Background: an optimization exercise with open tools, aiming at small area, a short achievable clock period and few clock cycles per item. Do not read the settings as production practice. Where RTL was checked, it was by simulation tests only, not by an equivalence proof against the original. Some runs may be left out. An edit can pass the tests and still lose a function that they never use. Function not checked in runs 2 to 5, 7 and 8: the RTL went through the layout flow alone.

==> flow/design.v <==
`timescale 1ns / 1ps
module bnn_core #(
    parameter  STRIDE = 1,
    parameter  IN_CHANNEL = 3,
    parameter  OUT_CHANNEL = 3,
    parameter  WEGT_WIDTH = 3,
    parameter  IN_DATA_WIDTH = 28,
    parameter  IN_DATA_1CH = IN_DATA_WIDTH ** 2,
    parameter  IN_DATA_SIZE = IN_DATA_1CH * IN_CHANNEL,
    parameter  WEGT_1CH = WEGT_WIDTH ** 2,
    parameter  WEGT_SIZE = WEGT_1CH * IN_CHANNEL,
    parameter  WEGTS_SIZE = OUT_CHANNEL * WEGT_SIZE,
    parameter  OUT_DATA_WIDTH = (IN_DATA_WIDTH - WEGT_WIDTH) / STRIDE +1,
    parameter  OUT_DATA_1CH = OUT_DATA_WIDTH ** 2,
    parameter  OUT_DATA_SIZE = OUT_CHANNEL * OUT_DATA_1CH,
    parameter  NUM_BUF = WEGT_WIDTH * IN_CHANNEL,
    parameter CORE_DELAY = 5
)(
	input	wire	                    clk,
	input	wire	                    reset_n,
    input   wire [WEGT_SIZE -1: 0]      i_weight,       
    input   wire [IN_DATA_WIDTH -1:0]   i_data,         
    input   wire                        i_valid,
    input   wire [CORE_DELAY - 1 : 0]   i_calc_valid,
	output  reg                         o_valid,
	output  reg  [OUT_DATA_WIDTH -1: 0] o_result        
    );
reg [1 : 0] core_channel_cnt;
always @(posedge clk or negedge reset_n) begin
    if(!reset_n) begin
        core_channel_cnt <= 0;
    end
    else if(i_valid) begin
        if(core_channel_cnt == 2) begin
            core_channel_cnt <= 0;
        end
        else begin
            core_channel_cnt <= core_channel_cnt + 1;
        end
    end
    else begin
        core_channel_cnt <= 0;
    end
end
integer i, j;
reg [IN_DATA_WIDTH - 1 : 0] r_input_mem_data [NUM_BUF - 1 : 0];
always @(posedge clk or negedge reset_n) begin
	if(!reset_n) begin
		for(i = 0; i < NUM_BUF; i = i + 1) begin
			r_input_mem_data[i] <= {IN_DATA_WIDTH{1'b0}};
		end
	end
	else if(i_valid && core_channel_cnt == 0) begin		 
		for(i = 0; i < IN_CHANNEL; i = i + 1) begin
			r_input_mem_data[i * WEGT_WIDTH] 	    <= r_input_mem_data[i * WEGT_WIDTH + 1];
			r_input_mem_data[i * WEGT_WIDTH + 1] 	<= r_input_mem_data[i * WEGT_WIDTH + 2];
		end
		r_input_mem_data[2] <= i_data;
		r_input_mem_data[5] <= 0;
		r_input_mem_data[8] <= 0;
	end
	else if(i_valid) begin
		r_input_mem_data[core_channel_cnt * WEGT_WIDTH + 2] <= i_data;
	end
end
reg [WEGT_SIZE - 1 : 0] r_weight;
always @(posedge clk or negedge reset_n) begin
    if(!reset_n) begin
        r_weight <= {WEGT_SIZE{1'b0}};
    end
    else if(i_valid) begin
        r_weight <= i_weight;
    end
end
wire [WEGT_SIZE - 1 : 0] sliced_input [OUT_DATA_WIDTH - 1 : 0];
genvar a,b,c;
generate
	for(a = 0; a < OUT_DATA_WIDTH; a = a + 1) begin
		for(b = 0; b < IN_CHANNEL; b = b + 1) begin
			for(c = 0; c < WEGT_WIDTH; c = c + 1) begin
				assign sliced_input[a][(WEGT_SIZE - 1) - b * WEGT_1CH - c * WEGT_WIDTH -: WEGT_WIDTH] 
				= r_input_mem_data[b * WEGT_WIDTH + c][(IN_DATA_WIDTH - 1) - a -: WEGT_WIDTH];
			end
		end
	end
endgenerate
reg [WEGT_SIZE - 1 : 0 ] r_sliced_input [OUT_DATA_WIDTH - 1 : 0];
always @(posedge clk or negedge reset_n) begin
	if(!reset_n) begin
		for(i = 0; i < OUT_DATA_WIDTH; i = i + 1) begin
			r_sliced_input[i] <= {WEGT_SIZE{1'b0}};
		end
	end
	else if(i_calc_valid[1]) begin
		for(i = 0; i < OUT_DATA_WIDTH; i = i + 1) begin
			r_sliced_input[i] <= sliced_input[i];
		end
	end
end
wire [WEGT_SIZE - 1 : 0] xnor_result [OUT_DATA_WIDTH - 1 : 0];
genvar d;
generate
	for(d = 0; d < OUT_DATA_WIDTH; d = d + 1) begin
		assign xnor_result[d] = ~ (r_sliced_input[d] ^ r_weight);
	end
endgenerate
reg [WEGT_SIZE - 1 : 0] r_xnor_result [OUT_DATA_WIDTH - 1 : 0];
always @(posedge clk or negedge reset_n) begin
	if(!reset_n) begin
		for(i = 0; i < OUT_DATA_WIDTH; i = i + 1) begin
			r_xnor_result[i] <= {WEGT_SIZE{1'b0}};
		end
	end
	else if(i_calc_valid[2]) begin
		for(i = 0; i < OUT_DATA_WIDTH; i = i + 1) begin
			r_xnor_result[i] <= xnor_result[i];
		end
	end
end
reg [4 : 0] popcnt_result [OUT_DATA_WIDTH - 1 : 0];
always @(*) begin
	for(i = 0; i < OUT_DATA_WIDTH; i = i + 1) begin
		popcnt_result[i] = 0;
		for(j = 0; j < WEGT_SIZE; j = j + 1) begin
			popcnt_result[i] = popcnt_result[i] + r_xnor_result[i][j];
		end
	end
end
reg [4 : 0] r_popcnt_result [OUT_DATA_WIDTH - 1 : 0];
always @(posedge clk or negedge reset_n) begin
	if(!reset_n) begin
		for(i = 0; i < OUT_DATA_WIDTH; i = i + 1) begin
			r_popcnt_result[i] <= {WEGT_SIZE{1'b0}};
		end
	end
	else if(i_calc_valid[3]) begin
		for(i = 0; i < OUT_DATA_WIDTH; i = i + 1) begin
			r_popcnt_result[i] <= popcnt_result[i];
		end
	end
end
wire [OUT_DATA_WIDTH - 1 : 0] result;
genvar e;
generate
	for(e = 0; e < OUT_DATA_WIDTH; e = e + 1) begin
		assign result[(OUT_DATA_WIDTH - 1) - e] = (r_popcnt_result[e] << 1) > WEGT_SIZE ? 1 : 0;
	end
endgenerate
always @(posedge clk or negedge reset_n) begin
	if(!reset_n) begin
		o_result <= {WEGT_SIZE{1'b0}};
	end
	else if(i_calc_valid[4]) begin
		o_result <= result;
	end
end
always @(posedge clk or negedge reset_n) begin
    if(!reset_n) begin
        o_valid <= 0;
    end
    else begin
        o_valid <= i_calc_valid[4];
    end
end
endmodule
`timescale 1ns / 1ps
module bnn_layer
#(
	parameter CNT_BIT = 31,
	parameter IN_MEM_DWIDTH = 28,
	parameter IN_MEM_AWIDTH = 7,
	parameter IN_MEM_DEPTH  = 84,
	parameter WEGT_MEM_DWIDTH = 27,
	parameter WEGT_MEM_AWIDTH = 2,
	parameter WEGT_MEM_DEPTH  = 3,
	parameter OUT_MEM_DWIDTH = 26,
	parameter OUT_MEM_AWIDTH = 5,
	parameter OUT_MEM_DEPTH  = 78,
    parameter  STRIDE = 1,
    parameter  IN_CHANNEL = 3,
    parameter  OUT_CHANNEL = 3,
    parameter  WEGT_WIDTH = 3,
    parameter  IN_DATA_WIDTH = 28,
    parameter  IN_DATA_1CH = IN_DATA_WIDTH ** 2,
    parameter  IN_DATA_SIZE = IN_DATA_1CH * IN_CHANNEL,  
    parameter  WEGT_1CH = WEGT_WIDTH ** 2,
    parameter  WEGT_SIZE = WEGT_1CH * IN_CHANNEL,
    parameter  WEGTS_SIZE = OUT_CHANNEL * WEGT_SIZE,
    parameter  OUT_DATA_WIDTH = (IN_DATA_WIDTH - WEGT_WIDTH) / STRIDE +1,
    parameter  OUT_DATA_1CH = OUT_DATA_WIDTH ** 2,
    parameter  OUT_DATA_SIZE = OUT_CHANNEL * OUT_DATA_1CH,
    parameter  NUM_BUF = WEGT_WIDTH * IN_CHANNEL,
    parameter  STATE_WIDTH = 3,
    parameter  CORE_DELAY = 5
)
(
    input 				        clk,
    input 				        reset_n,
	input 				        i_run,
	input  [CNT_BIT-1:0]	    i_num_cnt,
	output   			        o_idle,
	output   			        o_read,
	output                      o_write,
	output  			        o_done,
	output[IN_MEM_AWIDTH-1:0] 	addr_input,
	output 				        ce_input,
	output 				        we_input,
	input [IN_MEM_DWIDTH-1:0]   q_input,
	output[IN_MEM_DWIDTH-1:0] 	d_input,
	output[WEGT_MEM_AWIDTH-1:0] addr_weight,
	output 				        ce_weight,
	output 				        we_weight,
	input [WEGT_MEM_DWIDTH-1:0] q_weight,
	output[WEGT_MEM_DWIDTH-1:0] d_weight,
    output[OUT_MEM_AWIDTH-1:0] 	addr_output,
	output 				        ce_output,
	output 				        we_output,
	input [OUT_MEM_DWIDTH-1:0]  q_output,
	output[OUT_MEM_DWIDTH-1:0] 	d_output
    );
localparam S_IDLE	= 2'b00;
localparam S_RUN	= 2'b01;
localparam S_DONE  	= 2'b10;
reg [1:0] c_state_read;  
reg [1:0] n_state_read;  
reg [1:0] c_state_write;  
reg [1:0] n_state_write;  
wire      is_write_start;
wire      calc_valid;
wire      out_channel_end;
wire      wegt_read;
wire      result_valid;
wire	  is_write_done;
wire	  is_read_done;
always @(posedge clk or negedge reset_n) begin
    if(!reset_n) begin
		c_state_read <= S_IDLE;
    end else begin
		c_state_read <= n_state_read;
    end
end
always @(posedge clk or negedge reset_n) begin
    if(!reset_n) begin
		c_state_write <= S_IDLE;
    end else begin
		c_state_write <= n_state_write;
    end
end
always @(*) 
begin
	n_state_read = c_state_read;  
	case(c_state_read)
	S_IDLE	: if(i_run)
				n_state_read = S_RUN;
	S_RUN   : if(is_read_done)
				n_state_read = S_DONE;
	S_DONE	: n_state_read 	 = S_IDLE;
	endcase
end 
always @(*) 
begin
	n_state_write = c_state_write;  
	case(c_state_write)
	S_IDLE	: if(is_write_start)
				n_state_write = S_RUN;
	S_RUN   : if(is_write_done)
				n_state_write = S_DONE;
	S_DONE	: n_state_write   = S_IDLE;
	endcase
end 
assign o_idle 		= (c_state_read == S_IDLE) && (c_state_write == S_IDLE);
assign o_read 		= (c_state_read == S_RUN);
assign o_write 		= (c_state_write == S_RUN);
assign o_done 		= (c_state_write == S_DONE);  
reg [CNT_BIT-1:0] num_cnt;
reg [3:0] o_write_cnt;
always @(posedge clk or negedge reset_n) begin
    if(!reset_n) begin
        num_cnt <= 0;  
    end else if (i_run) begin
        num_cnt <= i_num_cnt;
	end else if (o_done) begin
		num_cnt <= 0;
	end
end
reg [1:0] in_channel_cnt;
always @(posedge clk or negedge reset_n) begin	 
	if(!reset_n) begin
		in_channel_cnt <= 1;
	end
	else if(in_channel_cnt >= 2) begin
		in_channel_cnt <= 0;
	end
	else if(o_read) begin
		in_channel_cnt <= in_channel_cnt + 1;
	end
end
reg [2 : 0] out_channel_cnt;
always @(posedge clk or negedge reset_n) begin
	if(!reset_n) begin
		out_channel_cnt <= 0;
	end
	else if(out_channel_end) begin
		out_channel_cnt <= out_channel_cnt + 1;
	end
	else if(out_channel_cnt == OUT_CHANNEL) begin
		out_channel_cnt <= 0;
	end
end
reg [IN_DATA_WIDTH - 1 : 0] row_cnt;
always @(posedge clk or negedge reset_n) begin	
	if(!reset_n) begin
		row_cnt <= 0;
	end
	else if(row_cnt >= IN_DATA_WIDTH) begin
		row_cnt <= 0;
	end
	else if(o_read && in_channel_cnt == 2) begin
		row_cnt <= row_cnt + 1;
	end
end
reg [CORE_DELAY - 1 : 0] r_calc_valid;
always @(posedge clk or negedge reset_n) begin
	if(!reset_n) begin
		r_calc_valid <= {CORE_DELAY{1'b0}};
	end
	else begin
		r_calc_valid <= {r_calc_valid[CORE_DELAY - 2 : 0],{calc_valid}};
	end
end
reg [CNT_BIT-1:0] addr_cnt_read_input;
reg [CNT_BIT-1:0] addr_cnt_read_weight; 
reg [CNT_BIT-1:0] addr_cnt_write;
assign is_read_done  = o_read  && (out_channel_cnt == OUT_CHANNEL - 1) && out_channel_end ;
assign is_write_done = o_write && (addr_cnt_write == OUT_MEM_DEPTH - 1) && (|r_calc_valid == 0);
assign calc_valid	= o_read && (in_channel_cnt == 0) && (row_cnt > 2);
assign out_channel_end = (addr_cnt_read_input == IN_MEM_DEPTH - 1); 
assign wegt_read    = o_read && (out_channel_cnt > 0) && (in_channel_cnt == 0) &&(row_cnt == 2);
always @(posedge clk or negedge reset_n) begin
    if(!reset_n) begin
        addr_cnt_read_input <= 0;  
    end else if (is_read_done | out_channel_end) begin
        addr_cnt_read_input <= 0; 
    end else if (o_read) begin
        addr_cnt_read_input <= IN_DATA_WIDTH * in_channel_cnt + row_cnt;
	end
end
always @(posedge clk or negedge reset_n) begin
    if(!reset_n) begin
        addr_cnt_read_weight <= 0;  
    end else if (is_read_done) begin
        addr_cnt_read_weight <= 0; 
    end else if (wegt_read) begin
        addr_cnt_read_weight <= addr_cnt_read_weight + 1;
	end
end
always @(posedge clk or negedge reset_n) begin
    if(!reset_n) begin
        addr_cnt_write <= 0;  
    end else if (is_write_done) begin
        addr_cnt_write <= 0; 
    end else if (o_write && result_valid ) begin
        addr_cnt_write <= addr_cnt_write + 1;
	end
end
reg  r_valid;
always @(posedge clk or negedge reset_n) begin
    if(!reset_n) begin
        r_valid <= {IN_MEM_DWIDTH{1'b0}};  
    end else begin
	    r_valid <= o_read;  
    end
end
assign addr_input 	= addr_cnt_read_input;
assign ce_input 	= o_read;
assign we_input 	= 1'b0;  
assign d_input		= {IN_MEM_DWIDTH{1'b0}};  
wire [IN_MEM_DWIDTH - 1 : 0]    input_mem_data;
assign input_mem_data = q_input;
assign addr_weight 	= addr_cnt_read_weight;
assign ce_weight 	= o_read;    
assign we_weight 	= 1'b0;  
assign d_weight		= {IN_MEM_DWIDTH{1'b0}};  
wire [WEGT_MEM_DWIDTH - 1:0] 	weight_mem_data;
assign weight_mem_data = q_weight; 
wire [OUT_MEM_DWIDTH-1:0] w_result;
bnn_core #(
.WEGT_WIDTH     (WEGT_WIDTH),
.IN_DATA_WIDTH  (IN_DATA_WIDTH),
.STRIDE         (STRIDE),
.IN_CHANNEL     (IN_CHANNEL),
.OUT_CHANNEL    (OUT_CHANNEL)
) u_bnn_core (
.clk            (clk),
.reset_n        (reset_n),
.i_weight       (weight_mem_data),
.i_data         (input_mem_data),
.i_valid	    (r_valid),
.i_calc_valid   (r_calc_valid),
.o_valid        (result_valid),
.o_result       (w_result)
);
assign is_write_start = r_calc_valid[4];
assign addr_output 	= addr_cnt_write;
assign ce_output 	= o_write && result_valid;
assign we_output 	= o_write;
assign d_output		= w_result;
endmodule
module bnn_layer0 (
    input  wire        clk,
    input  wire        reset_n,
    input  wire        i_run,
    output wire        o_idle,
    output wire        o_done,
    output wire [6:0]  addr_input,
    output wire        ce_input,
    input  wire [27:0] q_input,
    output wire [1:0]  addr_weight,
    output wire        ce_weight,
    input  wire [26:0] q_weight,
    output wire [6:0]  addr_output,
    output wire        we_output,
    output wire [25:0] d_output
);
wire        w_read, w_write;
wire        w_we_input, w_we_weight, w_ce_output, w_we_output;
wire [27:0] w_d_input;
wire [26:0] w_d_weight;
bnn_layer #(
    .CNT_BIT         (31),
    .IN_MEM_DWIDTH   (28),
    .IN_MEM_AWIDTH   (7),
    .IN_MEM_DEPTH    (84),
    .WEGT_MEM_DWIDTH (27),
    .WEGT_MEM_AWIDTH (2),
    .WEGT_MEM_DEPTH  (3),
    .OUT_MEM_DWIDTH  (26),
    .OUT_MEM_AWIDTH  (7),
    .OUT_MEM_DEPTH   (78),
    .WEGT_WIDTH      (3),
    .IN_DATA_WIDTH   (28),
    .STRIDE          (1),
    .IN_CHANNEL      (3),
    .OUT_CHANNEL     (3)
) u_bnn_layer (
    .clk         (clk),
    .reset_n     (reset_n),
    .i_run       (i_run),
    .i_num_cnt   (31'd84),
    .o_idle      (o_idle),
    .o_read      (w_read),
    .o_write     (w_write),
    .o_done      (o_done),
    .addr_input  (addr_input),
    .ce_input    (ce_input),
    .we_input    (w_we_input),
    .q_input     (q_input),
    .d_input     (w_d_input),
    .addr_weight (addr_weight),
    .ce_weight   (ce_weight),
    .we_weight   (w_we_weight),
    .q_weight    (q_weight),
    .d_weight    (w_d_weight),
    .addr_output (addr_output),
    .ce_output   (w_ce_output),
    .we_output   (w_we_output),
    .q_output    (26'd0),
    .d_output    (d_output)
);
assign we_output = w_ce_output & w_we_output;
endmodule
==> flow/run.sh <==
#!/bin/bash
# synth_recipe.tcl (not shown) runs the flow's synth.tcl, then flattens the netlist and writes it again
# the make line also repeats each setting of config.mk as NAME=value (left out here)
make -C /OpenROAD-flow-scripts/flow DESIGN_CONFIG=/design/flow/config.mk WORK_HOME=/design/flow/orfs CLKGATE_MAP_FILE= SYNTH_SCRIPT=/design/flow/synth_recipe.tcl finish
==> flow/config.mk <==
export PLATFORM = sky130hd
export DESIGN_NAME = bnn_layer0
export DESIGN_NICKNAME = bnn_layer0
export VERILOG_FILES = /design/flow/design.v
export SDC_FILE = /design/flow/constraint.sdc
export NUM_CORES = 4
export LEC_CHECK = 0
export CAP_MARGIN = 20
export CORE_MARGIN = 2
export CORE_UTILIZATION = 40
export PLACE_DENSITY = 0.6
export SLEW_MARGIN = 20
==> flow/constraint.sdc <==
create_clock -name core_clock -period 6.0 [get_ports {clk}]
set_input_delay 1.2000 -clock core_clock [delete_from_list [all_inputs] [get_ports {clk}]]
set_output_delay 1.2000 -clock core_clock [all_outputs]
set_load 0.01 [all_outputs]
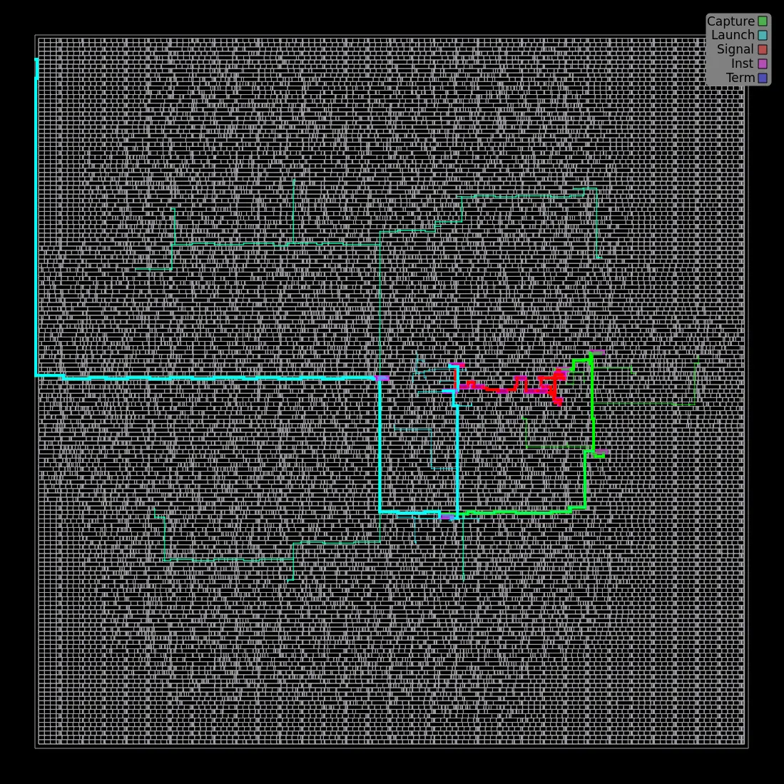
**Above:** run 1 (worst path highlighted).
setup TNS: 0 ns
Final Util: 0.4488
Post-Layout Cell Count: 9536
Period minus WS final: 5.428 ns

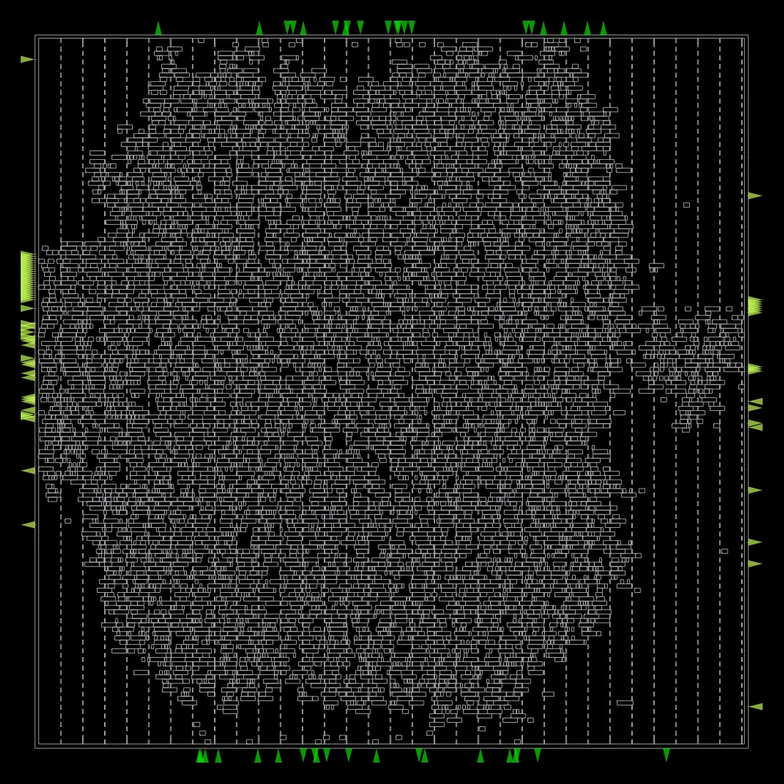
**Above:** run 1 (cell placement).
Filler Cell Count: 18130
Core Region: 196600 um2
seq_cells: 1471
n_taps: 2640
row count: 163

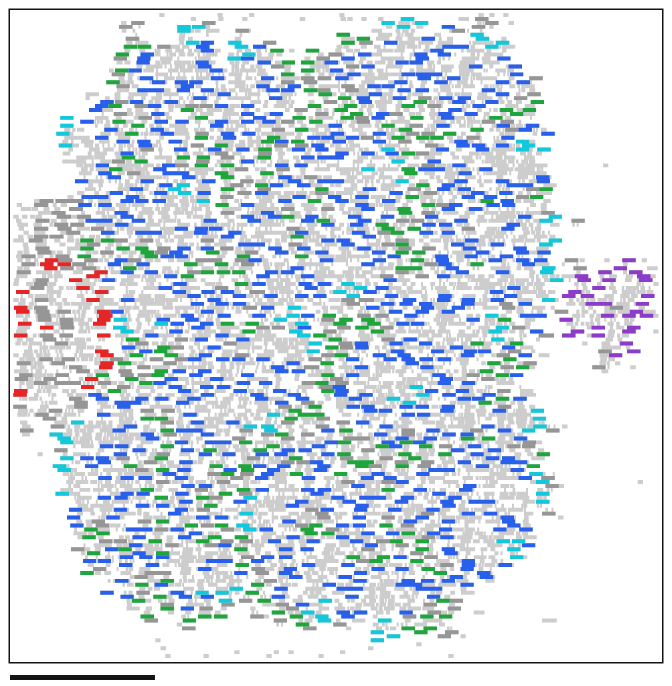
**Above:** run 1 (sequential cells grouped by signal name).
Scale bar: 100 um. Other sequential cells in the stronger grey, the rest of the logic in the fainter grey.
Key: u_bnn_layer.u_bnn_core.r_xnor_result = blue [placed flops 702]; u_bnn_layer.addr_cnt_read_input = red [placed flops 29, where west]; u_bnn_layer.addr_cnt_write = purple [placed flops 31, where east]; u_bnn_layer.u_bnn_core.r_input_mem_data = green [placed flops 252]; u_bnn_layer.u_bnn_core.r_popcnt_result = cyan [placed flops 104, where spread over the die]
sequential share of cell area: 0.4178
Seq. cell area: 36860 um2

==> flow_summary_export.csv, run 1 <==
group,metric,value,unit
cells_and_area,multi_input_gates,3953,
cells_and_area,final_common_cell,"dfrtp_1",
route,vias_per_cell,4.904,
cells_and_area,multi_input_area,36960,um2
timing,slew_violations,0,
logic_synthesis,async_flop_share,1.000,
logic_synthesis,syn_inst,6723,
clock_tree,clk_pin_slew_worst_paths,0.06,ns
logic_synthesis,synth_ff_type,"dfrtp_1",
outcome,status,"no timing/DRC/antenna violations",
route,routed_wl,195900,um
route,route.detailed.drc,0,
cells_and_area,nets,7548,
cells_and_area,final_cell_area,88230,um2
place,dpl_cell_area,82640,um2
logic_synthesis,yosysMostFrequentCell,"dfrtp_1",
cells_and_area,reg_top3,"u_bnn_layer.u_bnn_core.r_xnor_result (702), u_bnn_layer.u_bnn_core.r_input_mem_data (252), u_bnn_layer.u_bnn_core.r_sliced_input (252)",
cells_and_area,final_cell_mix,"dfrtp_1, inv_1, mux2_2",
clock_tree,clk_path_buf_depth,3,
critical_path,cpMostUsedCell,"fa_1",
grt,gr-usage-met1,0.2813,
cells_and_area,num-nonclk-inverters,990,
timing,clock.fmax,0.1842,GHz
cells_and_area,multi_input_area_share,0.4189,
logic_synthesis,ys_ff_latch,1471,
place,place_congestion,0.8111,
timing,max_slew.worst_pin.slew,1.116,ns
cells_and_area,diodes,3,
critical_path,cp_slowest_cell,"fa_1",
die,die_w,448.2,um
place,port_buffers,104,
timing,hold_violations,0,
logic_synthesis,synth_commonest_cells,"dfrtp_1, inv_1, mux2_2",
cells_and_area,signal_buffers,178,
timing,setup_viol,0,
cells_and_area,drive_gt1_frac,0.1763,
grt,first_global_vias,49340,
route,wl_per_cell,20.55,um
grt,grtUsageTotal,0.2008,
clock_tree,cts_root_buffer,"clkbuf_16",
cells_and_area,clk_share,0.06335,
timing,period_share,0.9046,
route,wl_met2,93170,um
critical_path,crit_required,6.67,ns
clock_tree,ctsHoldBuffers,0,
place,hpwl,124300,um
grt,grt-busiest-layer,"met2",
critical_path,slowest_delay,0.55,ns
route,wl_met1,89440,um
logic_synthesis,syn_area,78910,um2
grt,use_met3,0.03236,
die,start_util,0.4014,
logic_synthesis,synthSimpleGateAreaFrac,0.04124,
cells_and_area,nClkBuffers,247,
critical_path,r2r_slack,0.57,ns
place,dpl.cell_count,9232,
logic_synthesis,yosysSeqAreaShare,0.4665,
die,io_pins,105,
critical_path,cp_max_fo,2,
logic_synthesis,avgSynthCellArea,11.74,um2
route,drt_iter0_drc,3146,
clock_tree,cts.sinks,1471,
grt,grt_pass1_wl,305300,um
critical_path,critPathBufInv,5,
die,dieArea,200800,um2
place,pre_cts_ws,0.5601,ns
critical_path,path_depth,18,
route,drtPass1Iterations,7,
route,num_vias,46760,
logic_synthesis,yosys_warnings,7,
critical_path,reg2reg_to,"u_bnn_layer.u_bnn_core.r_popcnt_result[7][4]$_DFFE_PN0P_",
timing,max_slew_margin,0.2563,
route,top_layer,"met5",
critical_path,arrival,6.10,ns
logic_synthesis,yosys.area.top_type_share,0.4662,
Testbench counts for the RTL of run 1, summed over its fixed seeds: cycles 24,960, runs 96.
**Run 1: clock distribution**

Scale bar: 100 um.
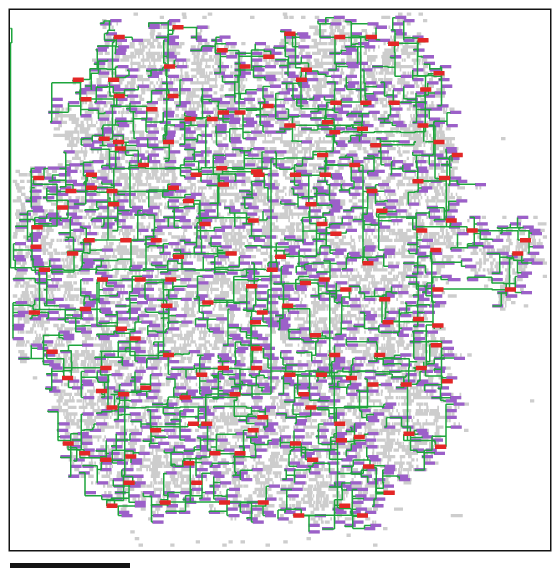

--- run 2 (changed files replaced; the others as in run 1) ---
==> flow/design.v <==
module bnn_layer0 (
    input  wire        clk,
    input  wire        reset_n,
    input  wire        i_run,
    output wire        o_idle,
    output wire        o_done,
    output wire [6:0]  addr_input,
    output wire        ce_input,
    input  wire [27:0] q_input,
    output wire [1:0]  addr_weight,
    output wire        ce_weight,
    input  wire [26:0] q_weight,
    output wire [6:0]  addr_output,
    output wire        we_output,
    output wire [25:0] d_output
);
localparam LAT = 2;             
localparam END = 88 + LAT;        
reg        busy;
reg  [6:0] cnt;                   
reg  [1:0] m3;                    
reg        ce_in;
reg  [6:0] a_in;
reg  [1:0] rch;
reg        we;
reg  [6:0] a_out;
reg  [1:0] och;
reg        done;
wire start = i_run & ~busy;
always @(posedge clk or negedge reset_n) begin
    if (!reset_n) begin
        busy  <= 1'b0;
        cnt   <= 7'd0;
        m3    <= 2'd0;
        ce_in <= 1'b0;
        a_in  <= 7'd0;
        rch   <= 2'd0;
        we    <= 1'b0;
        a_out <= 7'd0;
        och   <= 2'd0;
        done  <= 1'b0;
    end else begin
        done <= busy && (cnt == END);
        if (start) begin
            busy <= 1'b1;
            cnt  <= 7'd1;
            m3   <= 2'd1;
        end else if (busy) begin
            cnt <= cnt + 7'd1;
            m3  <= (m3 == 2'd2) ? 2'd0 : m3 + 2'd1;
            if (cnt == END) busy <= 1'b0;
        end
        ce_in <= start | (busy && (cnt <= 7'd83));
        if (start) begin
            a_in <= 7'd0;
            rch  <= 2'd0;
        end else if (ce_in) begin
            if (rch == 2'd2) begin
                rch  <= 2'd0;
                a_in <= a_in - 7'd55;
            end else begin
                rch  <= rch + 2'd1;
                a_in <= a_in + 7'd28;
            end
        end
        we <= busy && (cnt >= 10 + LAT) && (cnt <= 87 + LAT);
        if (start) begin
            a_out <= 7'd0;
            och   <= 2'd0;
        end else if (we) begin
            if (och == 2'd2) begin
                och   <= 2'd0;
                a_out <= a_out - 7'd51;
            end else begin
                och   <= och + 2'd1;
                a_out <= a_out + 7'd26;
            end
        end
    end
end
assign o_idle      = ~busy;
assign o_done      = done;
assign addr_input  = a_in;
assign ce_input    = ce_in;
assign addr_weight = m3;
assign ce_weight   = busy;
assign addr_output = a_out;
assign we_output   = we;
reg [27:0] qd1, qd2;              
reg [26:0] w_reg;                 
always @(posedge clk) begin
    qd1   <= q_input;
    qd2   <= qd1;
    w_reg <= q_weight;
end
reg [27:0] win [0:8];
wire ld = busy && (m3 == 2'd1);   
always @(posedge clk) begin
    if (ld) begin
        win[0] <= win[1]; win[1] <= win[2]; win[2] <= qd2;
        win[3] <= win[4]; win[4] <= win[5]; win[5] <= qd1;
        win[6] <= win[7]; win[7] <= win[8]; win[8] <= q_input;
    end
end
wire [25:0] res;
genvar c, s, k;
generate
    for (c = 0; c < 26; c = c + 1) begin : g_col
        wire [26:0] mt;
        for (s = 0; s < 9; s = s + 1) begin : g_slot
            for (k = 0; k < 3; k = k + 1) begin : g_k
                assign mt[s*3 + k] = ~(win[s][27 - c - k] ^ w_reg[26 - (s*3 + k)]);
            end
        end
        bnn_col u_col (.clk(clk), .m(mt), .o(res[25 - c]));
    end
endgenerate
reg [25:0] d_out;
always @(posedge clk) d_out <= res;
assign d_output = d_out;
endmodule
module bnn_col (
    input  wire        clk,
    input  wire [26:0] m,
    output wire        o
);
wire s1;
wire c2;
wire s3;
wire c4;
wire s5;
wire c6;
wire s7;
wire c8;
wire s9;
wire c10;
wire s11;
wire c12;
wire s13;
wire c14;
wire s15;
wire c16;
wire s17;
wire c18;
wire s19;
wire c20;
wire s21;
wire c22;
wire s23;
wire c24;
wire s25;
wire c26;
wire s27;
wire c28;
wire s29;
wire c30;
wire s31;
wire c32;
wire s33;
wire c34;
wire s35;
wire c36;
wire s37;
wire c38;
wire s39;
wire c40;
wire s41;
wire c42;
wire s43;
wire c44;
wire s45;
wire c46;
assign s1 = m[0] ^ m[1] ^ m[2];
assign c2 = (m[0] & m[1]) | (m[0] & m[2]) | (m[1] & m[2]);
assign s3 = m[3] ^ m[4] ^ m[5];
assign c4 = (m[3] & m[4]) | (m[3] & m[5]) | (m[4] & m[5]);
assign s5 = m[6] ^ m[7] ^ m[8];
assign c6 = (m[6] & m[7]) | (m[6] & m[8]) | (m[7] & m[8]);
assign s7 = m[9] ^ m[10] ^ m[11];
assign c8 = (m[9] & m[10]) | (m[9] & m[11]) | (m[10] & m[11]);
assign s9 = m[12] ^ m[13] ^ m[14];
assign c10 = (m[12] & m[13]) | (m[12] & m[14]) | (m[13] & m[14]);
assign s11 = m[15] ^ m[16] ^ m[17];
assign c12 = (m[15] & m[16]) | (m[15] & m[17]) | (m[16] & m[17]);
assign s13 = m[18] ^ m[19] ^ m[20];
assign c14 = (m[18] & m[19]) | (m[18] & m[20]) | (m[19] & m[20]);
assign s15 = m[21] ^ m[22] ^ m[23];
assign c16 = (m[21] & m[22]) | (m[21] & m[23]) | (m[22] & m[23]);
assign s17 = m[24] ^ m[25] ^ m[26];
assign c18 = (m[24] & m[25]) | (m[24] & m[26]) | (m[25] & m[26]);
assign s19 = s1 ^ s3 ^ s5;
assign c20 = (s1 & s3) | (s1 & s5) | (s3 & s5);
assign s21 = s7 ^ s9 ^ s11;
assign c22 = (s7 & s9) | (s7 & s11) | (s9 & s11);
assign s23 = s13 ^ s15 ^ s17;
assign c24 = (s13 & s15) | (s13 & s17) | (s15 & s17);
assign s25 = s19 ^ s21 ^ s23;
assign c26 = (s19 & s21) | (s19 & s23) | (s21 & s23);
assign s27 = c2 ^ c4 ^ c6;
assign c28 = (c2 & c4) | (c2 & c6) | (c4 & c6);
assign s29 = c8 ^ c10 ^ c12;
assign c30 = (c8 & c10) | (c8 & c12) | (c10 & c12);
assign s31 = c14 ^ c16 ^ c18;
assign c32 = (c14 & c16) | (c14 & c18) | (c16 & c18);
assign s33 = c20 ^ c22 ^ c24;
assign c34 = (c20 & c22) | (c20 & c24) | (c22 & c24);
assign s35 = s27 ^ s29 ^ s31;
assign c36 = (s27 & s29) | (s27 & s31) | (s29 & s31);
assign s37 = r_c26 ^ r_s33 ^ r_s35;
assign c38 = (r_c26 & r_s33) | (r_c26 & r_s35) | (r_s33 & r_s35);
assign s39 = c28 ^ c30 ^ c32;
assign c40 = (c28 & c30) | (c28 & c32) | (c30 & c32);
assign s41 = r_c34 ^ r_c36 ^ r_s39;
assign c42 = (r_c34 & r_c36) | (r_c34 & r_s39) | (r_c36 & r_s39);
assign s43 = c38 ^ s41;
assign c44 = c38 & s41;
assign s45 = r_c40 ^ c42 ^ c44;
assign c46 = (r_c40 & c42) | (r_c40 & c44) | (c42 & c44);
reg r_c26;
reg r_c34;
reg r_c36;
reg r_c40;
reg r_s33;
reg r_s35;
reg r_s39;
always @(posedge clk) begin
    r_c26 <= c26;
    r_c34 <= c34;
    r_c36 <= c36;
    r_c40 <= c40;
    r_s33 <= s33;
    r_s35 <= s35;
    r_s39 <= s39;
end
assign o = c46 | 1'b0 | (s45 & s43 & s37);
endmodule
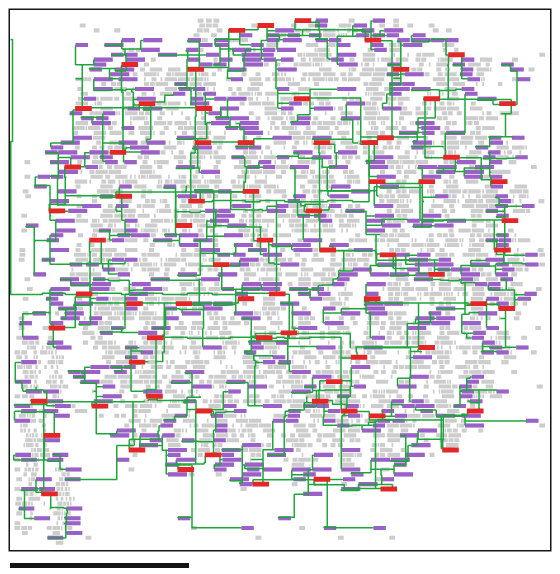
**Above:** run 2 (clock distribution).
Scale bar: 100 um.
Key: clock wires = green [length 8880 um]; cells driving clock nets = red [count 72]; flip-flops = purple [count 574]
There are 73 routed clock nets. Position of the flops: spread over the die.
Setup Skew: 0.03121 ns
worst skew pair latency: 0.62 ns

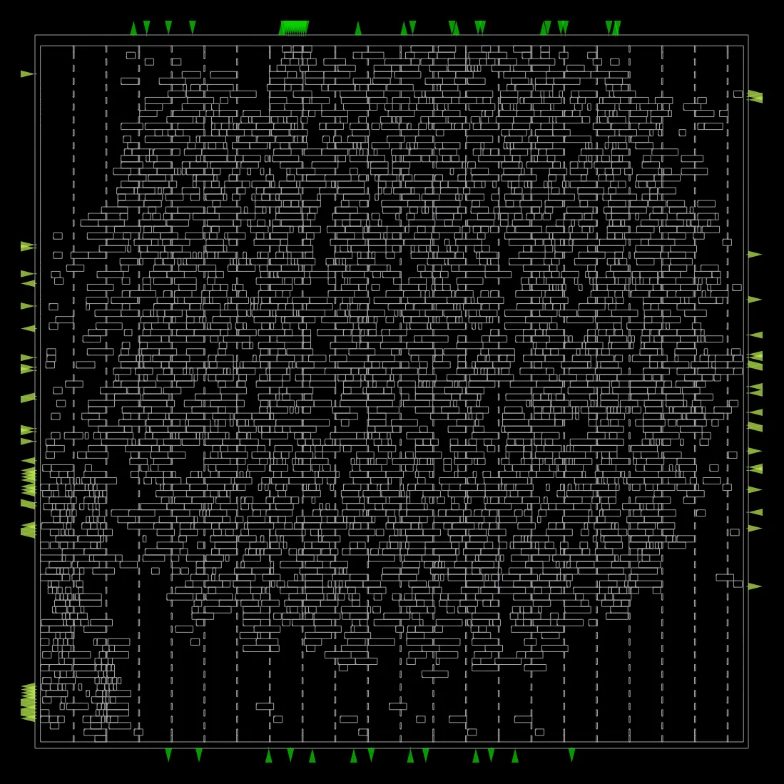
**Above:** run 2 (cell placement).
Filler Cell Count: 7784
n_taps: 1155
Core Region: 87160 um2

==> flow_summary_export.csv, run 2 <==
group,metric,value,unit
route,top_layer,"met4",
critical_path,endpoint,"o_idle",
die,io_pins,105,
timing,setup_viol,0,
clock_tree,cts-resized-gates,0,
logic_synthesis,yosys_warnings,3,
grt,grt-busiest-layer,"met2",
cells_and_area,largest_register_ffs,252,
critical_path,critical-path-top-delay-family,"buffers and inverters",
critical_path,path_depth,2,
timing,slew_violations,0,
route,num_vias,18230,
logic_synthesis,syn_area,35290,um2
timing,rsz0062_at_grt,"false",
grt,gr-usage-met1,0.2366,
clock_tree,cts_tree,"done",
route,wl_met1,34040,um
cells_and_area,reg_top3,"win (252), qd1 (28), qd2 (28)",
route,routed_wl,79370,um
grt,use_met3,0.02706,
critical_path,critPathBufInv,2,
cells_and_area,n_sequential_cell,574,
cells_and_area,nets,3386,
cells_and_area,sh_seq_area,0.3556,
timing,clock.fmax,0.3225,GHz
timing,period_share,0.5168,
place,dpl_cell_area,37550,um2
cells_and_area,final_common_cell,"fa_1",
die,rows,108,
logic_synthesis,syn_inst,2636,
route,drtPass1Iterations,6,
cells_and_area,signal_buffers,127,
logic_synthesis,synth-xor-area-share,0.1759,
critical_path,arrival,1.90,ns
timing,worst_hold_slack,0.3378,ns
route,route.detailed.drc,0,
critical_path,cp_max_fo,14,
worst_hold_path,min_path_cells,0,
timing,hold_violations,0,
die,dieArea,90630,um2
clock_tree,cts_setup_buffers,0,
clock_tree,cts_buffers,72,
logic_synthesis,yosysTopAreaCell,"fa_1",
logic_synthesis,yosys.area.top_type_share,0.3097,
cells_and_area,syn_to_final_growth,13.18,%
clock_tree,cts_root_buffer,"clkbuf_16",
logic_synthesis,post_synth_mux_area_share,0.001418,
route,final_antenna_net_count,0,
cells_and_area,final_cell_area,39950,um2
grt,grt_max_degree,164,
cells_and_area,num-nonclk-inverters,489,
logic_synthesis,synth_fa_ha_area_frac,0.3298,
logic_synthesis,yosysMostFrequentCell,"fa_1",
logic_synthesis,synth_top_family_by_area,"adder cells",
clock_tree,ctsHoldBuffers,0,
place,hpwl,54740,um
place,dpl.cell_count,3827,
cells_and_area,drive_gt1_frac,0.06488,
clock_tree,h-tree-depth,3,
logic_synthesis,synth_ff_type,"dfxtp_1",
cells_and_area,multi_input_area,18840,um2
critical_path,crit_required,4.80,ns
critical_path,critPathCaptureType,"output pin",
outcome,status,"no timing/DRC/antenna violations",
critical_path,r2r_slack,2.93,ns
timing,max_slew.worst_pin.slew,1.193,ns
grt,grt.met2_usage,0.3180,
worst_hold_path,min_from,"qd1[2]$_DFF_P_",
route,route.met3.wl,3263,um
logic_synthesis,synthTopCellsByArea,"fa_1, edfxtp_1, dfxtp_1",
place,pre_cts_ws,2.945,ns
die,start_util,0.4049,
cells_and_area,seq_area,14200,um2
logic_synthesis,avgSynthCellArea,13.39,um2
die,die_h,301.0,um
worst_hold_path,hold_end,"qd2[2]$_DFF_P_",
logic_synthesis,async_flop_share,0.05401,
logic_synthesis,ys_ff_latch,574,
route,vias_per_cell,4.603,
run,maxCapViolCount,0,
cells_and_area,nClkBuffers,103,
critical_path,crit_start,"busy$_DFF_PN0_",
logic_synthesis,yosysSeqAreaShare,0.4014,
critical_path,cp_cell_sequence,"inv_2 > clkdlybuf4s50_1",
clock_tree,clk_pin_slew_worst_paths,0.06,ns
cells_and_area,area_dominant_class,"multi-input combinational cells",
critical_path,slowest_delay,0.56,ns
timing,finalSetupTns,0,ns
grt,first_global_vias,21320,
critical_path,critPathKind,"flip-flop to output pin",
critical_path,r2r_start,"w_reg[2]$_DFF_P_",
cells_and_area,top_register,"win",
clock_tree,cts.sinks,574,
timing,max_slew_margin,0.2045,
logic_synthesis,synth_compound_area_frac,0.01514,
clock_tree,clk_path_buf_depth,3,
worst_hold_path,holdCritPathClass,"flip-flop to flip-flop",
logic_synthesis,ys_types,45,
cells_and_area,multi_input_area_share,0.4717,
critical_path,reg2reg_to,"g_col[16].u_col.r_s35$_DFF_P_",
grt,grtUsageTotal,0.1830,
cells_and_area,bufAreaShareNonClock,0.03070,
cells_and_area,final_cell_mix,"fa_1, inv_1, xnor2_1",
cells_and_area,diodes,1,
logic_synthesis,synthSimpleGateAreaFrac,0.01127,
cells_and_area,clk_share,0.05979,
place,place_congestion,0.8216,
logic_synthesis,synth_commonest_cells,"fa_1, inv_1, xnor2_1",
cells_and_area,multi_input_gates,1482,
route,drt_iter0_drc,849,
die,die_w,301.0,um
critical_path,cp_slowest_cell,"clkdlybuf4s50_1",
place,port_buffers,104,
critical_path,rr_worst_depth,5,
route,wl_met2,39940,um
critical_path,start_kind,"flip-flop",
route,wl_per_cell,20.04,um
grt,antenna_found_initial,0,
grt,grt_overflow,0,
grt,grt_pass1_wl,124200,um
logic_synthesis,synth_edf_count,252,
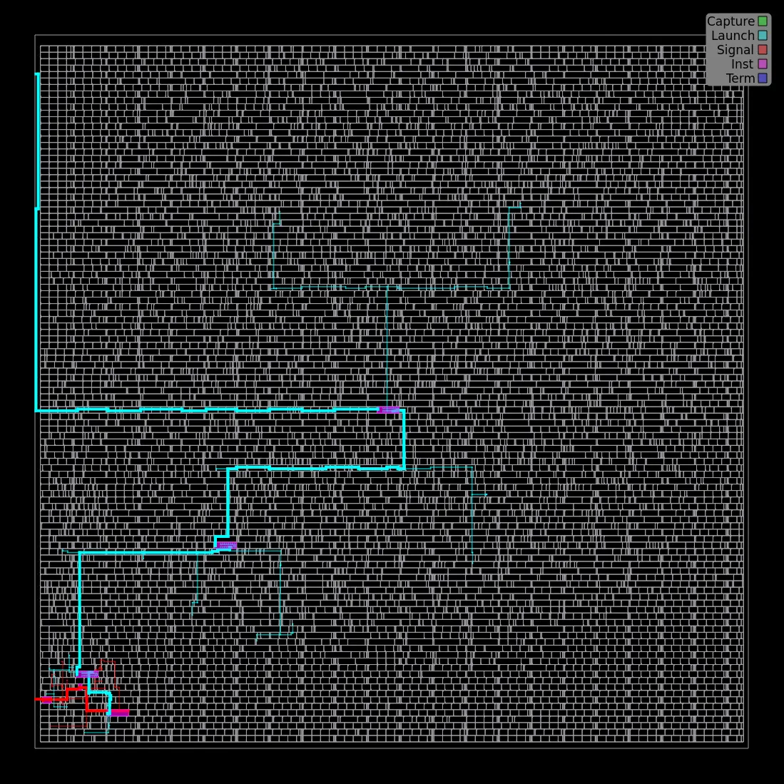
**Above:** run 2 (worst path highlighted).
Final Util: 0.4583
worst setup margin: 2.899 ns
Period minus WS final: 3.101 ns
Post-Layout Cell Count: 3961

**Run 2: sequential cells grouped by signal name**

Scale bar: 100 um. Other sequential cells in the stronger grey, the rest of the logic in the fainter grey.
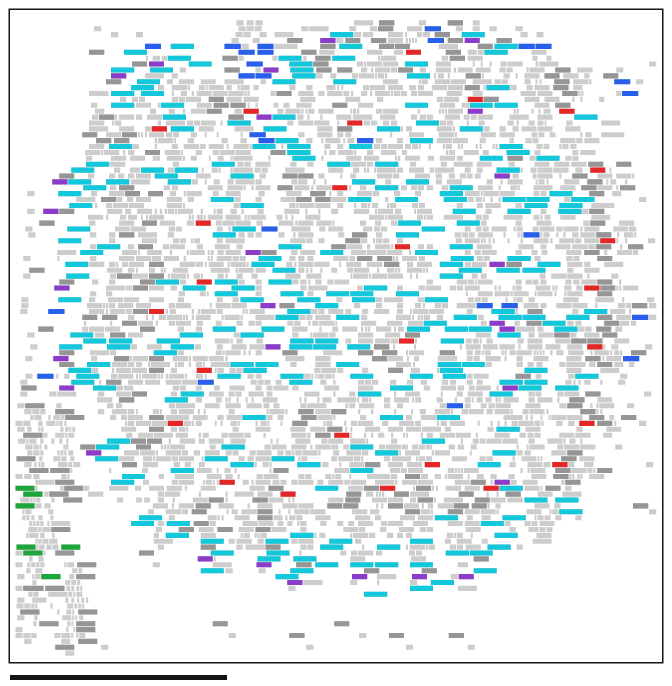

==> run 3: a larger rewrite; changed files in full <==
==> flow/design.v <==
module bnn_layer0 (
    input  wire        clk,
    input  wire        reset_n,
    input  wire        i_run,
    output wire        o_idle,
    output wire        o_done,
    output wire [6:0]  addr_input,
    output wire        ce_input,
    input  wire [27:0] q_input,
    output wire [1:0]  addr_weight,
    output wire        ce_weight,
    input  wire [26:0] q_weight,
    output wire [6:0]  addr_output,
    output wire        we_output,
    output wire [25:0] d_output
);
localparam LAT = 2;             
localparam END = 88 + LAT;        
reg        busy;
reg  [6:0] cnt;                   
reg  [1:0] m3;                    
reg        ce_in;
reg  [6:0] a_in;
reg  [1:0] rch;
reg        we;
reg  [6:0] a_out;
reg  [1:0] och;
reg        done;
wire start = i_run & ~busy;
always @(posedge clk or negedge reset_n) begin
    if (!reset_n) begin
        busy  <= 1'b0;
        cnt   <= 7'd0;
        m3    <= 2'd0;
        ce_in <= 1'b0;
        a_in  <= 7'd0;
        rch   <= 2'd0;
        we    <= 1'b0;
        a_out <= 7'd0;
        och   <= 2'd0;
        done  <= 1'b0;
    end else begin
        done <= busy && (cnt == END);
        if (start) begin
            busy <= 1'b1;
            cnt  <= 7'd1;
            m3   <= 2'd1;
        end else if (busy) begin
            cnt <= cnt + 7'd1;
            m3  <= (m3 == 2'd2) ? 2'd0 : m3 + 2'd1;
            if (cnt == END) busy <= 1'b0;
        end
        ce_in <= start | (busy && (cnt <= 7'd83));
        if (start) begin
            a_in <= 7'd0;
            rch  <= 2'd0;
        end else if (ce_in) begin
            if (rch == 2'd2) begin
                rch  <= 2'd0;
                a_in <= a_in - 7'd55;
            end else begin
                rch  <= rch + 2'd1;
                a_in <= a_in + 7'd28;
            end
        end
        we <= busy && (cnt >= 10 + LAT) && (cnt <= 87 + LAT);
        if (start) begin
            a_out <= 7'd0;
            och   <= 2'd0;
        end else if (we) begin
            if (och == 2'd2) begin
                och   <= 2'd0;
                a_out <= a_out - 7'd51;
            end else begin
                och   <= och + 2'd1;
                a_out <= a_out + 7'd26;
            end
        end
    end
end
assign o_idle      = ~busy;
assign o_done      = done;
assign addr_input  = a_in;
assign ce_input    = ce_in;
assign addr_weight = m3;
assign ce_weight   = busy;
assign addr_output = a_out;
assign we_output   = we;
reg [27:0] qd1, qd2;              
reg [26:0] w_reg;                 
always @(posedge clk) begin
    qd1   <= q_input;
    qd2   <= qd1;
    w_reg <= q_weight;
end
reg [27:0] win [0:8];
wire ld = busy && (m3 == 2'd1);   
always @(posedge clk) begin
    if (ld) begin
        win[0] <= win[1]; win[1] <= win[2]; win[2] <= qd2;
        win[3] <= win[4]; win[4] <= win[5]; win[5] <= qd1;
        win[6] <= win[7]; win[7] <= win[8]; win[8] <= q_input;
    end
end
wire [25:0] res;
genvar c, s, k;
generate
    for (c = 0; c < 26; c = c + 1) begin : g_col
        wire [26:0] mt;
        for (s = 0; s < 9; s = s + 1) begin : g_slot
            for (k = 0; k < 3; k = k + 1) begin : g_k
                assign mt[s*3 + k] = win[s][27 - c - k] ^ w_reg[26 - (s*3 + k)];
            end
        end
        bnn_col u_col (.clk(clk), .m(mt), .o(res[25 - c]));   
    end
endgenerate
reg [25:0] d_out;
always @(posedge clk) d_out <= res;
assign d_output = d_out;
endmodule
module bnn_col (
    input  wire        clk,
    input  wire [26:0] m,
    output wire        o
);
wire s1;
wire c2;
wire s3;
wire c4;
wire s5;
wire c6;
wire s7;
wire c8;
wire s9;
wire c10;
wire s11;
wire c12;
wire s13;
wire c14;
wire s15;
wire c16;
wire s17;
wire c18;
wire s19;
wire c20;
wire s21;
wire c22;
wire s23;
wire c24;
wire s25;
wire c26;
wire s27;
wire c28;
wire s29;
wire c30;
wire s31;
wire c32;
wire s33;
wire c34;
wire s35;
wire c36;
wire s37;
wire c38;
wire s39;
wire c40;
wire s41;
wire c42;
wire s43;
wire c44;
wire s45;
wire c46;
bnn_fa u_s1 (.a(m[0]), .b(m[1]), .c(m[2]), .s(s1), .co(c2));
bnn_fa u_s3 (.a(m[3]), .b(m[4]), .c(m[5]), .s(s3), .co(c4));
bnn_fa u_s5 (.a(m[6]), .b(m[7]), .c(m[8]), .s(s5), .co(c6));
bnn_fa u_s7 (.a(m[9]), .b(m[10]), .c(m[11]), .s(s7), .co(c8));
bnn_fa u_s9 (.a(m[12]), .b(m[13]), .c(m[14]), .s(s9), .co(c10));
bnn_fa u_s11 (.a(m[15]), .b(m[16]), .c(m[17]), .s(s11), .co(c12));
bnn_fa u_s13 (.a(m[18]), .b(m[19]), .c(m[20]), .s(s13), .co(c14));
bnn_fa u_s15 (.a(m[21]), .b(m[22]), .c(m[23]), .s(s15), .co(c16));
bnn_fa u_s17 (.a(m[24]), .b(m[25]), .c(m[26]), .s(s17), .co(c18));
bnn_fa u_s19 (.a(s1), .b(s3), .c(s5), .s(s19), .co(c20));
bnn_fa u_s21 (.a(s7), .b(s9), .c(s11), .s(s21), .co(c22));
bnn_fa u_s23 (.a(s13), .b(s15), .c(s17), .s(s23), .co(c24));
assign c26 = (s19 & s21) | (s19 & s23) | (s21 & s23);
bnn_fa u_s27 (.a(c2), .b(c4), .c(c6), .s(s27), .co(c28));
bnn_fa u_s29 (.a(c8), .b(c10), .c(c12), .s(s29), .co(c30));
bnn_fa u_s31 (.a(c14), .b(c16), .c(c18), .s(s31), .co(c32));
bnn_fa u_s33 (.a(c20), .b(c22), .c(c24), .s(s33), .co(c34));
bnn_fa u_s35 (.a(s27), .b(s29), .c(s31), .s(s35), .co(c36));
bnn_fa u_s37 (.a(r_c26), .b(r_s33), .c(r_s35), .s(s37), .co(c38));
bnn_fa u_s39 (.a(c28), .b(c30), .c(c32), .s(s39), .co(c40));
bnn_fa u_s41 (.a(r_c34), .b(r_c36), .c(r_s39), .s(s41), .co(c42));
assign s43 = c38 ^ s41;
assign c44 = c38 & s41;
bnn_fa u_s45 (.a(r_c40), .b(c42), .c(c44), .s(s45), .co(c46));
reg r_c26;
reg r_c34;
reg r_c36;
reg r_c40;
reg r_s33;
reg r_s35;
reg r_s39;
always @(posedge clk) begin
    r_c26 <= c26;
    r_c34 <= c34;
    r_c36 <= c36;
    r_c40 <= c40;
    r_s33 <= s33;
    r_s35 <= s35;
    r_s39 <= s39;
end
assign o = ~(c46 | 1'b0 | (s45 & s43 & s37));
endmodule
module bnn_fa (input wire a, input wire b, input wire c, output wire s, output wire co);
assign s  = a ^ b ^ c;
assign co = (a & b) | (a & c) | (b & c);
endmodule
==> flow/config.mk <==
export PLATFORM = sky130hd
export DESIGN_NAME = bnn_layer0
export DESIGN_NICKNAME = bnn_layer0
export VERILOG_FILES = /design/flow/design.v
export SDC_FILE = /design/flow/constraint.sdc
export NUM_CORES = 4
export LEC_CHECK = 0
export CAP_MARGIN = 20
export CORE_MARGIN = 2
export CORE_UTILIZATION = 40
export PLACE_DENSITY = 0.6
export SLEW_MARGIN = 20
export SYNTH_HIERARCHICAL = 1
export SYNTH_MINIMUM_KEEP_SIZE = 0
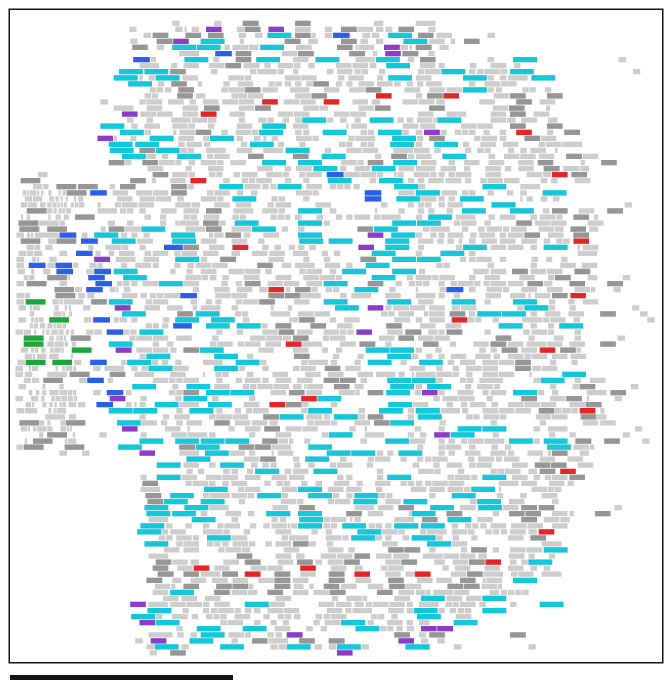
**Above:** run 3 (sequential cells grouped by signal name).
Scale bar: 100 um. Other sequential cells in the stronger grey, the rest of the logic in the fainter grey.
Final Util: 0.4592

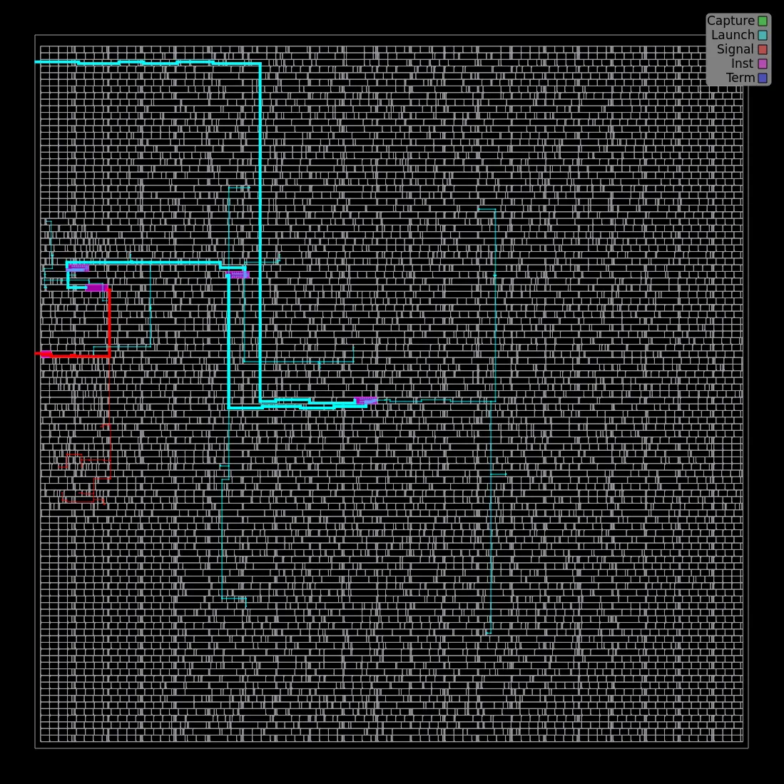
**Above:** run 3 (worst path highlighted).
Post-Layout Cell Count: 3371
Period minus WS final: 3.154 ns
worst setup margin: 2.846 ns

==> flow_summary_export.csv, run 3 <==
group,metric,value,unit
critical_path,r2r_start,"w_reg[22]$_DFF_P_",
cells_and_area,fill_cells,7095,
place,pre_cts_ws,3.010,ns
critical_path,rr_worst_depth,4,
cells_and_area,final_cell_mix,"xor2_1, fa_1, dfxtp_1",
cells_and_area,signal_buffers,128,
timing,hold_violations,0,
grt,grtUsageTotal,0.1841,
logic_synthesis,synthSimpleGateAreaFrac,0.01019,
critical_path,critical-path-top-delay-family,"flip-flops",
worst_hold_path,hold_end,"qd2[6]$_DFF_P_",
critical_path,crit_required,4.80,ns
timing,clock.fmax,0.3170,GHz
logic_synthesis,yosys_warnings,9,
logic_synthesis,syn_area,33390,um2
critical_path,arrival,1.95,ns
route,num_vias,16330,
cells_and_area,multi_input_area,18750,um2
die,rows,105,
worst_hold_path,holdCritPathClass,"flip-flop to flip-flop",
logic_synthesis,synth-xor-area-share,0.1857,
critical_path,r2r_slack,3.04,ns
cells_and_area,syn_to_final_growth,13.27,%
logic_synthesis,synth_fa_ha_area_frac,0.3496,
logic_synthesis,yosysSeqAreaShare,0.4243,
clock_tree,cts_tree,"done",
logic_synthesis,async_flop_share,0.05401,
critical_path,slowest_delay,0.70,ns
cells_and_area,seq_area,14210,um2
clock_tree,cts_setup_buffers,0,
logic_synthesis,synth_edf_count,252,
die,die_w,292.9,um
critical_path,cp_max_fo,15,
timing,finalSetupTns,0,ns
grt,grt-busiest-layer,"met2",
die,nWellTaps,1070,
critical_path,critPathCaptureType,"output pin",
grt,grt_max_degree,167,
route,wl_per_cell,22.51,um
route,route.met3.wl,4132,um
clock_tree,ctsHoldBuffers,0,
run,maxCapViolCount,0,
timing,worst_hold_slack,0.3488,ns
die,start_util,0.4054,
place,dpl_cell_area,35550,um2
clock_tree,clk_pin_slew_worst_paths,0.06,ns
logic_synthesis,synth_compound_area_frac,0.01461,
grt,grt_overflow,0,
cells_and_area,bufAreaShareNonClock,0.03295,
cells_and_area,area_dominant_class,"multi-input combinational cells",
critical_path,crit_start,"we$_DFF_PN0_",
cells_and_area,clk_share,0.05945,
clock_tree,cts-resized-gates,0,
critical_path,critPathBufInv,1,
timing,max_slew.worst_pin.slew,1.135,ns
clock_tree,h-tree-depth,3,
cells_and_area,final_cell_area,37820,um2
timing,setup_viol,0,
place,hpwl,53100,um
outcome,status,"no timing/DRC/antenna violations",
clock_tree,clk_path_buf_depth,3,
logic_synthesis,synth_commonest_cells,"xor2_1, fa_1, dfxtp_1",
logic_synthesis,syn_inst,2135,
grt,grt_pass1_wl,117400,um
cells_and_area,largest_register_ffs,252,
cells_and_area,sh_seq_area,0.3756,
clock_tree,clock_latency,0.61,ns
logic_synthesis,avgSynthCellArea,15.64,um2
logic_synthesis,synthTopCellsByArea,"fa_1, edfxtp_1, xor2_1",
logic_synthesis,ys_ff_latch,574,
critical_path,reg2reg_to,"g_col[6].u_col.r_s35$_DFF_P_",
cells_and_area,drive_gt1_frac,0.08040,
cells_and_area,reg_top3,"win (252), qd1 (28), qd2 (28)",
route,route.detailed.drc,0,
critical_path,start_kind,"flip-flop",
die,core_region_area,82370,um2
timing,max_slew_margin,0.2436,
clock_tree,cts_root_buffer,"clkbuf_16",
cells_and_area,nets,2885,
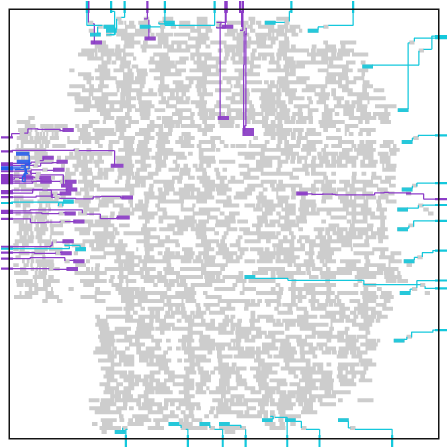
**Above:** run 3 (nets reached from selected ports).
Key: q_weight = purple [bits 27, direction input, end cells 27, buffers 27, wire 1220 um]; addr_weight = blue [bits 2, direction output, end cells 2, buffers 2, wire 69.3 um]; d_output = cyan [bits 26, direction output, end cells 26, buffers 26, wire 836 um]
total I/O pin count: 105
# port buffers: 104

**Run 3: wiring heat map**

Scale bar: 100 um. 29 x 29 tiles, from dark blue (low) to red (high), scaled to the fullest tile. Values are wire area over tile area, all layers added.
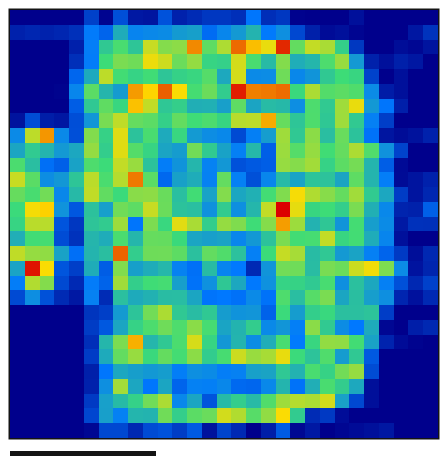

==> run 3 -> run 4 <==
--- a/flow/design.v
+++ b/flow/design.v
@@ -28,2 +28,3 @@
 reg        done;
+reg        idle;                    
 wire start = i_run & ~busy;
@@ -41,4 +42,6 @@
         done  <= 1'b0;
+        idle  <= 1'b1;
     end else begin
         done <= busy && (cnt == END);
+        idle <= busy ? (cnt == END) : ~i_run;
         if (start) begin
@@ -80,3 +83,3 @@
 end
-assign o_idle      = ~busy;
+assign o_idle      = idle;
 assign o_done      = done;
--- a/flow/config.mk
+++ b/flow/config.mk
@@ -11,2 +11,3 @@
 export PLACE_DENSITY = 0.6
+export SETUP_SLACK_MARGIN = 3.5
 export SLEW_MARGIN = 20
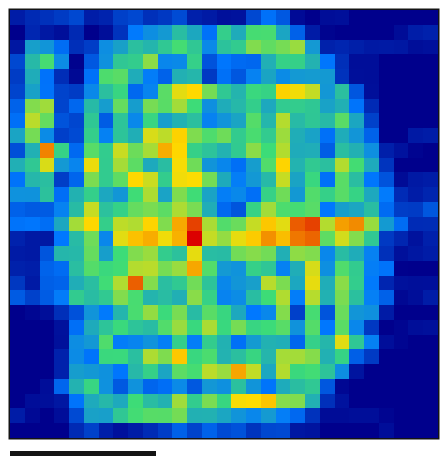
**Above:** run 4 (wiring heat map).
Scale bar: 100 um. 29 x 29 tiles, from dark blue (low) to red (high), scaled to the fullest tile. Values are wire area over tile area, all layers added.
The fullest tile reaches 0.49. 13% of the tiles are nearly empty. The densest ninth of the die: centre. 24% of the tiles are over half the peak. The mean over all tiles is 0.16.
via count: 16950
drt total wl: 85340 um
Total GRT Usage: 0.1987
drt wl/cell: 24.85 um

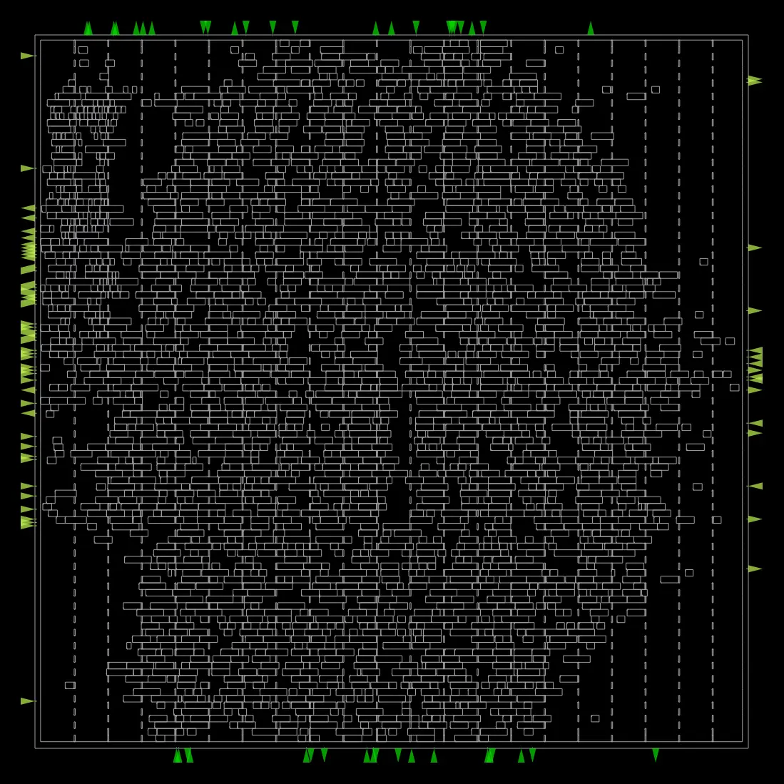
**Above:** run 4 (cell placement).
sequential share of cell area: 0.3635
row count: 106
Post-Layout Cell Count: 3435

==> flow_summary_export.csv, run 4 <==
group,metric,value,unit
die,dieArea,85940,um2
logic_synthesis,synth_compound_area_frac,0.01422,
clock_tree,cts_tree,"done",
cells_and_area,signal_buffers,183,
cells_and_area,reg_top3,"win (252), qd1 (28), qd2 (28)",
critical_path,rr_worst_depth,5,
cells_and_area,final_common_cell,"xor2_1",
cells_and_area,seq_area,14270,um2
worst_hold_path,hold_end,"qd2[0]$_DFF_P_",
place,port_buffers,104,
grt,grt_overflow,0,
logic_synthesis,yosysSeqAreaShare,0.4244,
route,route.detailed.drc,0,
cells_and_area,largest_register_ffs,252,
critical_path,cp_slowest_cell,"fa_1",
critical_path,critPathKind,"flip-flop to flip-flop",
grt,grt_pass1_wl,124100,um
route,drtPass1Iterations,5,
die,die_h,293.2,um
critical_path,arrival,2.98,ns
logic_synthesis,avgSynthCellArea,15.63,um2
critical_path,cp_cell_sequence,"buf_16 > xor2_1 > fa_1 > fa_1 > fa_1",
clock_tree,clk_pin_slew_worst_paths,0.06,ns
cells_and_area,clk_share,0.05699,
clock_tree,clock_latency,0.61,ns
logic_synthesis,synth_ff_type,"dfxtp_1",
timing,period_share,0.4180,
die,nWellTaps,1080,
cells_and_area,area_dominant_class,"multi-input combinational cells",
grt,use_met3,0.03578,
timing,max_slew_margin,0.2089,
cells_and_area,multi_input_area,19100,um2
critical_path,cpMostUsedCell,"fa_1",
grt,gr-usage-met1,0.2784,
die,io_pins,105,
logic_synthesis,yosysMostFrequentCell,"xor2_1",
grt,grt_max_degree,172,
critical_path,crit_required,6.47,ns
timing,setup_viol,0,
cells_and_area,drive_gt1_frac,0.1316,
route,vias_per_cell,4.935,
grt,first_global_vias,19320,
critical_path,endpoint,"g_col[22].u_col.r_s33$_DFF_P_",
logic_synthesis,ys_types,45,
logic_synthesis,post_synth_mux_area_share,0.001534,
logic_synthesis,syn_inst,2140,
critical_path,r2r_slack,3.49,ns
timing,rsz0062_at_grt,"true",
critical_path,cp_max_fo,13,
grt,antenna_found_initial,1,
cells_and_area,bufAreaShareNonClock,0.05817,
critical_path,critical-path-top-delay-family,"adder cells",
worst_hold_path,min_from,"qd1[0]$_DFF_P_",
cells_and_area,multi_input_gates,1466,
grt,grt.met2_usage,0.3177,
place,pre_cts_ws,2.795,ns
outcome,status,"no timing/DRC/antenna violations",
critical_path,r2r_start,"w_reg[24]$_DFF_P_",
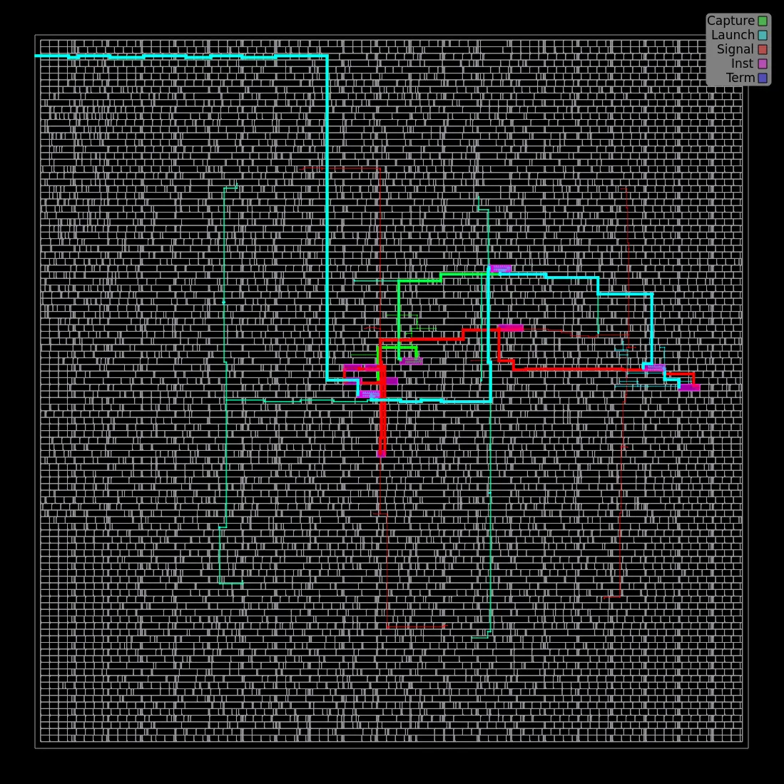
**Above:** run 4 (worst path highlighted).
Period minus WS final: 2.508 ns
Final Util: 0.4723
worst setup margin: 3.492 ns

**Run 4: clock distribution**

Scale bar: 100 um.
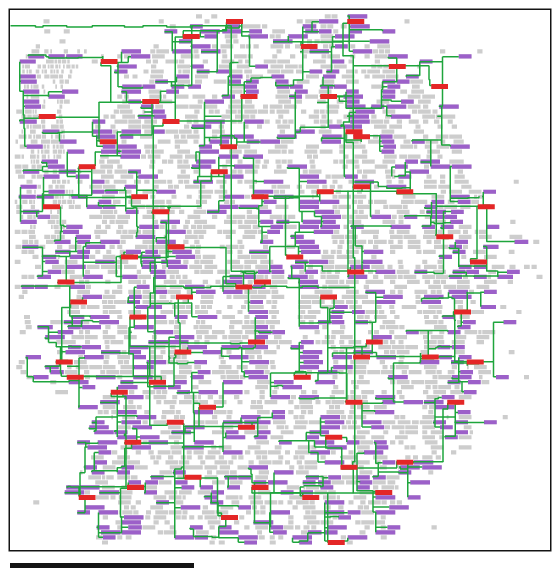

==> run 4 -> run 5 <==
--- a/flow/config.mk
+++ b/flow/config.mk
@@ -11,3 +11,3 @@
 export PLACE_DENSITY = 0.6
-export SETUP_SLACK_MARGIN = 3.5
+export SETUP_SLACK_MARGIN = 3.9
 export SLEW_MARGIN = 20
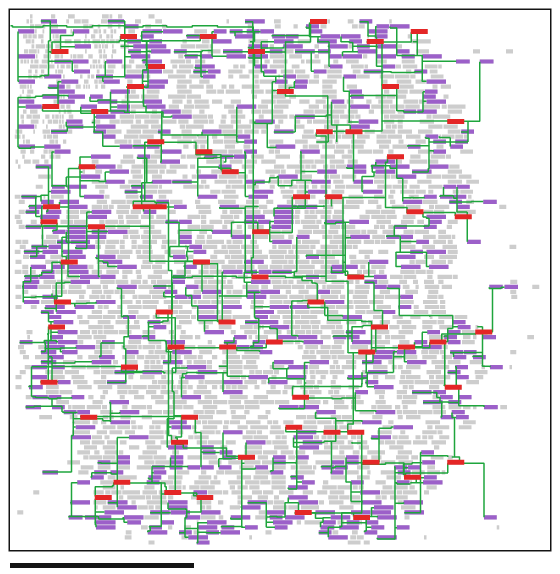
**Above:** run 5 (clock distribution).
Scale bar: 100 um.
Key: cells driving clock nets = red [count 68]; clock wires = green [length 8340 um]; flip-flops = purple [count 575]
Position of the flops: spread over the die.
Setup Skew: 0.01876 ns

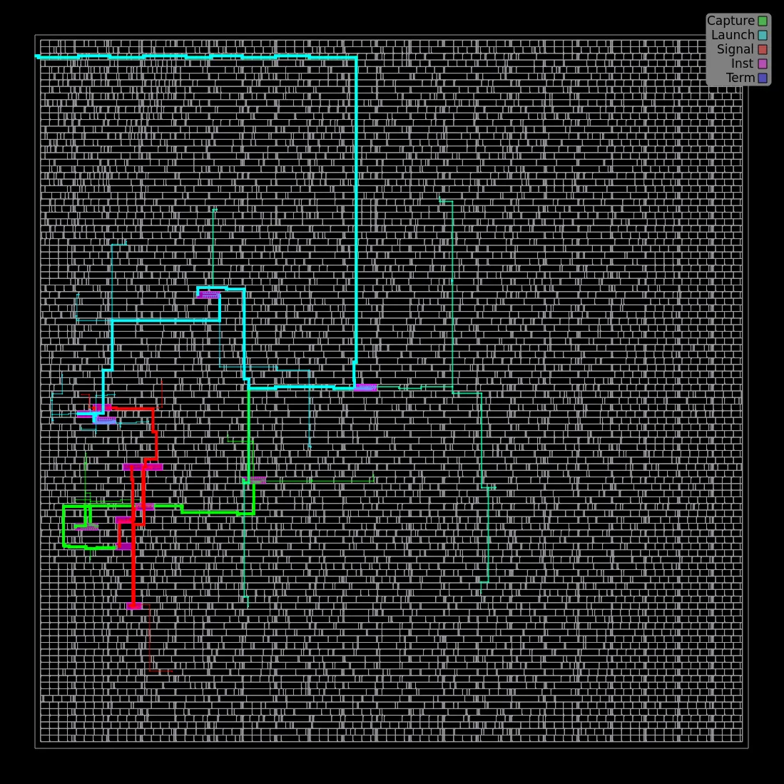
**Above:** run 5 (worst path highlighted).
Post-Layout Cell Count: 3531
Period minus WS final: 2.477 ns
Final Util: 0.5368
worst setup margin: 3.523 ns

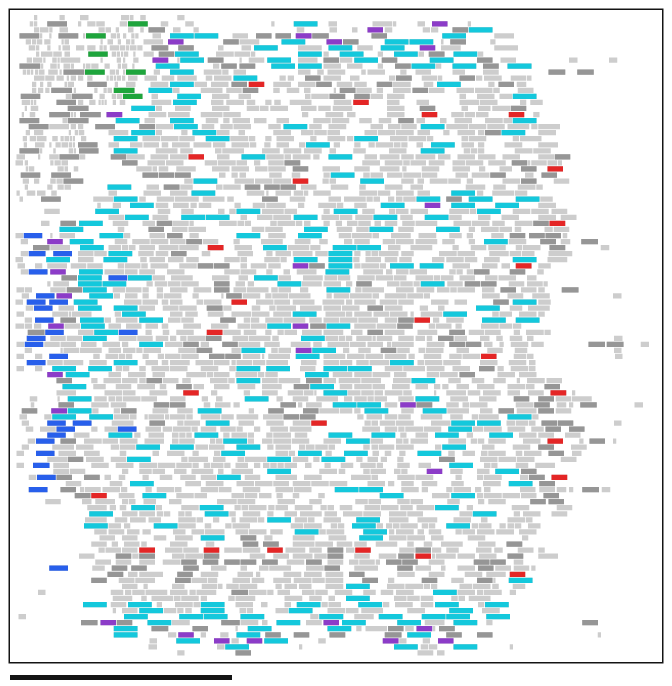
**Above:** run 5 (sequential cells grouped by signal name).
Scale bar: 100 um. Other sequential cells in the stronger grey, the rest of the logic in the fainter grey.
Key: win = cyan [placed flops 252]; a_in = green [placed flops 7, where north-west]; w_reg = blue [placed flops 27, where west]; g_col.u_col.r_c26 = red [placed flops 26]; qd1 = purple [placed flops 28]
sequential share of cell area: 0.3209
Seq. cell area: 14330 um2

==> flow_summary_export.csv, run 5 <==
group,metric,value,unit
cells_and_area,signal_buffers,277,
grt,grt_pass1_wl,133700,um
critical_path,r2r_slack,3.52,ns
worst_hold_path,hold_end,"qd2[0]$_DFF_P_",
die,io_pins,105,
critical_path,rr_worst_depth,6,
cells_and_area,syn_to_final_growth,33.48,%
route,wl_per_cell,28.23,um
logic_synthesis,syn_area,33440,um2
cells_and_area,top_register,"win",
critical_path,critical-path-top-delay-family,"adder cells",
route,vias_per_cell,4.996,
route,routed_wl,99670,um
route,route.met3.wl,8581,um
timing,finalSetupTns,0,ns
logic_synthesis,synth_compound_area_frac,0.01422,
logic_synthesis,yosys_warnings,9,
cells_and_area,multi_input_area,22580,um2
cells_and_area,multi_input_gates,1466,
timing,max_slew.worst_pin.slew,0.8558,ns
worst_hold_path,min_from,"qd1[0]$_DFF_P_",
clock_tree,clk_path_buf_depth,3,
logic_synthesis,yosysTopAreaCell,"fa_1",
clock_tree,clock_latency,0.62,ns
logic_synthesis,synth_ff_type,"dfxtp_1",
cells_and_area,nets,3036,
critical_path,start_kind,"flip-flop",
cells_and_area,diodes,0,
die,start_util,0.4022,
logic_synthesis,synth-xor-area-share,0.1859,
run,maxCapViolCount,0,
grt,grt-busiest-layer,"met2",
logic_synthesis,ys_types,45,
critical_path,arrival,2.96,ns
grt,first_global_vias,19890,
critical_path,critPathBufInv,2,
timing,worst_hold_slack,0.3454,ns
die,core_region_area,83160,um2
route,wl_met2,46950,um
route,top_layer,"met5",
die,rows,106,
critical_path,cp_slowest_cell,"fa_2",
clock_tree,cts_setup_buffers,68,
logic_synthesis,post_synth_mux_area_share,0.001534,
logic_synthesis,ys_ff_latch,575,
critical_path,cp_cell_sequence,"buf_12 > buf_12 > xor2_2 > fa_2 > fa_1 > fa_1",
critical_path,crit_required,6.48,ns
clock_tree,cts_tree,"done",
die,die_h,293.2,um
logic_synthesis,syn_inst,2140,
cells_and_area,area_dominant_class,"multi-input combinational cells",
cells_and_area,reg_top3,"win (252), qd1 (28), qd2 (28)",
critical_path,slowest_delay,0.49,ns
cells_and_area,clk_share,0.05227,
cells_and_area,final_common_cell,"xor2_1",
logic_synthesis,synth_top_family_by_area,"adder cells",
place,place_congestion,0.8595,
timing,slew_violations,0,
logic_synthesis,yosysSeqAreaShare,0.4244,
grt,grt.met2_usage,0.3500,
logic_synthesis,yosys.area.top_type_share,0.3268,
critical_path,reg2reg_to,"g_col[21].u_col.r_s33$_DFF_P_",
critical_path,critPathKind,"flip-flop to flip-flop",
die,dieArea,85940,um2
cells_and_area,largest_register_ffs,252,
clock_tree,cts_root_buffer,"clkbuf_16",
clock_tree,ctsHoldBuffers,0,
critical_path,r2r_start,"w_reg[26]$_DFF_P_",
place,port_buffers,104,
worst_hold_path,holdCritPathClass,"flip-flop to flip-flop",
die,die_w,293.2,um
timing,hold_violations,0,
cells_and_area,multi_input_area_share,0.5058,
grt,antenna_found_initial,1,
logic_synthesis,avgSynthCellArea,15.63,um2
logic_synthesis,synth_fa_ha_area_frac,0.3491,
route,drt_iter0_drc,1293,
place,dpl_cell_area,36920,um2
timing,max_slew_margin,0.4295,
logic_synthesis,yosysMostFrequentCell,"xor2_1",
grt,grtUsageTotal,0.2181,
grt,gr-usage-met1,0.2986,
timing,period_share,0.4128,
critical_path,crit_start,"w_reg[26]$_DFF_P_",
cells_and_area,final_cell_area,44640,um2
cells_and_area,drive_gt1_frac,0.4541,
route,final_antenna_net_count,0,
grt,grt_max_degree,126,
critical_path,path_depth,6,
cells_and_area,nClkBuffers,96,
place,hpwl,54920,um
clock_tree,h-tree-depth,3,
critical_path,endpoint,"g_col[21].u_col.r_s33$_DFF_P_",
route,drtPass1Iterations,5,
critical_path,cp_max_fo,6,
cells_and_area,bufAreaShareNonClock,0.09006,
clock_tree,cts-resized-gates,518,
die,nWellTaps,1080,
timing,rsz0062_at_grt,"true",
route,wl_met1,40800,um
place,dpl.cell_count,3261,
timing,setup_viol,0,
timing,clock.fmax,0.4037,GHz
route,route.detailed.drc,0,
grt,grt_overflow,0,
outcome,status,"no timing/DRC/antenna violations",
cells_and_area,fill_cells,6488,
clock_tree,clk_pin_slew_worst_paths,0.06,ns
clock_tree,cts.sinks,575,
cells_and_area,final_cell_mix,"xor2_1, fa_2, xor2_2",
grt,use_met3,0.04750,
logic_synthesis,synthTopCellsByArea,"fa_1, edfxtp_1, xor2_1",
cells_and_area,num-nonclk-inverters,8,
place,pre_cts_ws,2.677,ns
logic_synthesis,synth_edf_count,252,
**Run 5: wiring heat map**

Scale bar: 100 um. 29 x 29 tiles, from dark blue (low) to red (high), scaled to the fullest tile. Values are wire area over tile area, all layers added.
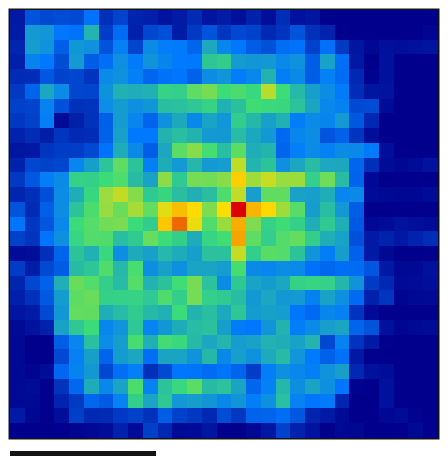

==> run 5 -> run 6 <==
--- a/flow/design.v
+++ b/flow/design.v
@@ -36,7 +36,3 @@
         ce_in <= 1'b0;
-        a_in  <= 7'd0;
-        rch   <= 2'd0;
         we    <= 1'b0;
-        a_out <= 7'd0;
-        och   <= 2'd0;
         done  <= 1'b0;
@@ -56,26 +52,28 @@
         ce_in <= start | (busy && (cnt <= 7'd83));
-        if (start) begin
-            a_in <= 7'd0;
+        we <= busy && (cnt >= 10 + LAT) && (cnt <= 87 + LAT);
+    end
+end
+always @(posedge clk) begin
+    if (start) begin
+        a_in <= 7'd0;
+        rch  <= 2'd0;
+    end else if (ce_in) begin
+        if (rch == 2'd2) begin
             rch  <= 2'd0;
-        end else if (ce_in) begin
-            if (rch == 2'd2) begin
-                rch  <= 2'd0;
-                a_in <= a_in - 7'd55;
-            end else begin
-                rch  <= rch + 2'd1;
-                a_in <= a_in + 7'd28;
-            end
-        end
-        we <= busy && (cnt >= 10 + LAT) && (cnt <= 87 + LAT);
-        if (start) begin
-            a_out <= 7'd0;
+            a_in <= a_in - 7'd55;
+        end else begin
+            rch  <= rch + 2'd1;
+            a_in <= a_in + 7'd28;
+        end
+    end
+    if (start) begin
+        a_out <= 7'd0;
+        och   <= 2'd0;
+    end else if (we) begin
+        if (och == 2'd2) begin
             och   <= 2'd0;
-        end else if (we) begin
-            if (och == 2'd2) begin
-                och   <= 2'd0;
-                a_out <= a_out - 7'd51;
-            end else begin
-                och   <= och + 2'd1;
-                a_out <= a_out + 7'd26;
-            end
+            a_out <= a_out - 7'd51;
+        end else begin
+            och   <= och + 2'd1;
+            a_out <= a_out + 7'd26;
         end
@@ -193,23 +191,23 @@
 bnn_fa u_s35 (.a(s27), .b(s29), .c(s31), .s(s35), .co(c36));
-bnn_fa u_s37 (.a(r_c26), .b(r_s33), .c(r_s35), .s(s37), .co(c38));
+bnn_fa u_s37 (.a(r1_c26), .b(r1_s33), .c(r1_s35), .s(s37), .co(c38));
 bnn_fa u_s39 (.a(c28), .b(c30), .c(c32), .s(s39), .co(c40));
-bnn_fa u_s41 (.a(r_c34), .b(r_c36), .c(r_s39), .s(s41), .co(c42));
+bnn_fa u_s41 (.a(r1_c34), .b(r1_c36), .c(r1_s39), .s(s41), .co(c42));
 assign s43 = c38 ^ s41;
 assign c44 = c38 & s41;
-bnn_fa u_s45 (.a(r_c40), .b(c42), .c(c44), .s(s45), .co(c46));
-reg r_c26;
-reg r_c34;
-reg r_c36;
-reg r_c40;
-reg r_s33;
-reg r_s35;
-reg r_s39;
-always @(posedge clk) begin
-    r_c26 <= c26;
-    r_c34 <= c34;
-    r_c36 <= c36;
-    r_c40 <= c40;
-    r_s33 <= s33;
-    r_s35 <= s35;
-    r_s39 <= s39;
+bnn_fa u_s45 (.a(r1_c40), .b(c42), .c(c44), .s(s45), .co(c46));
+reg r1_c26;
+reg r1_c34;
+reg r1_c36;
+reg r1_c40;
+reg r1_s33;
+reg r1_s35;
+reg r1_s39;
+always @(posedge clk) begin
+    r1_c26 <= c26;
+    r1_c34 <= c34;
+    r1_c36 <= c36;
+    r1_c40 <= c40;
+    r1_s33 <= s33;
+    r1_s35 <= s35;
+    r1_s39 <= s39;
 end
--- a/flow/config.mk
+++ b/flow/config.mk
@@ -10,4 +10,6 @@
 export CORE_UTILIZATION = 40
+export CTS_BUF_LIST = sky130_fd_sc_hd__clkbuf_4 sky130_fd_sc_hd__clkbuf_8
+export CTS_CLUSTER_SIZE = 30
 export PLACE_DENSITY = 0.6
-export SETUP_SLACK_MARGIN = 3.9
+export SETUP_SLACK_MARGIN = 3.5
 export SLEW_MARGIN = 20
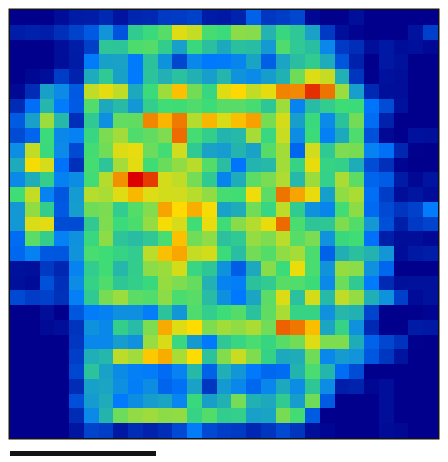
**Above:** run 6 (wiring heat map).
Scale bar: 100 um. 29 x 29 tiles, from dark blue (low) to red (high), scaled to the fullest tile. Values are wire area over tile area, all layers added.
14% of the tiles are nearly empty. 29% of the tiles are over half the peak. The fullest tile reaches 0.48. The densest ninth of the die: centre. The mean over all tiles is 0.16.
drt wl/cell: 25.26 um
Total GRT Usage: 0.2019
via count: 17270

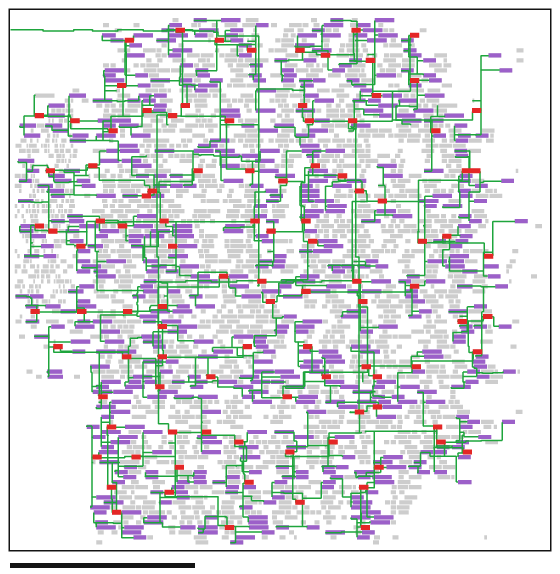
**Above:** run 6 (clock distribution).
Scale bar: 100 um.
Key: clock wires = green [length 8750 um]; cells driving clock nets = red [count 102]; flip-flops = purple [count 575]
There are 103 routed clock nets. Position of the flops: spread over the die.
worst skew pair latency: 0.70 ns
Setup Skew: 0.03830 ns

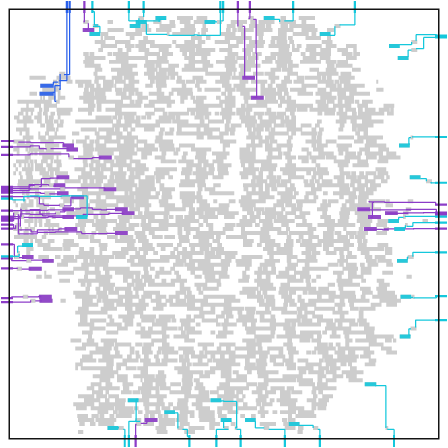
**Above:** run 6 (nets reached from selected ports).

==> flow_summary_export.csv, run 6 <==
group,metric,value,unit
critical_path,critPathBufInv,1,
clock_tree,cts_setup_buffers,52,
worst_hold_path,min_from,"qd1[6]$_DFF_P_",
timing,max_slew_margin,0.4338,
cells_and_area,top_register,"win",
critical_path,crit_start,"idle$_DFF_PN1_",
clock_tree,cts-resized-gates,243,
clock_tree,cts_buffers,102,
logic_synthesis,synth_fa_ha_area_frac,0.3507,
worst_hold_path,hold_end,"qd2[6]$_DFF_P_",
clock_tree,h-tree-depth,3,
worst_hold_path,min_path_cells,0,
timing,hold_violations,0,
route,final_antenna_net_count,0,
critical_path,slowest_delay,0.52,ns
cells_and_area,multi_input_area,19110,um2
place,dpl.cell_count,3241,
cells_and_area,fill_cells,7059,
critical_path,path_depth,1,
cells_and_area,sh_seq_area,0.3627,
grt,use_met3,0.04128,
cells_and_area,largest_register_ffs,252,
clock_tree,clk_pin_slew_worst_paths,0.06,ns
critical_path,rr_worst_depth,5,
logic_synthesis,syn_area,33290,um2
logic_synthesis,synth_edf_count,252,
grt,gr-usage-met1,0.2816,
logic_synthesis,yosysMostFrequentCell,"xor2_1",
die,io_pins,105,
cells_and_area,multi_input_gates,1468,
place,hpwl,53450,um
clock_tree,clk_path_buf_depth,3,
place,dpl_cell_area,35450,um2
logic_synthesis,post_synth_mux_area_share,0.001240,
critical_path,critPathCaptureType,"output pin",
logic_synthesis,yosys.area.top_type_share,0.3283,
critical_path,start_kind,"flip-flop",
logic_synthesis,yosysSeqAreaShare,0.4237,
cells_and_area,finalNonFillerCells,3500,
die,die_w,292.5,um
cells_and_area,multi_input_area_share,0.4870,
logic_synthesis,yosys_warnings,9,
die,nWellTaps,1070,
cells_and_area,syn_to_final_growth,17.83,%
logic_synthesis,avgSynthCellArea,15.56,um2
grt,first_global_vias,19850,
timing,fin_crit,2.512,ns
route,vias_per_cell,4.935,
cells_and_area,bufAreaShareNonClock,0.05920,
cells_and_area,area_dominant_class,"multi-input combinational cells",
logic_synthesis,ys_types,47,
timing,fin_ws,3.489,ns
die,core_region_area,82240,um2
cells_and_area,nets,2982,
timing,slew_violations,0,
grt,antenna_found_initial,2,
cells_and_area,final_util,0.4770,
grt,grt_overflow,0,
logic_synthesis,synthSimpleGateAreaFrac,0.01064,
run,maxCapViolCount,0,
grt,grt_max_degree,136,
grt,grt-busiest-layer,"met2",
place,place_congestion,0.8268,
critical_path,r2r_start,"w_reg[6]$_DFF_P_",
logic_synthesis,synthTopCellsByArea,"fa_1, edfxtp_1, dfxtp_1",
die,rows,105,
route,top_layer,"met4",
timing,rsz0062_at_grt,"true",
timing,period_share,0.4186,
logic_synthesis,syn_inst,2139,
cells_and_area,final_cell_mix,"xor2_1, fa_1, dfxtp_1",
logic_synthesis,yosysTopAreaCell,"fa_1",
timing,worst_hold_slack,0.3435,ns
timing,max_slew.worst_pin.slew,0.8493,ns
route,drt_iter0_drc,1096,
route,route.detailed.drc,0,
route,wl_met1,38560,um
cells_and_area,n_sequential_cell,575,
outcome,status,"no timing/DRC/antenna violations",
route,routed_wl,88390,um
logic_synthesis,synth_ff_type,"dfxtp_1",
cells_and_area,final_cell_area,39230,um2
critical_path,critical-path-top-delay-family,"flip-flops",
critical_path,arrival,1.31,ns
cells_and_area,final_common_cell,"xor2_1",
Testbench counts for the RTL of run 6, summed over its fixed seeds: cycles 8,744, runs 96.
**Run 6: sequential cells grouped by signal name**

Scale bar: 100 um. Other sequential cells in the stronger grey, the rest of the logic in the fainter grey.
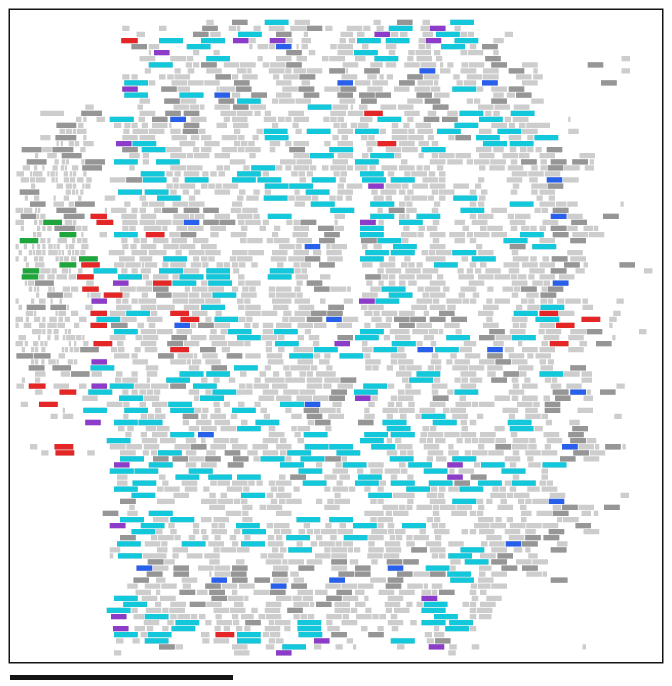

==> run 6 -> run 7 <==
--- a/flow/design.v
+++ b/flow/design.v
@@ -16,3 +16,3 @@
 );
-localparam LAT = 2;             
+localparam LAT = 3;             
 localparam END = 88 + LAT;        
@@ -185,3 +185,3 @@
 bnn_fa u_s23 (.a(s13), .b(s15), .c(s17), .s(s23), .co(c24));
-assign c26 = (s19 & s21) | (s19 & s23) | (s21 & s23);
+assign c26 = (r1_s19 & r1_s21) | (r1_s19 & r1_s23) | (r1_s21 & r1_s23);
 bnn_fa u_s27 (.a(c2), .b(c4), .c(c6), .s(s27), .co(c28));
@@ -189,27 +189,47 @@
 bnn_fa u_s31 (.a(c14), .b(c16), .c(c18), .s(s31), .co(c32));
-bnn_fa u_s33 (.a(c20), .b(c22), .c(c24), .s(s33), .co(c34));
-bnn_fa u_s35 (.a(s27), .b(s29), .c(s31), .s(s35), .co(c36));
-bnn_fa u_s37 (.a(r1_c26), .b(r1_s33), .c(r1_s35), .s(s37), .co(c38));
-bnn_fa u_s39 (.a(c28), .b(c30), .c(c32), .s(s39), .co(c40));
-bnn_fa u_s41 (.a(r1_c34), .b(r1_c36), .c(r1_s39), .s(s41), .co(c42));
-assign s43 = c38 ^ s41;
-assign c44 = c38 & s41;
-bnn_fa u_s45 (.a(r1_c40), .b(c42), .c(c44), .s(s45), .co(c46));
-reg r1_c26;
-reg r1_c34;
-reg r1_c36;
+bnn_fa u_s33 (.a(r1_c20), .b(r1_c22), .c(r1_c24), .s(s33), .co(c34));
+bnn_fa u_s35 (.a(r1_s27), .b(r1_s29), .c(r1_s31), .s(s35), .co(c36));
+bnn_fa u_s37 (.a(c26), .b(s33), .c(s35), .s(s37), .co(c38));
+bnn_fa u_s39 (.a(r1_c28), .b(r1_c30), .c(r1_c32), .s(s39), .co(c40));
+bnn_fa u_s41 (.a(c34), .b(c36), .c(s39), .s(s41), .co(c42));
+assign s43 = r1_c38 ^ r1_s41;
+assign c44 = r1_c38 & r1_s41;
+bnn_fa u_s45 (.a(r1_c40), .b(r1_c42), .c(c44), .s(s45), .co(c46));
+reg r1_c20;
+reg r1_c22;
+reg r1_c24;
+reg r1_c28;
+reg r1_c30;
+reg r1_c32;
+reg r1_c38;
 reg r1_c40;
-reg r1_s33;
-reg r1_s35;
-reg r1_s39;
-always @(posedge clk) begin
-    r1_c26 <= c26;
-    r1_c34 <= c34;
-    r1_c36 <= c36;
+reg r1_c42;
+reg r1_s19;
+reg r1_s21;
+reg r1_s23;
+reg r1_s27;
+reg r1_s29;
+reg r1_s31;
+reg r1_s37;
+reg r1_s41;
+always @(posedge clk) begin
+    r1_c20 <= c20;
+    r1_c22 <= c22;
+    r1_c24 <= c24;
+    r1_c28 <= c28;
+    r1_c30 <= c30;
+    r1_c32 <= c32;
+    r1_c38 <= c38;
     r1_c40 <= c40;
-    r1_s33 <= s33;
-    r1_s35 <= s35;
-    r1_s39 <= s39;
-end
-assign o = ~(c46 | 1'b0 | (s45 & s43 & s37));
+    r1_c42 <= c42;
+    r1_s19 <= s19;
+    r1_s21 <= s21;
+    r1_s23 <= s23;
+    r1_s27 <= s27;
+    r1_s29 <= s29;
+    r1_s31 <= s31;
+    r1_s37 <= s37;
+    r1_s41 <= s41;
+end
+assign o = ~(c46 | 1'b0 | (s45 & s43 & r1_s37));
 endmodule
--- a/flow/config.mk
+++ b/flow/config.mk
@@ -10,6 +10,4 @@
 export CORE_UTILIZATION = 40
-export CTS_BUF_LIST = sky130_fd_sc_hd__clkbuf_4 sky130_fd_sc_hd__clkbuf_8
-export CTS_CLUSTER_SIZE = 30
 export PLACE_DENSITY = 0.6
-export SETUP_SLACK_MARGIN = 3.5
+export SETUP_SLACK_MARGIN = 3.7
 export SLEW_MARGIN = 20
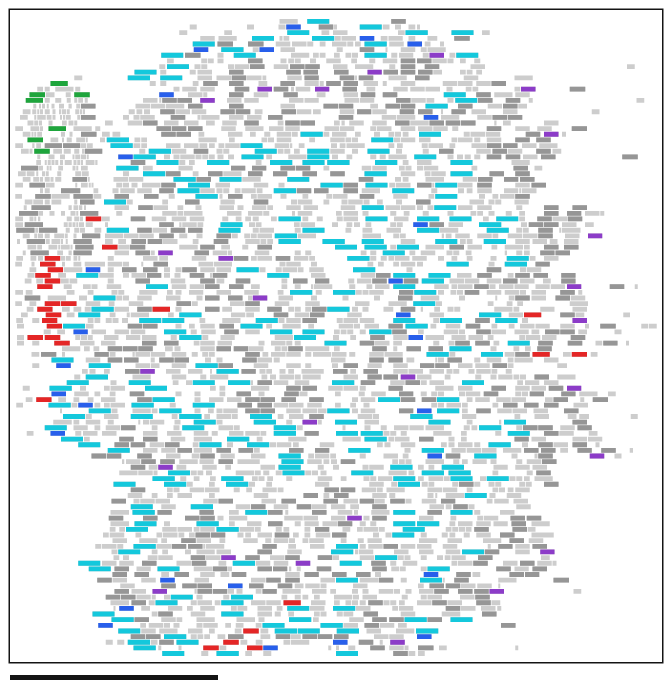
**Above:** run 7 (sequential cells grouped by signal name).
Scale bar: 100 um. Other sequential cells in the stronger grey, the rest of the logic in the fainter grey.
Key: win = cyan [placed flops 252]; qd1 = blue [placed flops 28]; g_col.u_col.r1_s37 = purple [placed flops 26, where spread over the die]; a_in = green [placed flops 7, where north-west]; w_reg = red [placed flops 27]
Another 495 sequential cells are not coloured.
Seq. cell area: 19410 um2
sequential share of cell area: 0.4372
Final Util: 0.4666

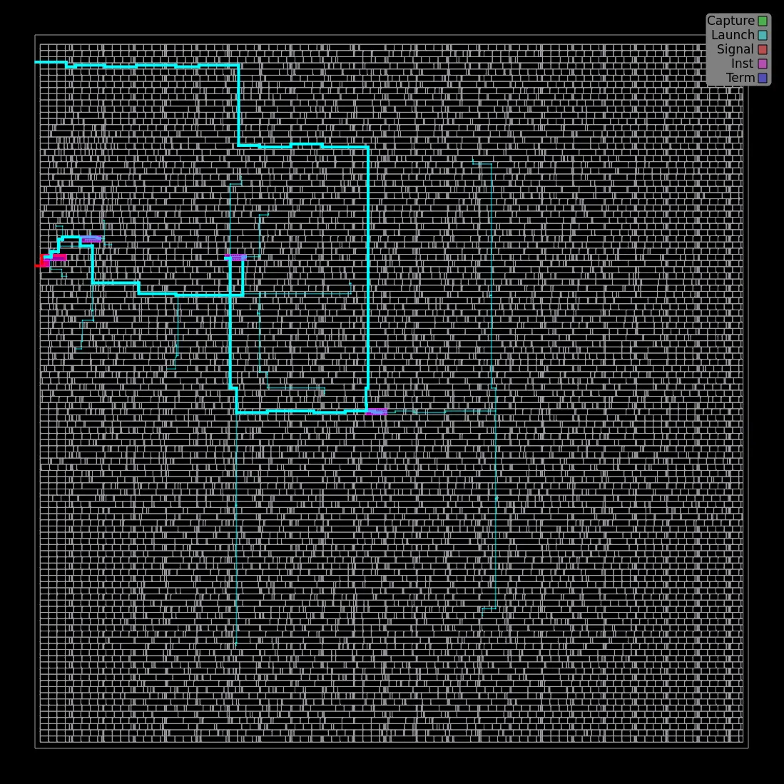
**Above:** run 7 (worst path highlighted).
Post-Layout Cell Count: 3895
worst setup margin: 3.527 ns
Period minus WS final: 2.473 ns

==> flow_summary_export.csv, run 7 <==
group,metric,value,unit
outcome,status,"no timing/DRC/antenna violations",
clock_tree,cts-resized-gates,277,
timing,period_share,0.4121,
route,routed_wl,83770,um
critical_path,cp_max_fo,1,
critical_path,endpoint,"o_idle",
route,final_antenna_net_count,0,
timing,max_slew_margin,0.5359,
route,route.detailed.drc,0,
route,drtPass1Iterations,5,
grt,grt_overflow,0,
cells_and_area,fill_cells,8232,
clock_tree,clk_pin_slew_worst_paths,0.06,ns
cells_and_area,syn_to_final_growth,15.33,%
critical_path,rr_worst_depth,4,
place,port_buffers,104,
grt,antenna_found_initial,2,
logic_synthesis,ys_types,47,
cells_and_area,reg_top3,"win (252), qd1 (28), qd2 (28)",
route,wl_per_cell,21.51,um
route,wl_met1,37660,um
cells_and_area,area_dominant_class,"sequential cells",
timing,setup_viol,0,
die,nWellTaps,1265,
logic_synthesis,yosysTopAreaCell,"dfxtp_1",
critical_path,start_kind,"flip-flop",
route,top_layer,"met4",
route,vias_per_cell,4.675,
critical_path,cp_slowest_cell,"dfstp_2",
logic_synthesis,synthTopCellsByArea,"dfxtp_1, fa_1, edfxtp_1",
grt,grt.met2_usage,0.2904,
route,drt_iter0_drc,971,
timing,clock_skew,0.02735,ns
cells_and_area,clk_share,0.07091,
run,maxCapViolCount,0,
critical_path,r2r_start,"w_reg[6]$_DFF_P_",
critical_path,crit_start,"idle$_DFF_PN1_",
logic_synthesis,avgSynthCellArea,16.09,um2
die,core_region_area,95150,um2
worst_hold_path,hold_end,"qd2[6]$_DFF_P_",
grt,grt-busiest-layer,"met2",
cells_and_area,n_sequential_cell,835,
cells_and_area,signal_buffers,149,
place,place_congestion,0.7716,
critical_path,critPathKind,"flip-flop to output pin",
clock_tree,clk_path_buf_depth,3,
route,wl_met2,40390,um
critical_path,arrival,1.27,ns
place,dpl.cell_count,3700,
cells_and_area,diodes,0,
timing,rsz0062_at_grt,"true",
timing,slew_violations,0,
worst_hold_path,holdCritPathClass,"flip-flop to flip-flop",
logic_synthesis,synth-xor-area-share,0.1606,
clock_tree,cts_root_buffer,"clkbuf_16",
logic_synthesis,yosysMostFrequentCell,"xor2_1",
cells_and_area,nClkBuffers,146,
critical_path,r2r_slack,3.77,ns
timing,hold_violations,0,
clock_tree,ctsHoldBuffers,0,
cells_and_area,largest_register_ffs,252,
logic_synthesis,synth_ff_type,"dfxtp_1",
die,start_util,0.4045,
logic_synthesis,synth_top_family_by_area,"adder cells",
grt,grt_max_degree,83,
clock_tree,cts_buffers,93,
clock_tree,cts_setup_buffers,19,
logic_synthesis,async_flop_share,0.01677,
cells_and_area,bufAreaShareNonClock,0.03343,
cells_and_area,num-nonclk-inverters,8,
die,rows,113,
timing,finalSetupTns,0,ns
cells_and_area,multi_input_area,18740,um2
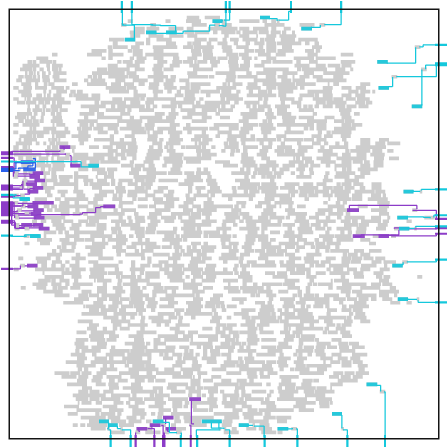
**Above:** run 7 (nets reached from selected ports).
Key: q_weight = purple [bits 27, direction input, end cells 27, buffers 27, wire 723 um]; addr_weight = blue [bits 2, direction output, end cells 2, buffers 2, wire 55.5 um]; d_output = cyan [bits 26, direction output, end cells 26, buffers 26, wire 769 um]

**Run 7: wiring heat map**

Scale bar: 100 um. 31 x 31 tiles, from dark blue (low) to red (high), scaled to the fullest tile. Values are wire area over tile area, all layers added.
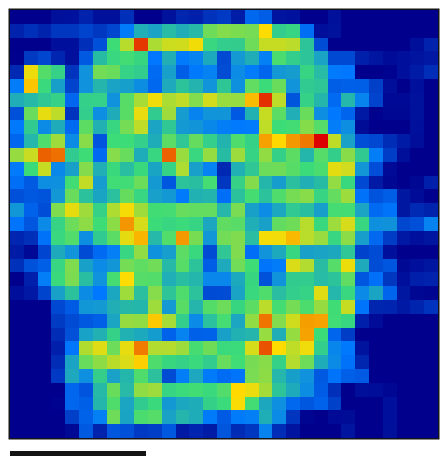

## Run 8: files that changed since run 7, shown whole
==> flow/design.v <==
module bnn_layer0 (
    input  wire        clk,
    input  wire        reset_n,
    input  wire        i_run,
    output wire        o_idle,
    output wire        o_done,
    output wire [6:0]  addr_input,
    output wire        ce_input,
    input  wire [27:0] q_input,
    output wire [1:0]  addr_weight,
    output wire        ce_weight,
    input  wire [26:0] q_weight,
    output wire [6:0]  addr_output,
    output wire        we_output,
    output wire [25:0] d_output
);
localparam LAT = 2;               
localparam END = 88 + LAT;        
reg        busy;
reg  [6:0] cnt;                   
reg  [1:0] m3;                    
reg        ce_in;
reg  [6:0] a_in;
reg  [1:0] rch;
reg        we;
reg  [6:0] a_out;
reg  [1:0] och;
reg        done;
wire start = i_run & ~busy;
always @(posedge clk or negedge reset_n) begin
    if (!reset_n) begin
        busy  <= 1'b0;
        cnt   <= 7'd0;
        m3    <= 2'd0;
        ce_in <= 1'b0;
        we    <= 1'b0;
        done  <= 1'b0;
    end else begin
        done <= busy && (cnt == END);
        if (start) begin
            busy <= 1'b1;
            cnt  <= 7'd1;
            m3   <= 2'd1;
        end else if (busy) begin
            cnt <= cnt + 7'd1;
            m3  <= (m3 == 2'd2) ? 2'd0 : m3 + 2'd1;
            if (cnt == END) busy <= 1'b0;
        end
        ce_in <= start | (busy && (cnt <= 7'd83));
        we <= busy && (cnt >= 10 + LAT) && (cnt <= 87 + LAT);
    end
end
wire nidle;
bnn_idle u_idle (
    .clk     (clk),
    .reset_n (reset_n),
    .d       (busy ? (cnt != END) : i_run),
    .q       (nidle)
);
always @(posedge clk) begin
    if (start) begin
        a_in <= 7'd0;
        rch  <= 2'd0;
    end else if (ce_in) begin
        if (rch == 2'd2) begin
            rch  <= 2'd0;
            a_in <= a_in - 7'd55;
        end else begin
            rch  <= rch + 2'd1;
            a_in <= a_in + 7'd28;
        end
    end
    if (start) begin
        a_out <= 7'd0;
        och   <= 2'd0;
    end else if (we) begin
        if (och == 2'd2) begin
            och   <= 2'd0;
            a_out <= a_out - 7'd51;
        end else begin
            och   <= och + 2'd1;
            a_out <= a_out + 7'd26;
        end
    end
end
assign o_idle      = ~nidle;
assign o_done      = done;
assign addr_input  = a_in;
assign ce_input    = ce_in;
assign addr_weight = m3;
assign ce_weight   = busy;
assign addr_output = a_out;
assign we_output   = we;
reg [27:0] qd1, qd2;              
always @(posedge clk) begin
    qd1 <= q_input;
    qd2 <= qd1;
end
reg [27:0] win [0:8];
wire ld = busy && (m3 == 2'd1);   
always @(posedge clk) begin
    if (ld) begin
        win[0] <= win[1]; win[1] <= win[2]; win[2] <= qd2;
        win[3] <= win[4]; win[4] <= win[5]; win[5] <= qd1;
        win[6] <= win[7]; win[7] <= win[8]; win[8] <= q_input;
    end
end
wire [25:0] res;
genvar h, s;
generate
    for (h = 0; h < 2; h = h + 1) begin : g_half
        wire [134:0] ws;
        for (s = 0; s < 9; s = s + 1) begin : g_s
            assign ws[s*15 +: 15] = win[s][27 - 13*h -: 15];
        end
        bnn_half u_half (
            .clk      (clk),
            .ws       (ws),
            .q_weight (q_weight),
            .res      (res[25 - 13*h -: 13])
        );
    end
endgenerate
reg [25:0] d_out;
always @(posedge clk) d_out <= res;
assign d_output = d_out;
endmodule
module bnn_idle (
    input  wire clk,
    input  wire reset_n,
    input  wire d,
    output reg  q
);
always @(posedge clk or negedge reset_n) begin
    if (!reset_n) q <= 1'b0;
    else          q <= d;
end
endmodule
module bnn_half (
    input  wire         clk,
    input  wire [134:0] ws,
    input  wire [26:0]  q_weight,
    output wire [12:0]  res
);
reg [26:0] w_reg;                 
always @(posedge clk) w_reg <= q_weight;
genvar j, s, k;
generate
    for (j = 0; j < 13; j = j + 1) begin : g_col
        wire [26:0] d, w;
        for (s = 0; s < 9; s = s + 1) begin : g_s
            for (k = 0; k < 3; k = k + 1) begin : g_k
                assign d[s*3 + k] = ws[s*15 + 14 - j - k];
                assign w[s*3 + k] = w_reg[26 - (s*3 + k)];
            end
        end
        bnn_col u_col (.clk(clk), .d(d), .w(w), .o(res[12 - j]));
    end
endgenerate
endmodule
module bnn_col (
    input  wire        clk,
    input  wire [26:0] d,
    input  wire [26:0] w,
    output wire        o
);
wire [26:0] m = d ^ w;
wire [8:0] s1, c1;                
wire [2:0] as_, ac, bs, bc;       
genvar i;
generate
    for (i = 0; i < 9; i = i + 1) begin : g_l1
        bnn_fa u_fa (.a(m[3*i]), .b(m[3*i+1]), .c(m[3*i+2]), .s(s1[i]), .co(c1[i]));
    end
    for (i = 0; i < 3; i = i + 1) begin : g_l2
        bnn_fa u_fa1 (.a(s1[3*i]), .b(s1[3*i+1]), .c(s1[3*i+2]), .s(as_[i]), .co(ac[i]));
        bnn_fa u_fa2 (.a(c1[3*i]), .b(c1[3*i+1]), .c(c1[3*i+2]), .s(bs[i]), .co(bc[i]));
    end
endgenerate
reg [2:0] r_as, r_ac, r_bs, r_bc;
always @(posedge clk) begin
    r_as <= as_;
    r_ac <= ac;
    r_bs <= bs;
    r_bc <= bc;
end
wire x0 = (r_as[0] & r_as[1]) | (r_as[0] & r_as[2]) | (r_as[1] & r_as[2]);
wire y_s, y_c, z_s, z_c, u_s, u_c;
bnn_fa u_y (.a(r_ac[0]), .b(r_ac[1]), .c(r_ac[2]), .s(y_s), .co(y_c));
bnn_fa u_z (.a(r_bs[0]), .b(r_bs[1]), .c(r_bs[2]), .s(z_s), .co(z_c));
bnn_fa u_u (.a(r_bc[0]), .b(r_bc[1]), .c(r_bc[2]), .s(u_s), .co(u_c));
wire a_ge1 = x0 | y_s | z_s;
wire a_eq3 = x0 & y_s & z_s;
wire b_ge1 = y_c | z_c | u_s;
wire b_ge2 = (y_c & z_c) | (y_c & u_s) | (z_c & u_s);
wire b_eq3 = y_c & z_c & u_s;
wire ge = (u_c & (b_ge2 | (b_ge1 & a_ge1) | a_eq3))
        | (b_eq3 & a_ge1)
        | (b_ge2 & a_eq3);
assign o = ~ge;
endmodule
module bnn_fa (
    input  wire a,
    input  wire b,
    input  wire c,
    output wire s,
    output wire co
);
assign s  = a ^ b ^ c;
assign co = (a & b) | (a & c) | (b & c);
endmodule
==> flow/config.mk <==
export PLATFORM = sky130hd
export DESIGN_NAME = bnn_layer0
export DESIGN_NICKNAME = bnn_layer0
export VERILOG_FILES = /design/flow/design.v
export SDC_FILE = /design/flow/constraint.sdc
export NUM_CORES = 4
export LEC_CHECK = 0
export CAP_MARGIN = 20
export CORE_MARGIN = 2
export CORE_UTILIZATION = 40
export PLACE_DENSITY = 0.6
export SETUP_SLACK_MARGIN = 3.8
export SLEW_MARGIN = 20
export SYNTH_HIERARCHICAL = 1
export SYNTH_MINIMUM_KEEP_SIZE = 0
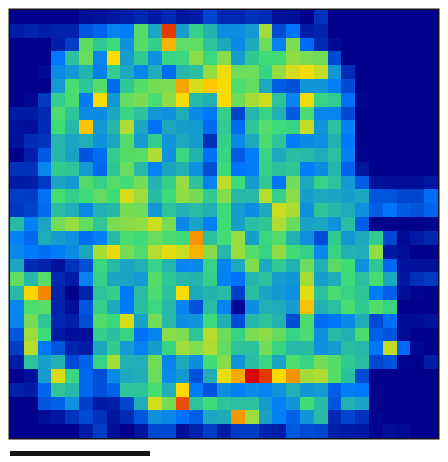
**Above:** run 8 (wiring heat map).
Scale bar: 100 um. 31 x 31 tiles, from dark blue (low) to red (high), scaled to the fullest tile. Values are wire area over tile area, all layers added.
The densest ninth of the die: centre. 19% of the tiles are over half the peak. The fullest tile reaches 0.48. The emptiest ninth of the die: north-east. 16% of the tiles are nearly empty.
Total GRT Usage: 0.1931
drt total wl: 88100 um

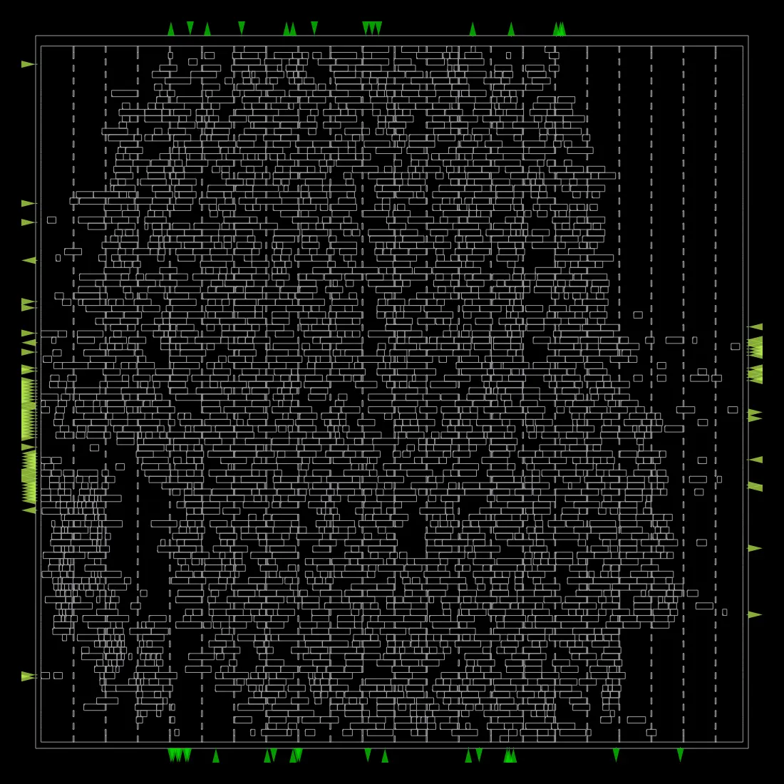
**Above:** run 8 (cell placement).
Core Region: 90290 um2
Filler Cell Count: 7883
n_taps: 1176
sequential share of cell area: 0.4113

==> flow_summary_export.csv, run 8 <==
group,metric,value,unit
critical_path,endpoint,"we_output",
grt,first_global_vias,22470,
cells_and_area,clk_share,0.06413,
logic_synthesis,yosysSeqAreaShare,0.4715,
cells_and_area,n_sequential_cell,732,
critical_path,rr_worst_depth,3,
cells_and_area,final_common_cell,"xor2_1",
clock_tree,h-tree-depth,3,
die,die_h,306.4,um
clock_tree,cts_setup_buffers,16,
logic_synthesis,synth_compound_area_frac,0.06554,
logic_synthesis,yosysMostFrequentCell,"xor2_1",
cells_and_area,drive_gt1_frac,0.1401,
cells_and_area,largest_register_ffs,252,
grt,gr-usage-met1,0.2772,
critical_path,cp_max_fo,2,
route,vias_per_cell,5.172,
clock_tree,clk_pin_slew_worst_paths,0.06,ns
logic_synthesis,post_synth_mux_area_share,0.001129,
outcome,status,"no timing/DRC/antenna violations",
route,drt_iter0_drc,1258,
worst_hold_path,min_from,"qd1[8]$_DFF_P_",
route,final_antenna_net_count,0,
route,drtPass1Iterations,7,
critical_path,start_kind,"flip-flop",
worst_hold_path,holdCritPathClass,"flip-flop to flip-flop",
clock_tree,ctsHoldBuffers,0,
cells_and_area,signal_buffers,148,
critical_path,path_depth,1,
cells_and_area,top_register,"win",
route,wl_per_cell,22.83,um
timing,rsz0062_at_grt,"true",
logic_synthesis,ys_types,54,
critical_path,cp_slowest_cell,"dfrtp_2",
critical_path,critPathCaptureType,"output pin",
logic_synthesis,synth_commonest_cells,"xor2_1, fa_1, dfxtp_1",
clock_tree,cts-resized-gates,272,
route,wl_met1,40620,um
critical_path,r2r_start,"g_half[1].u_half.w_reg[23]$_DFF_P_",
clock_tree,cts_root_buffer,"clkbuf_16",
cells_and_area,area_dominant_class,"multi-input combinational cells",
die,start_util,0.4051,
timing,slew_violations,0,
logic_synthesis,synth_top_family_by_area,"adder cells",
timing,setup_viol,0,
place,place_congestion,0.8390,
logic_synthesis,synthSimpleGateAreaFrac,0.02254,
cells_and_area,multi_input_area,19290,um2
logic_synthesis,async_flop_share,0.01913,
timing,clock_skew,0.01329,ns
cells_and_area,multi_input_gates,1644,
critical_path,critical-path-top-delay-family,"flip-flops",
logic_synthesis,syn_area,36580,um2
clock_tree,cts_buffers,82,
die,dieArea,93880,um2
grt,grt-busiest-layer,"met2",
clock_tree,clock_latency,0.62,ns
route,top_layer,"met4",
critical_path,reg2reg_to,"g_half[1].u_half.g_col[11].u_col.r_as[0]$_DFF_P_",
clock_tree,clk_path_buf_depth,3,
place,dpl.cell_count,3687,
route,route.met3.wl,4820,um
cells_and_area,final_cell_mix,"xor2_1, fa_1, dfxtp_1",
place,dpl_cell_area,39260,um2
route,wl_met2,41260,um
timing,hold_violations,0,
route,route.detailed.drc,0,
logic_synthesis,synth_ff_type,"dfxtp_1",
cells_and_area,nets,3153,
grt,use_met3,0.03256,
run,maxCapViolCount,0,
timing,worst_hold_slack,0.3469,ns
grt,antenna_found_initial,1,
logic_synthesis,synth-xor-area-share,0.1698,
grt,grt_overflow,0,
critical_path,r2r_slack,3.86,ns
timing,max_slew.worst_pin.slew,0.9473,ns
timing,clock.fmax,0.4193,GHz
logic_synthesis,synth_fa_ha_area_frac,0.2676,
route,num_vias,19960,
cells_and_area,bufAreaShareNonClock,0.03176,
logic_synthesis,yosys.area.top_type_share,0.2561,
cells_and_area,final_cell_area,42200,um2
cells_and_area,num-nonclk-inverters,9,
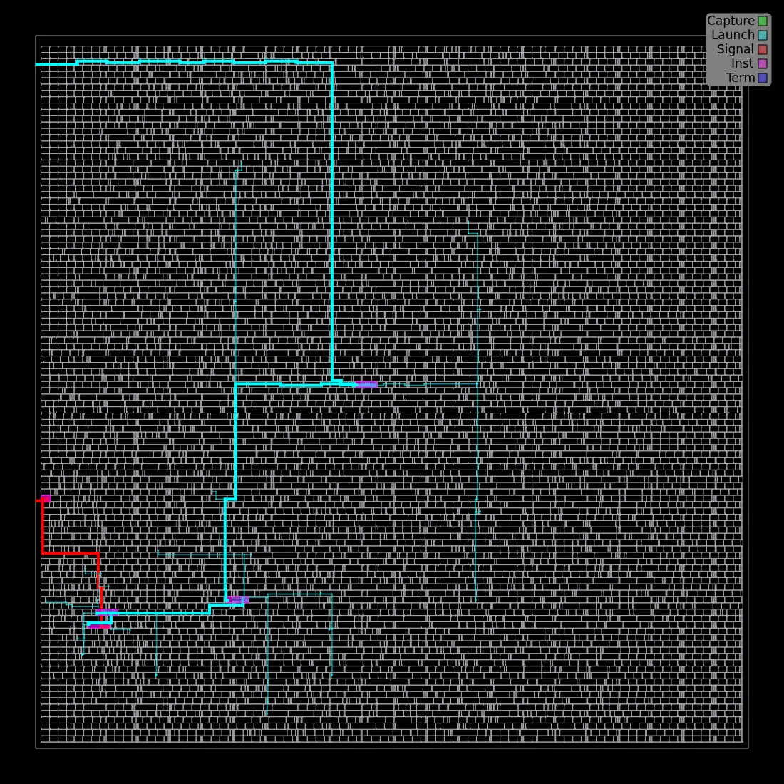
**Above:** run 8 (worst path highlighted).
Final Util: 0.4674
Post-Layout Cell Count: 3859
Period minus WS final: 2.385 ns
worst setup margin: 3.615 ns


==> screenshots <==
Clock distribution.
Scale bar: 100 um.
picture 1
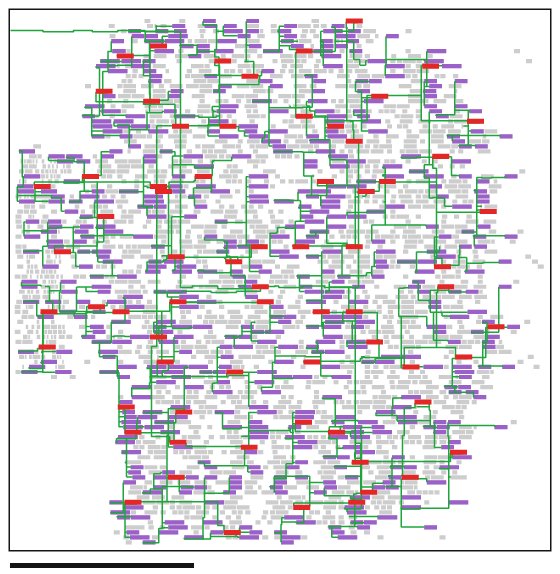
picture 2
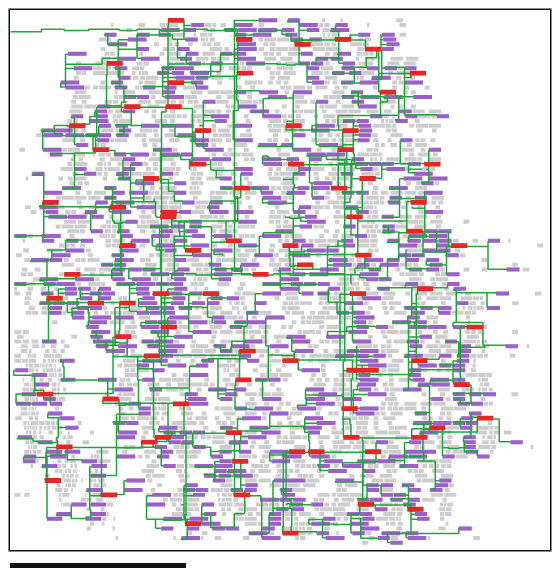
picture 1 -> run 3
picture 2 -> run 8
- most sequential cells: picture 2

-- port drivers added, routing unchanged --
In the flow no input, the clock included, has a driving cell. The finished layouts below were timed again as built, in two steps.
Step 1: set_driving_cell puts a clkbuf_16 on clk and a buf_2 on each other input, an assumption about the parent block.
Step 2 moves the port delays by t, midway between the first and last clock arrival at a register: inputs arrive t later, outputs are due t later. That takes back most of the time a late clock gives input paths.
a / b / c = ideal ports / drivers / drivers and shift; a / b = the first two.
run | t, ns | setup slack, ns | worst setup path after step 2 | pins driven straight from the clock port
run 1 | 0.873 | 0.572 / 0.572 / 0.572 | register to register | 1
run 2 | 0.671 | 2.899 / 2.837 / 2.930 | register to register | 1
run 3 | 0.666 | 2.846 / 2.779 / 3.036 | register to register | 1
run 4 | 0.655 | 3.492 / 3.482 / 3.152 | input to register | 1
run 5 | 0.674 | 3.523 / 3.488 / 3.464 | input to register | 1
run 6 | 0.747 | 3.489 / 3.426 / 3.388 | input to register | 1
run 7 | 0.708 | 3.527 / 3.459 / 3.344 | input to register | 1
run 8 | 0.679 | 3.615 / 3.548 / 3.375 | input to register | 1
After both steps every run listed still meets setup and hold. The setup slack of run 4, which loses most, moves by -0.010 ns with the drivers and by -0.340 ns with both steps.
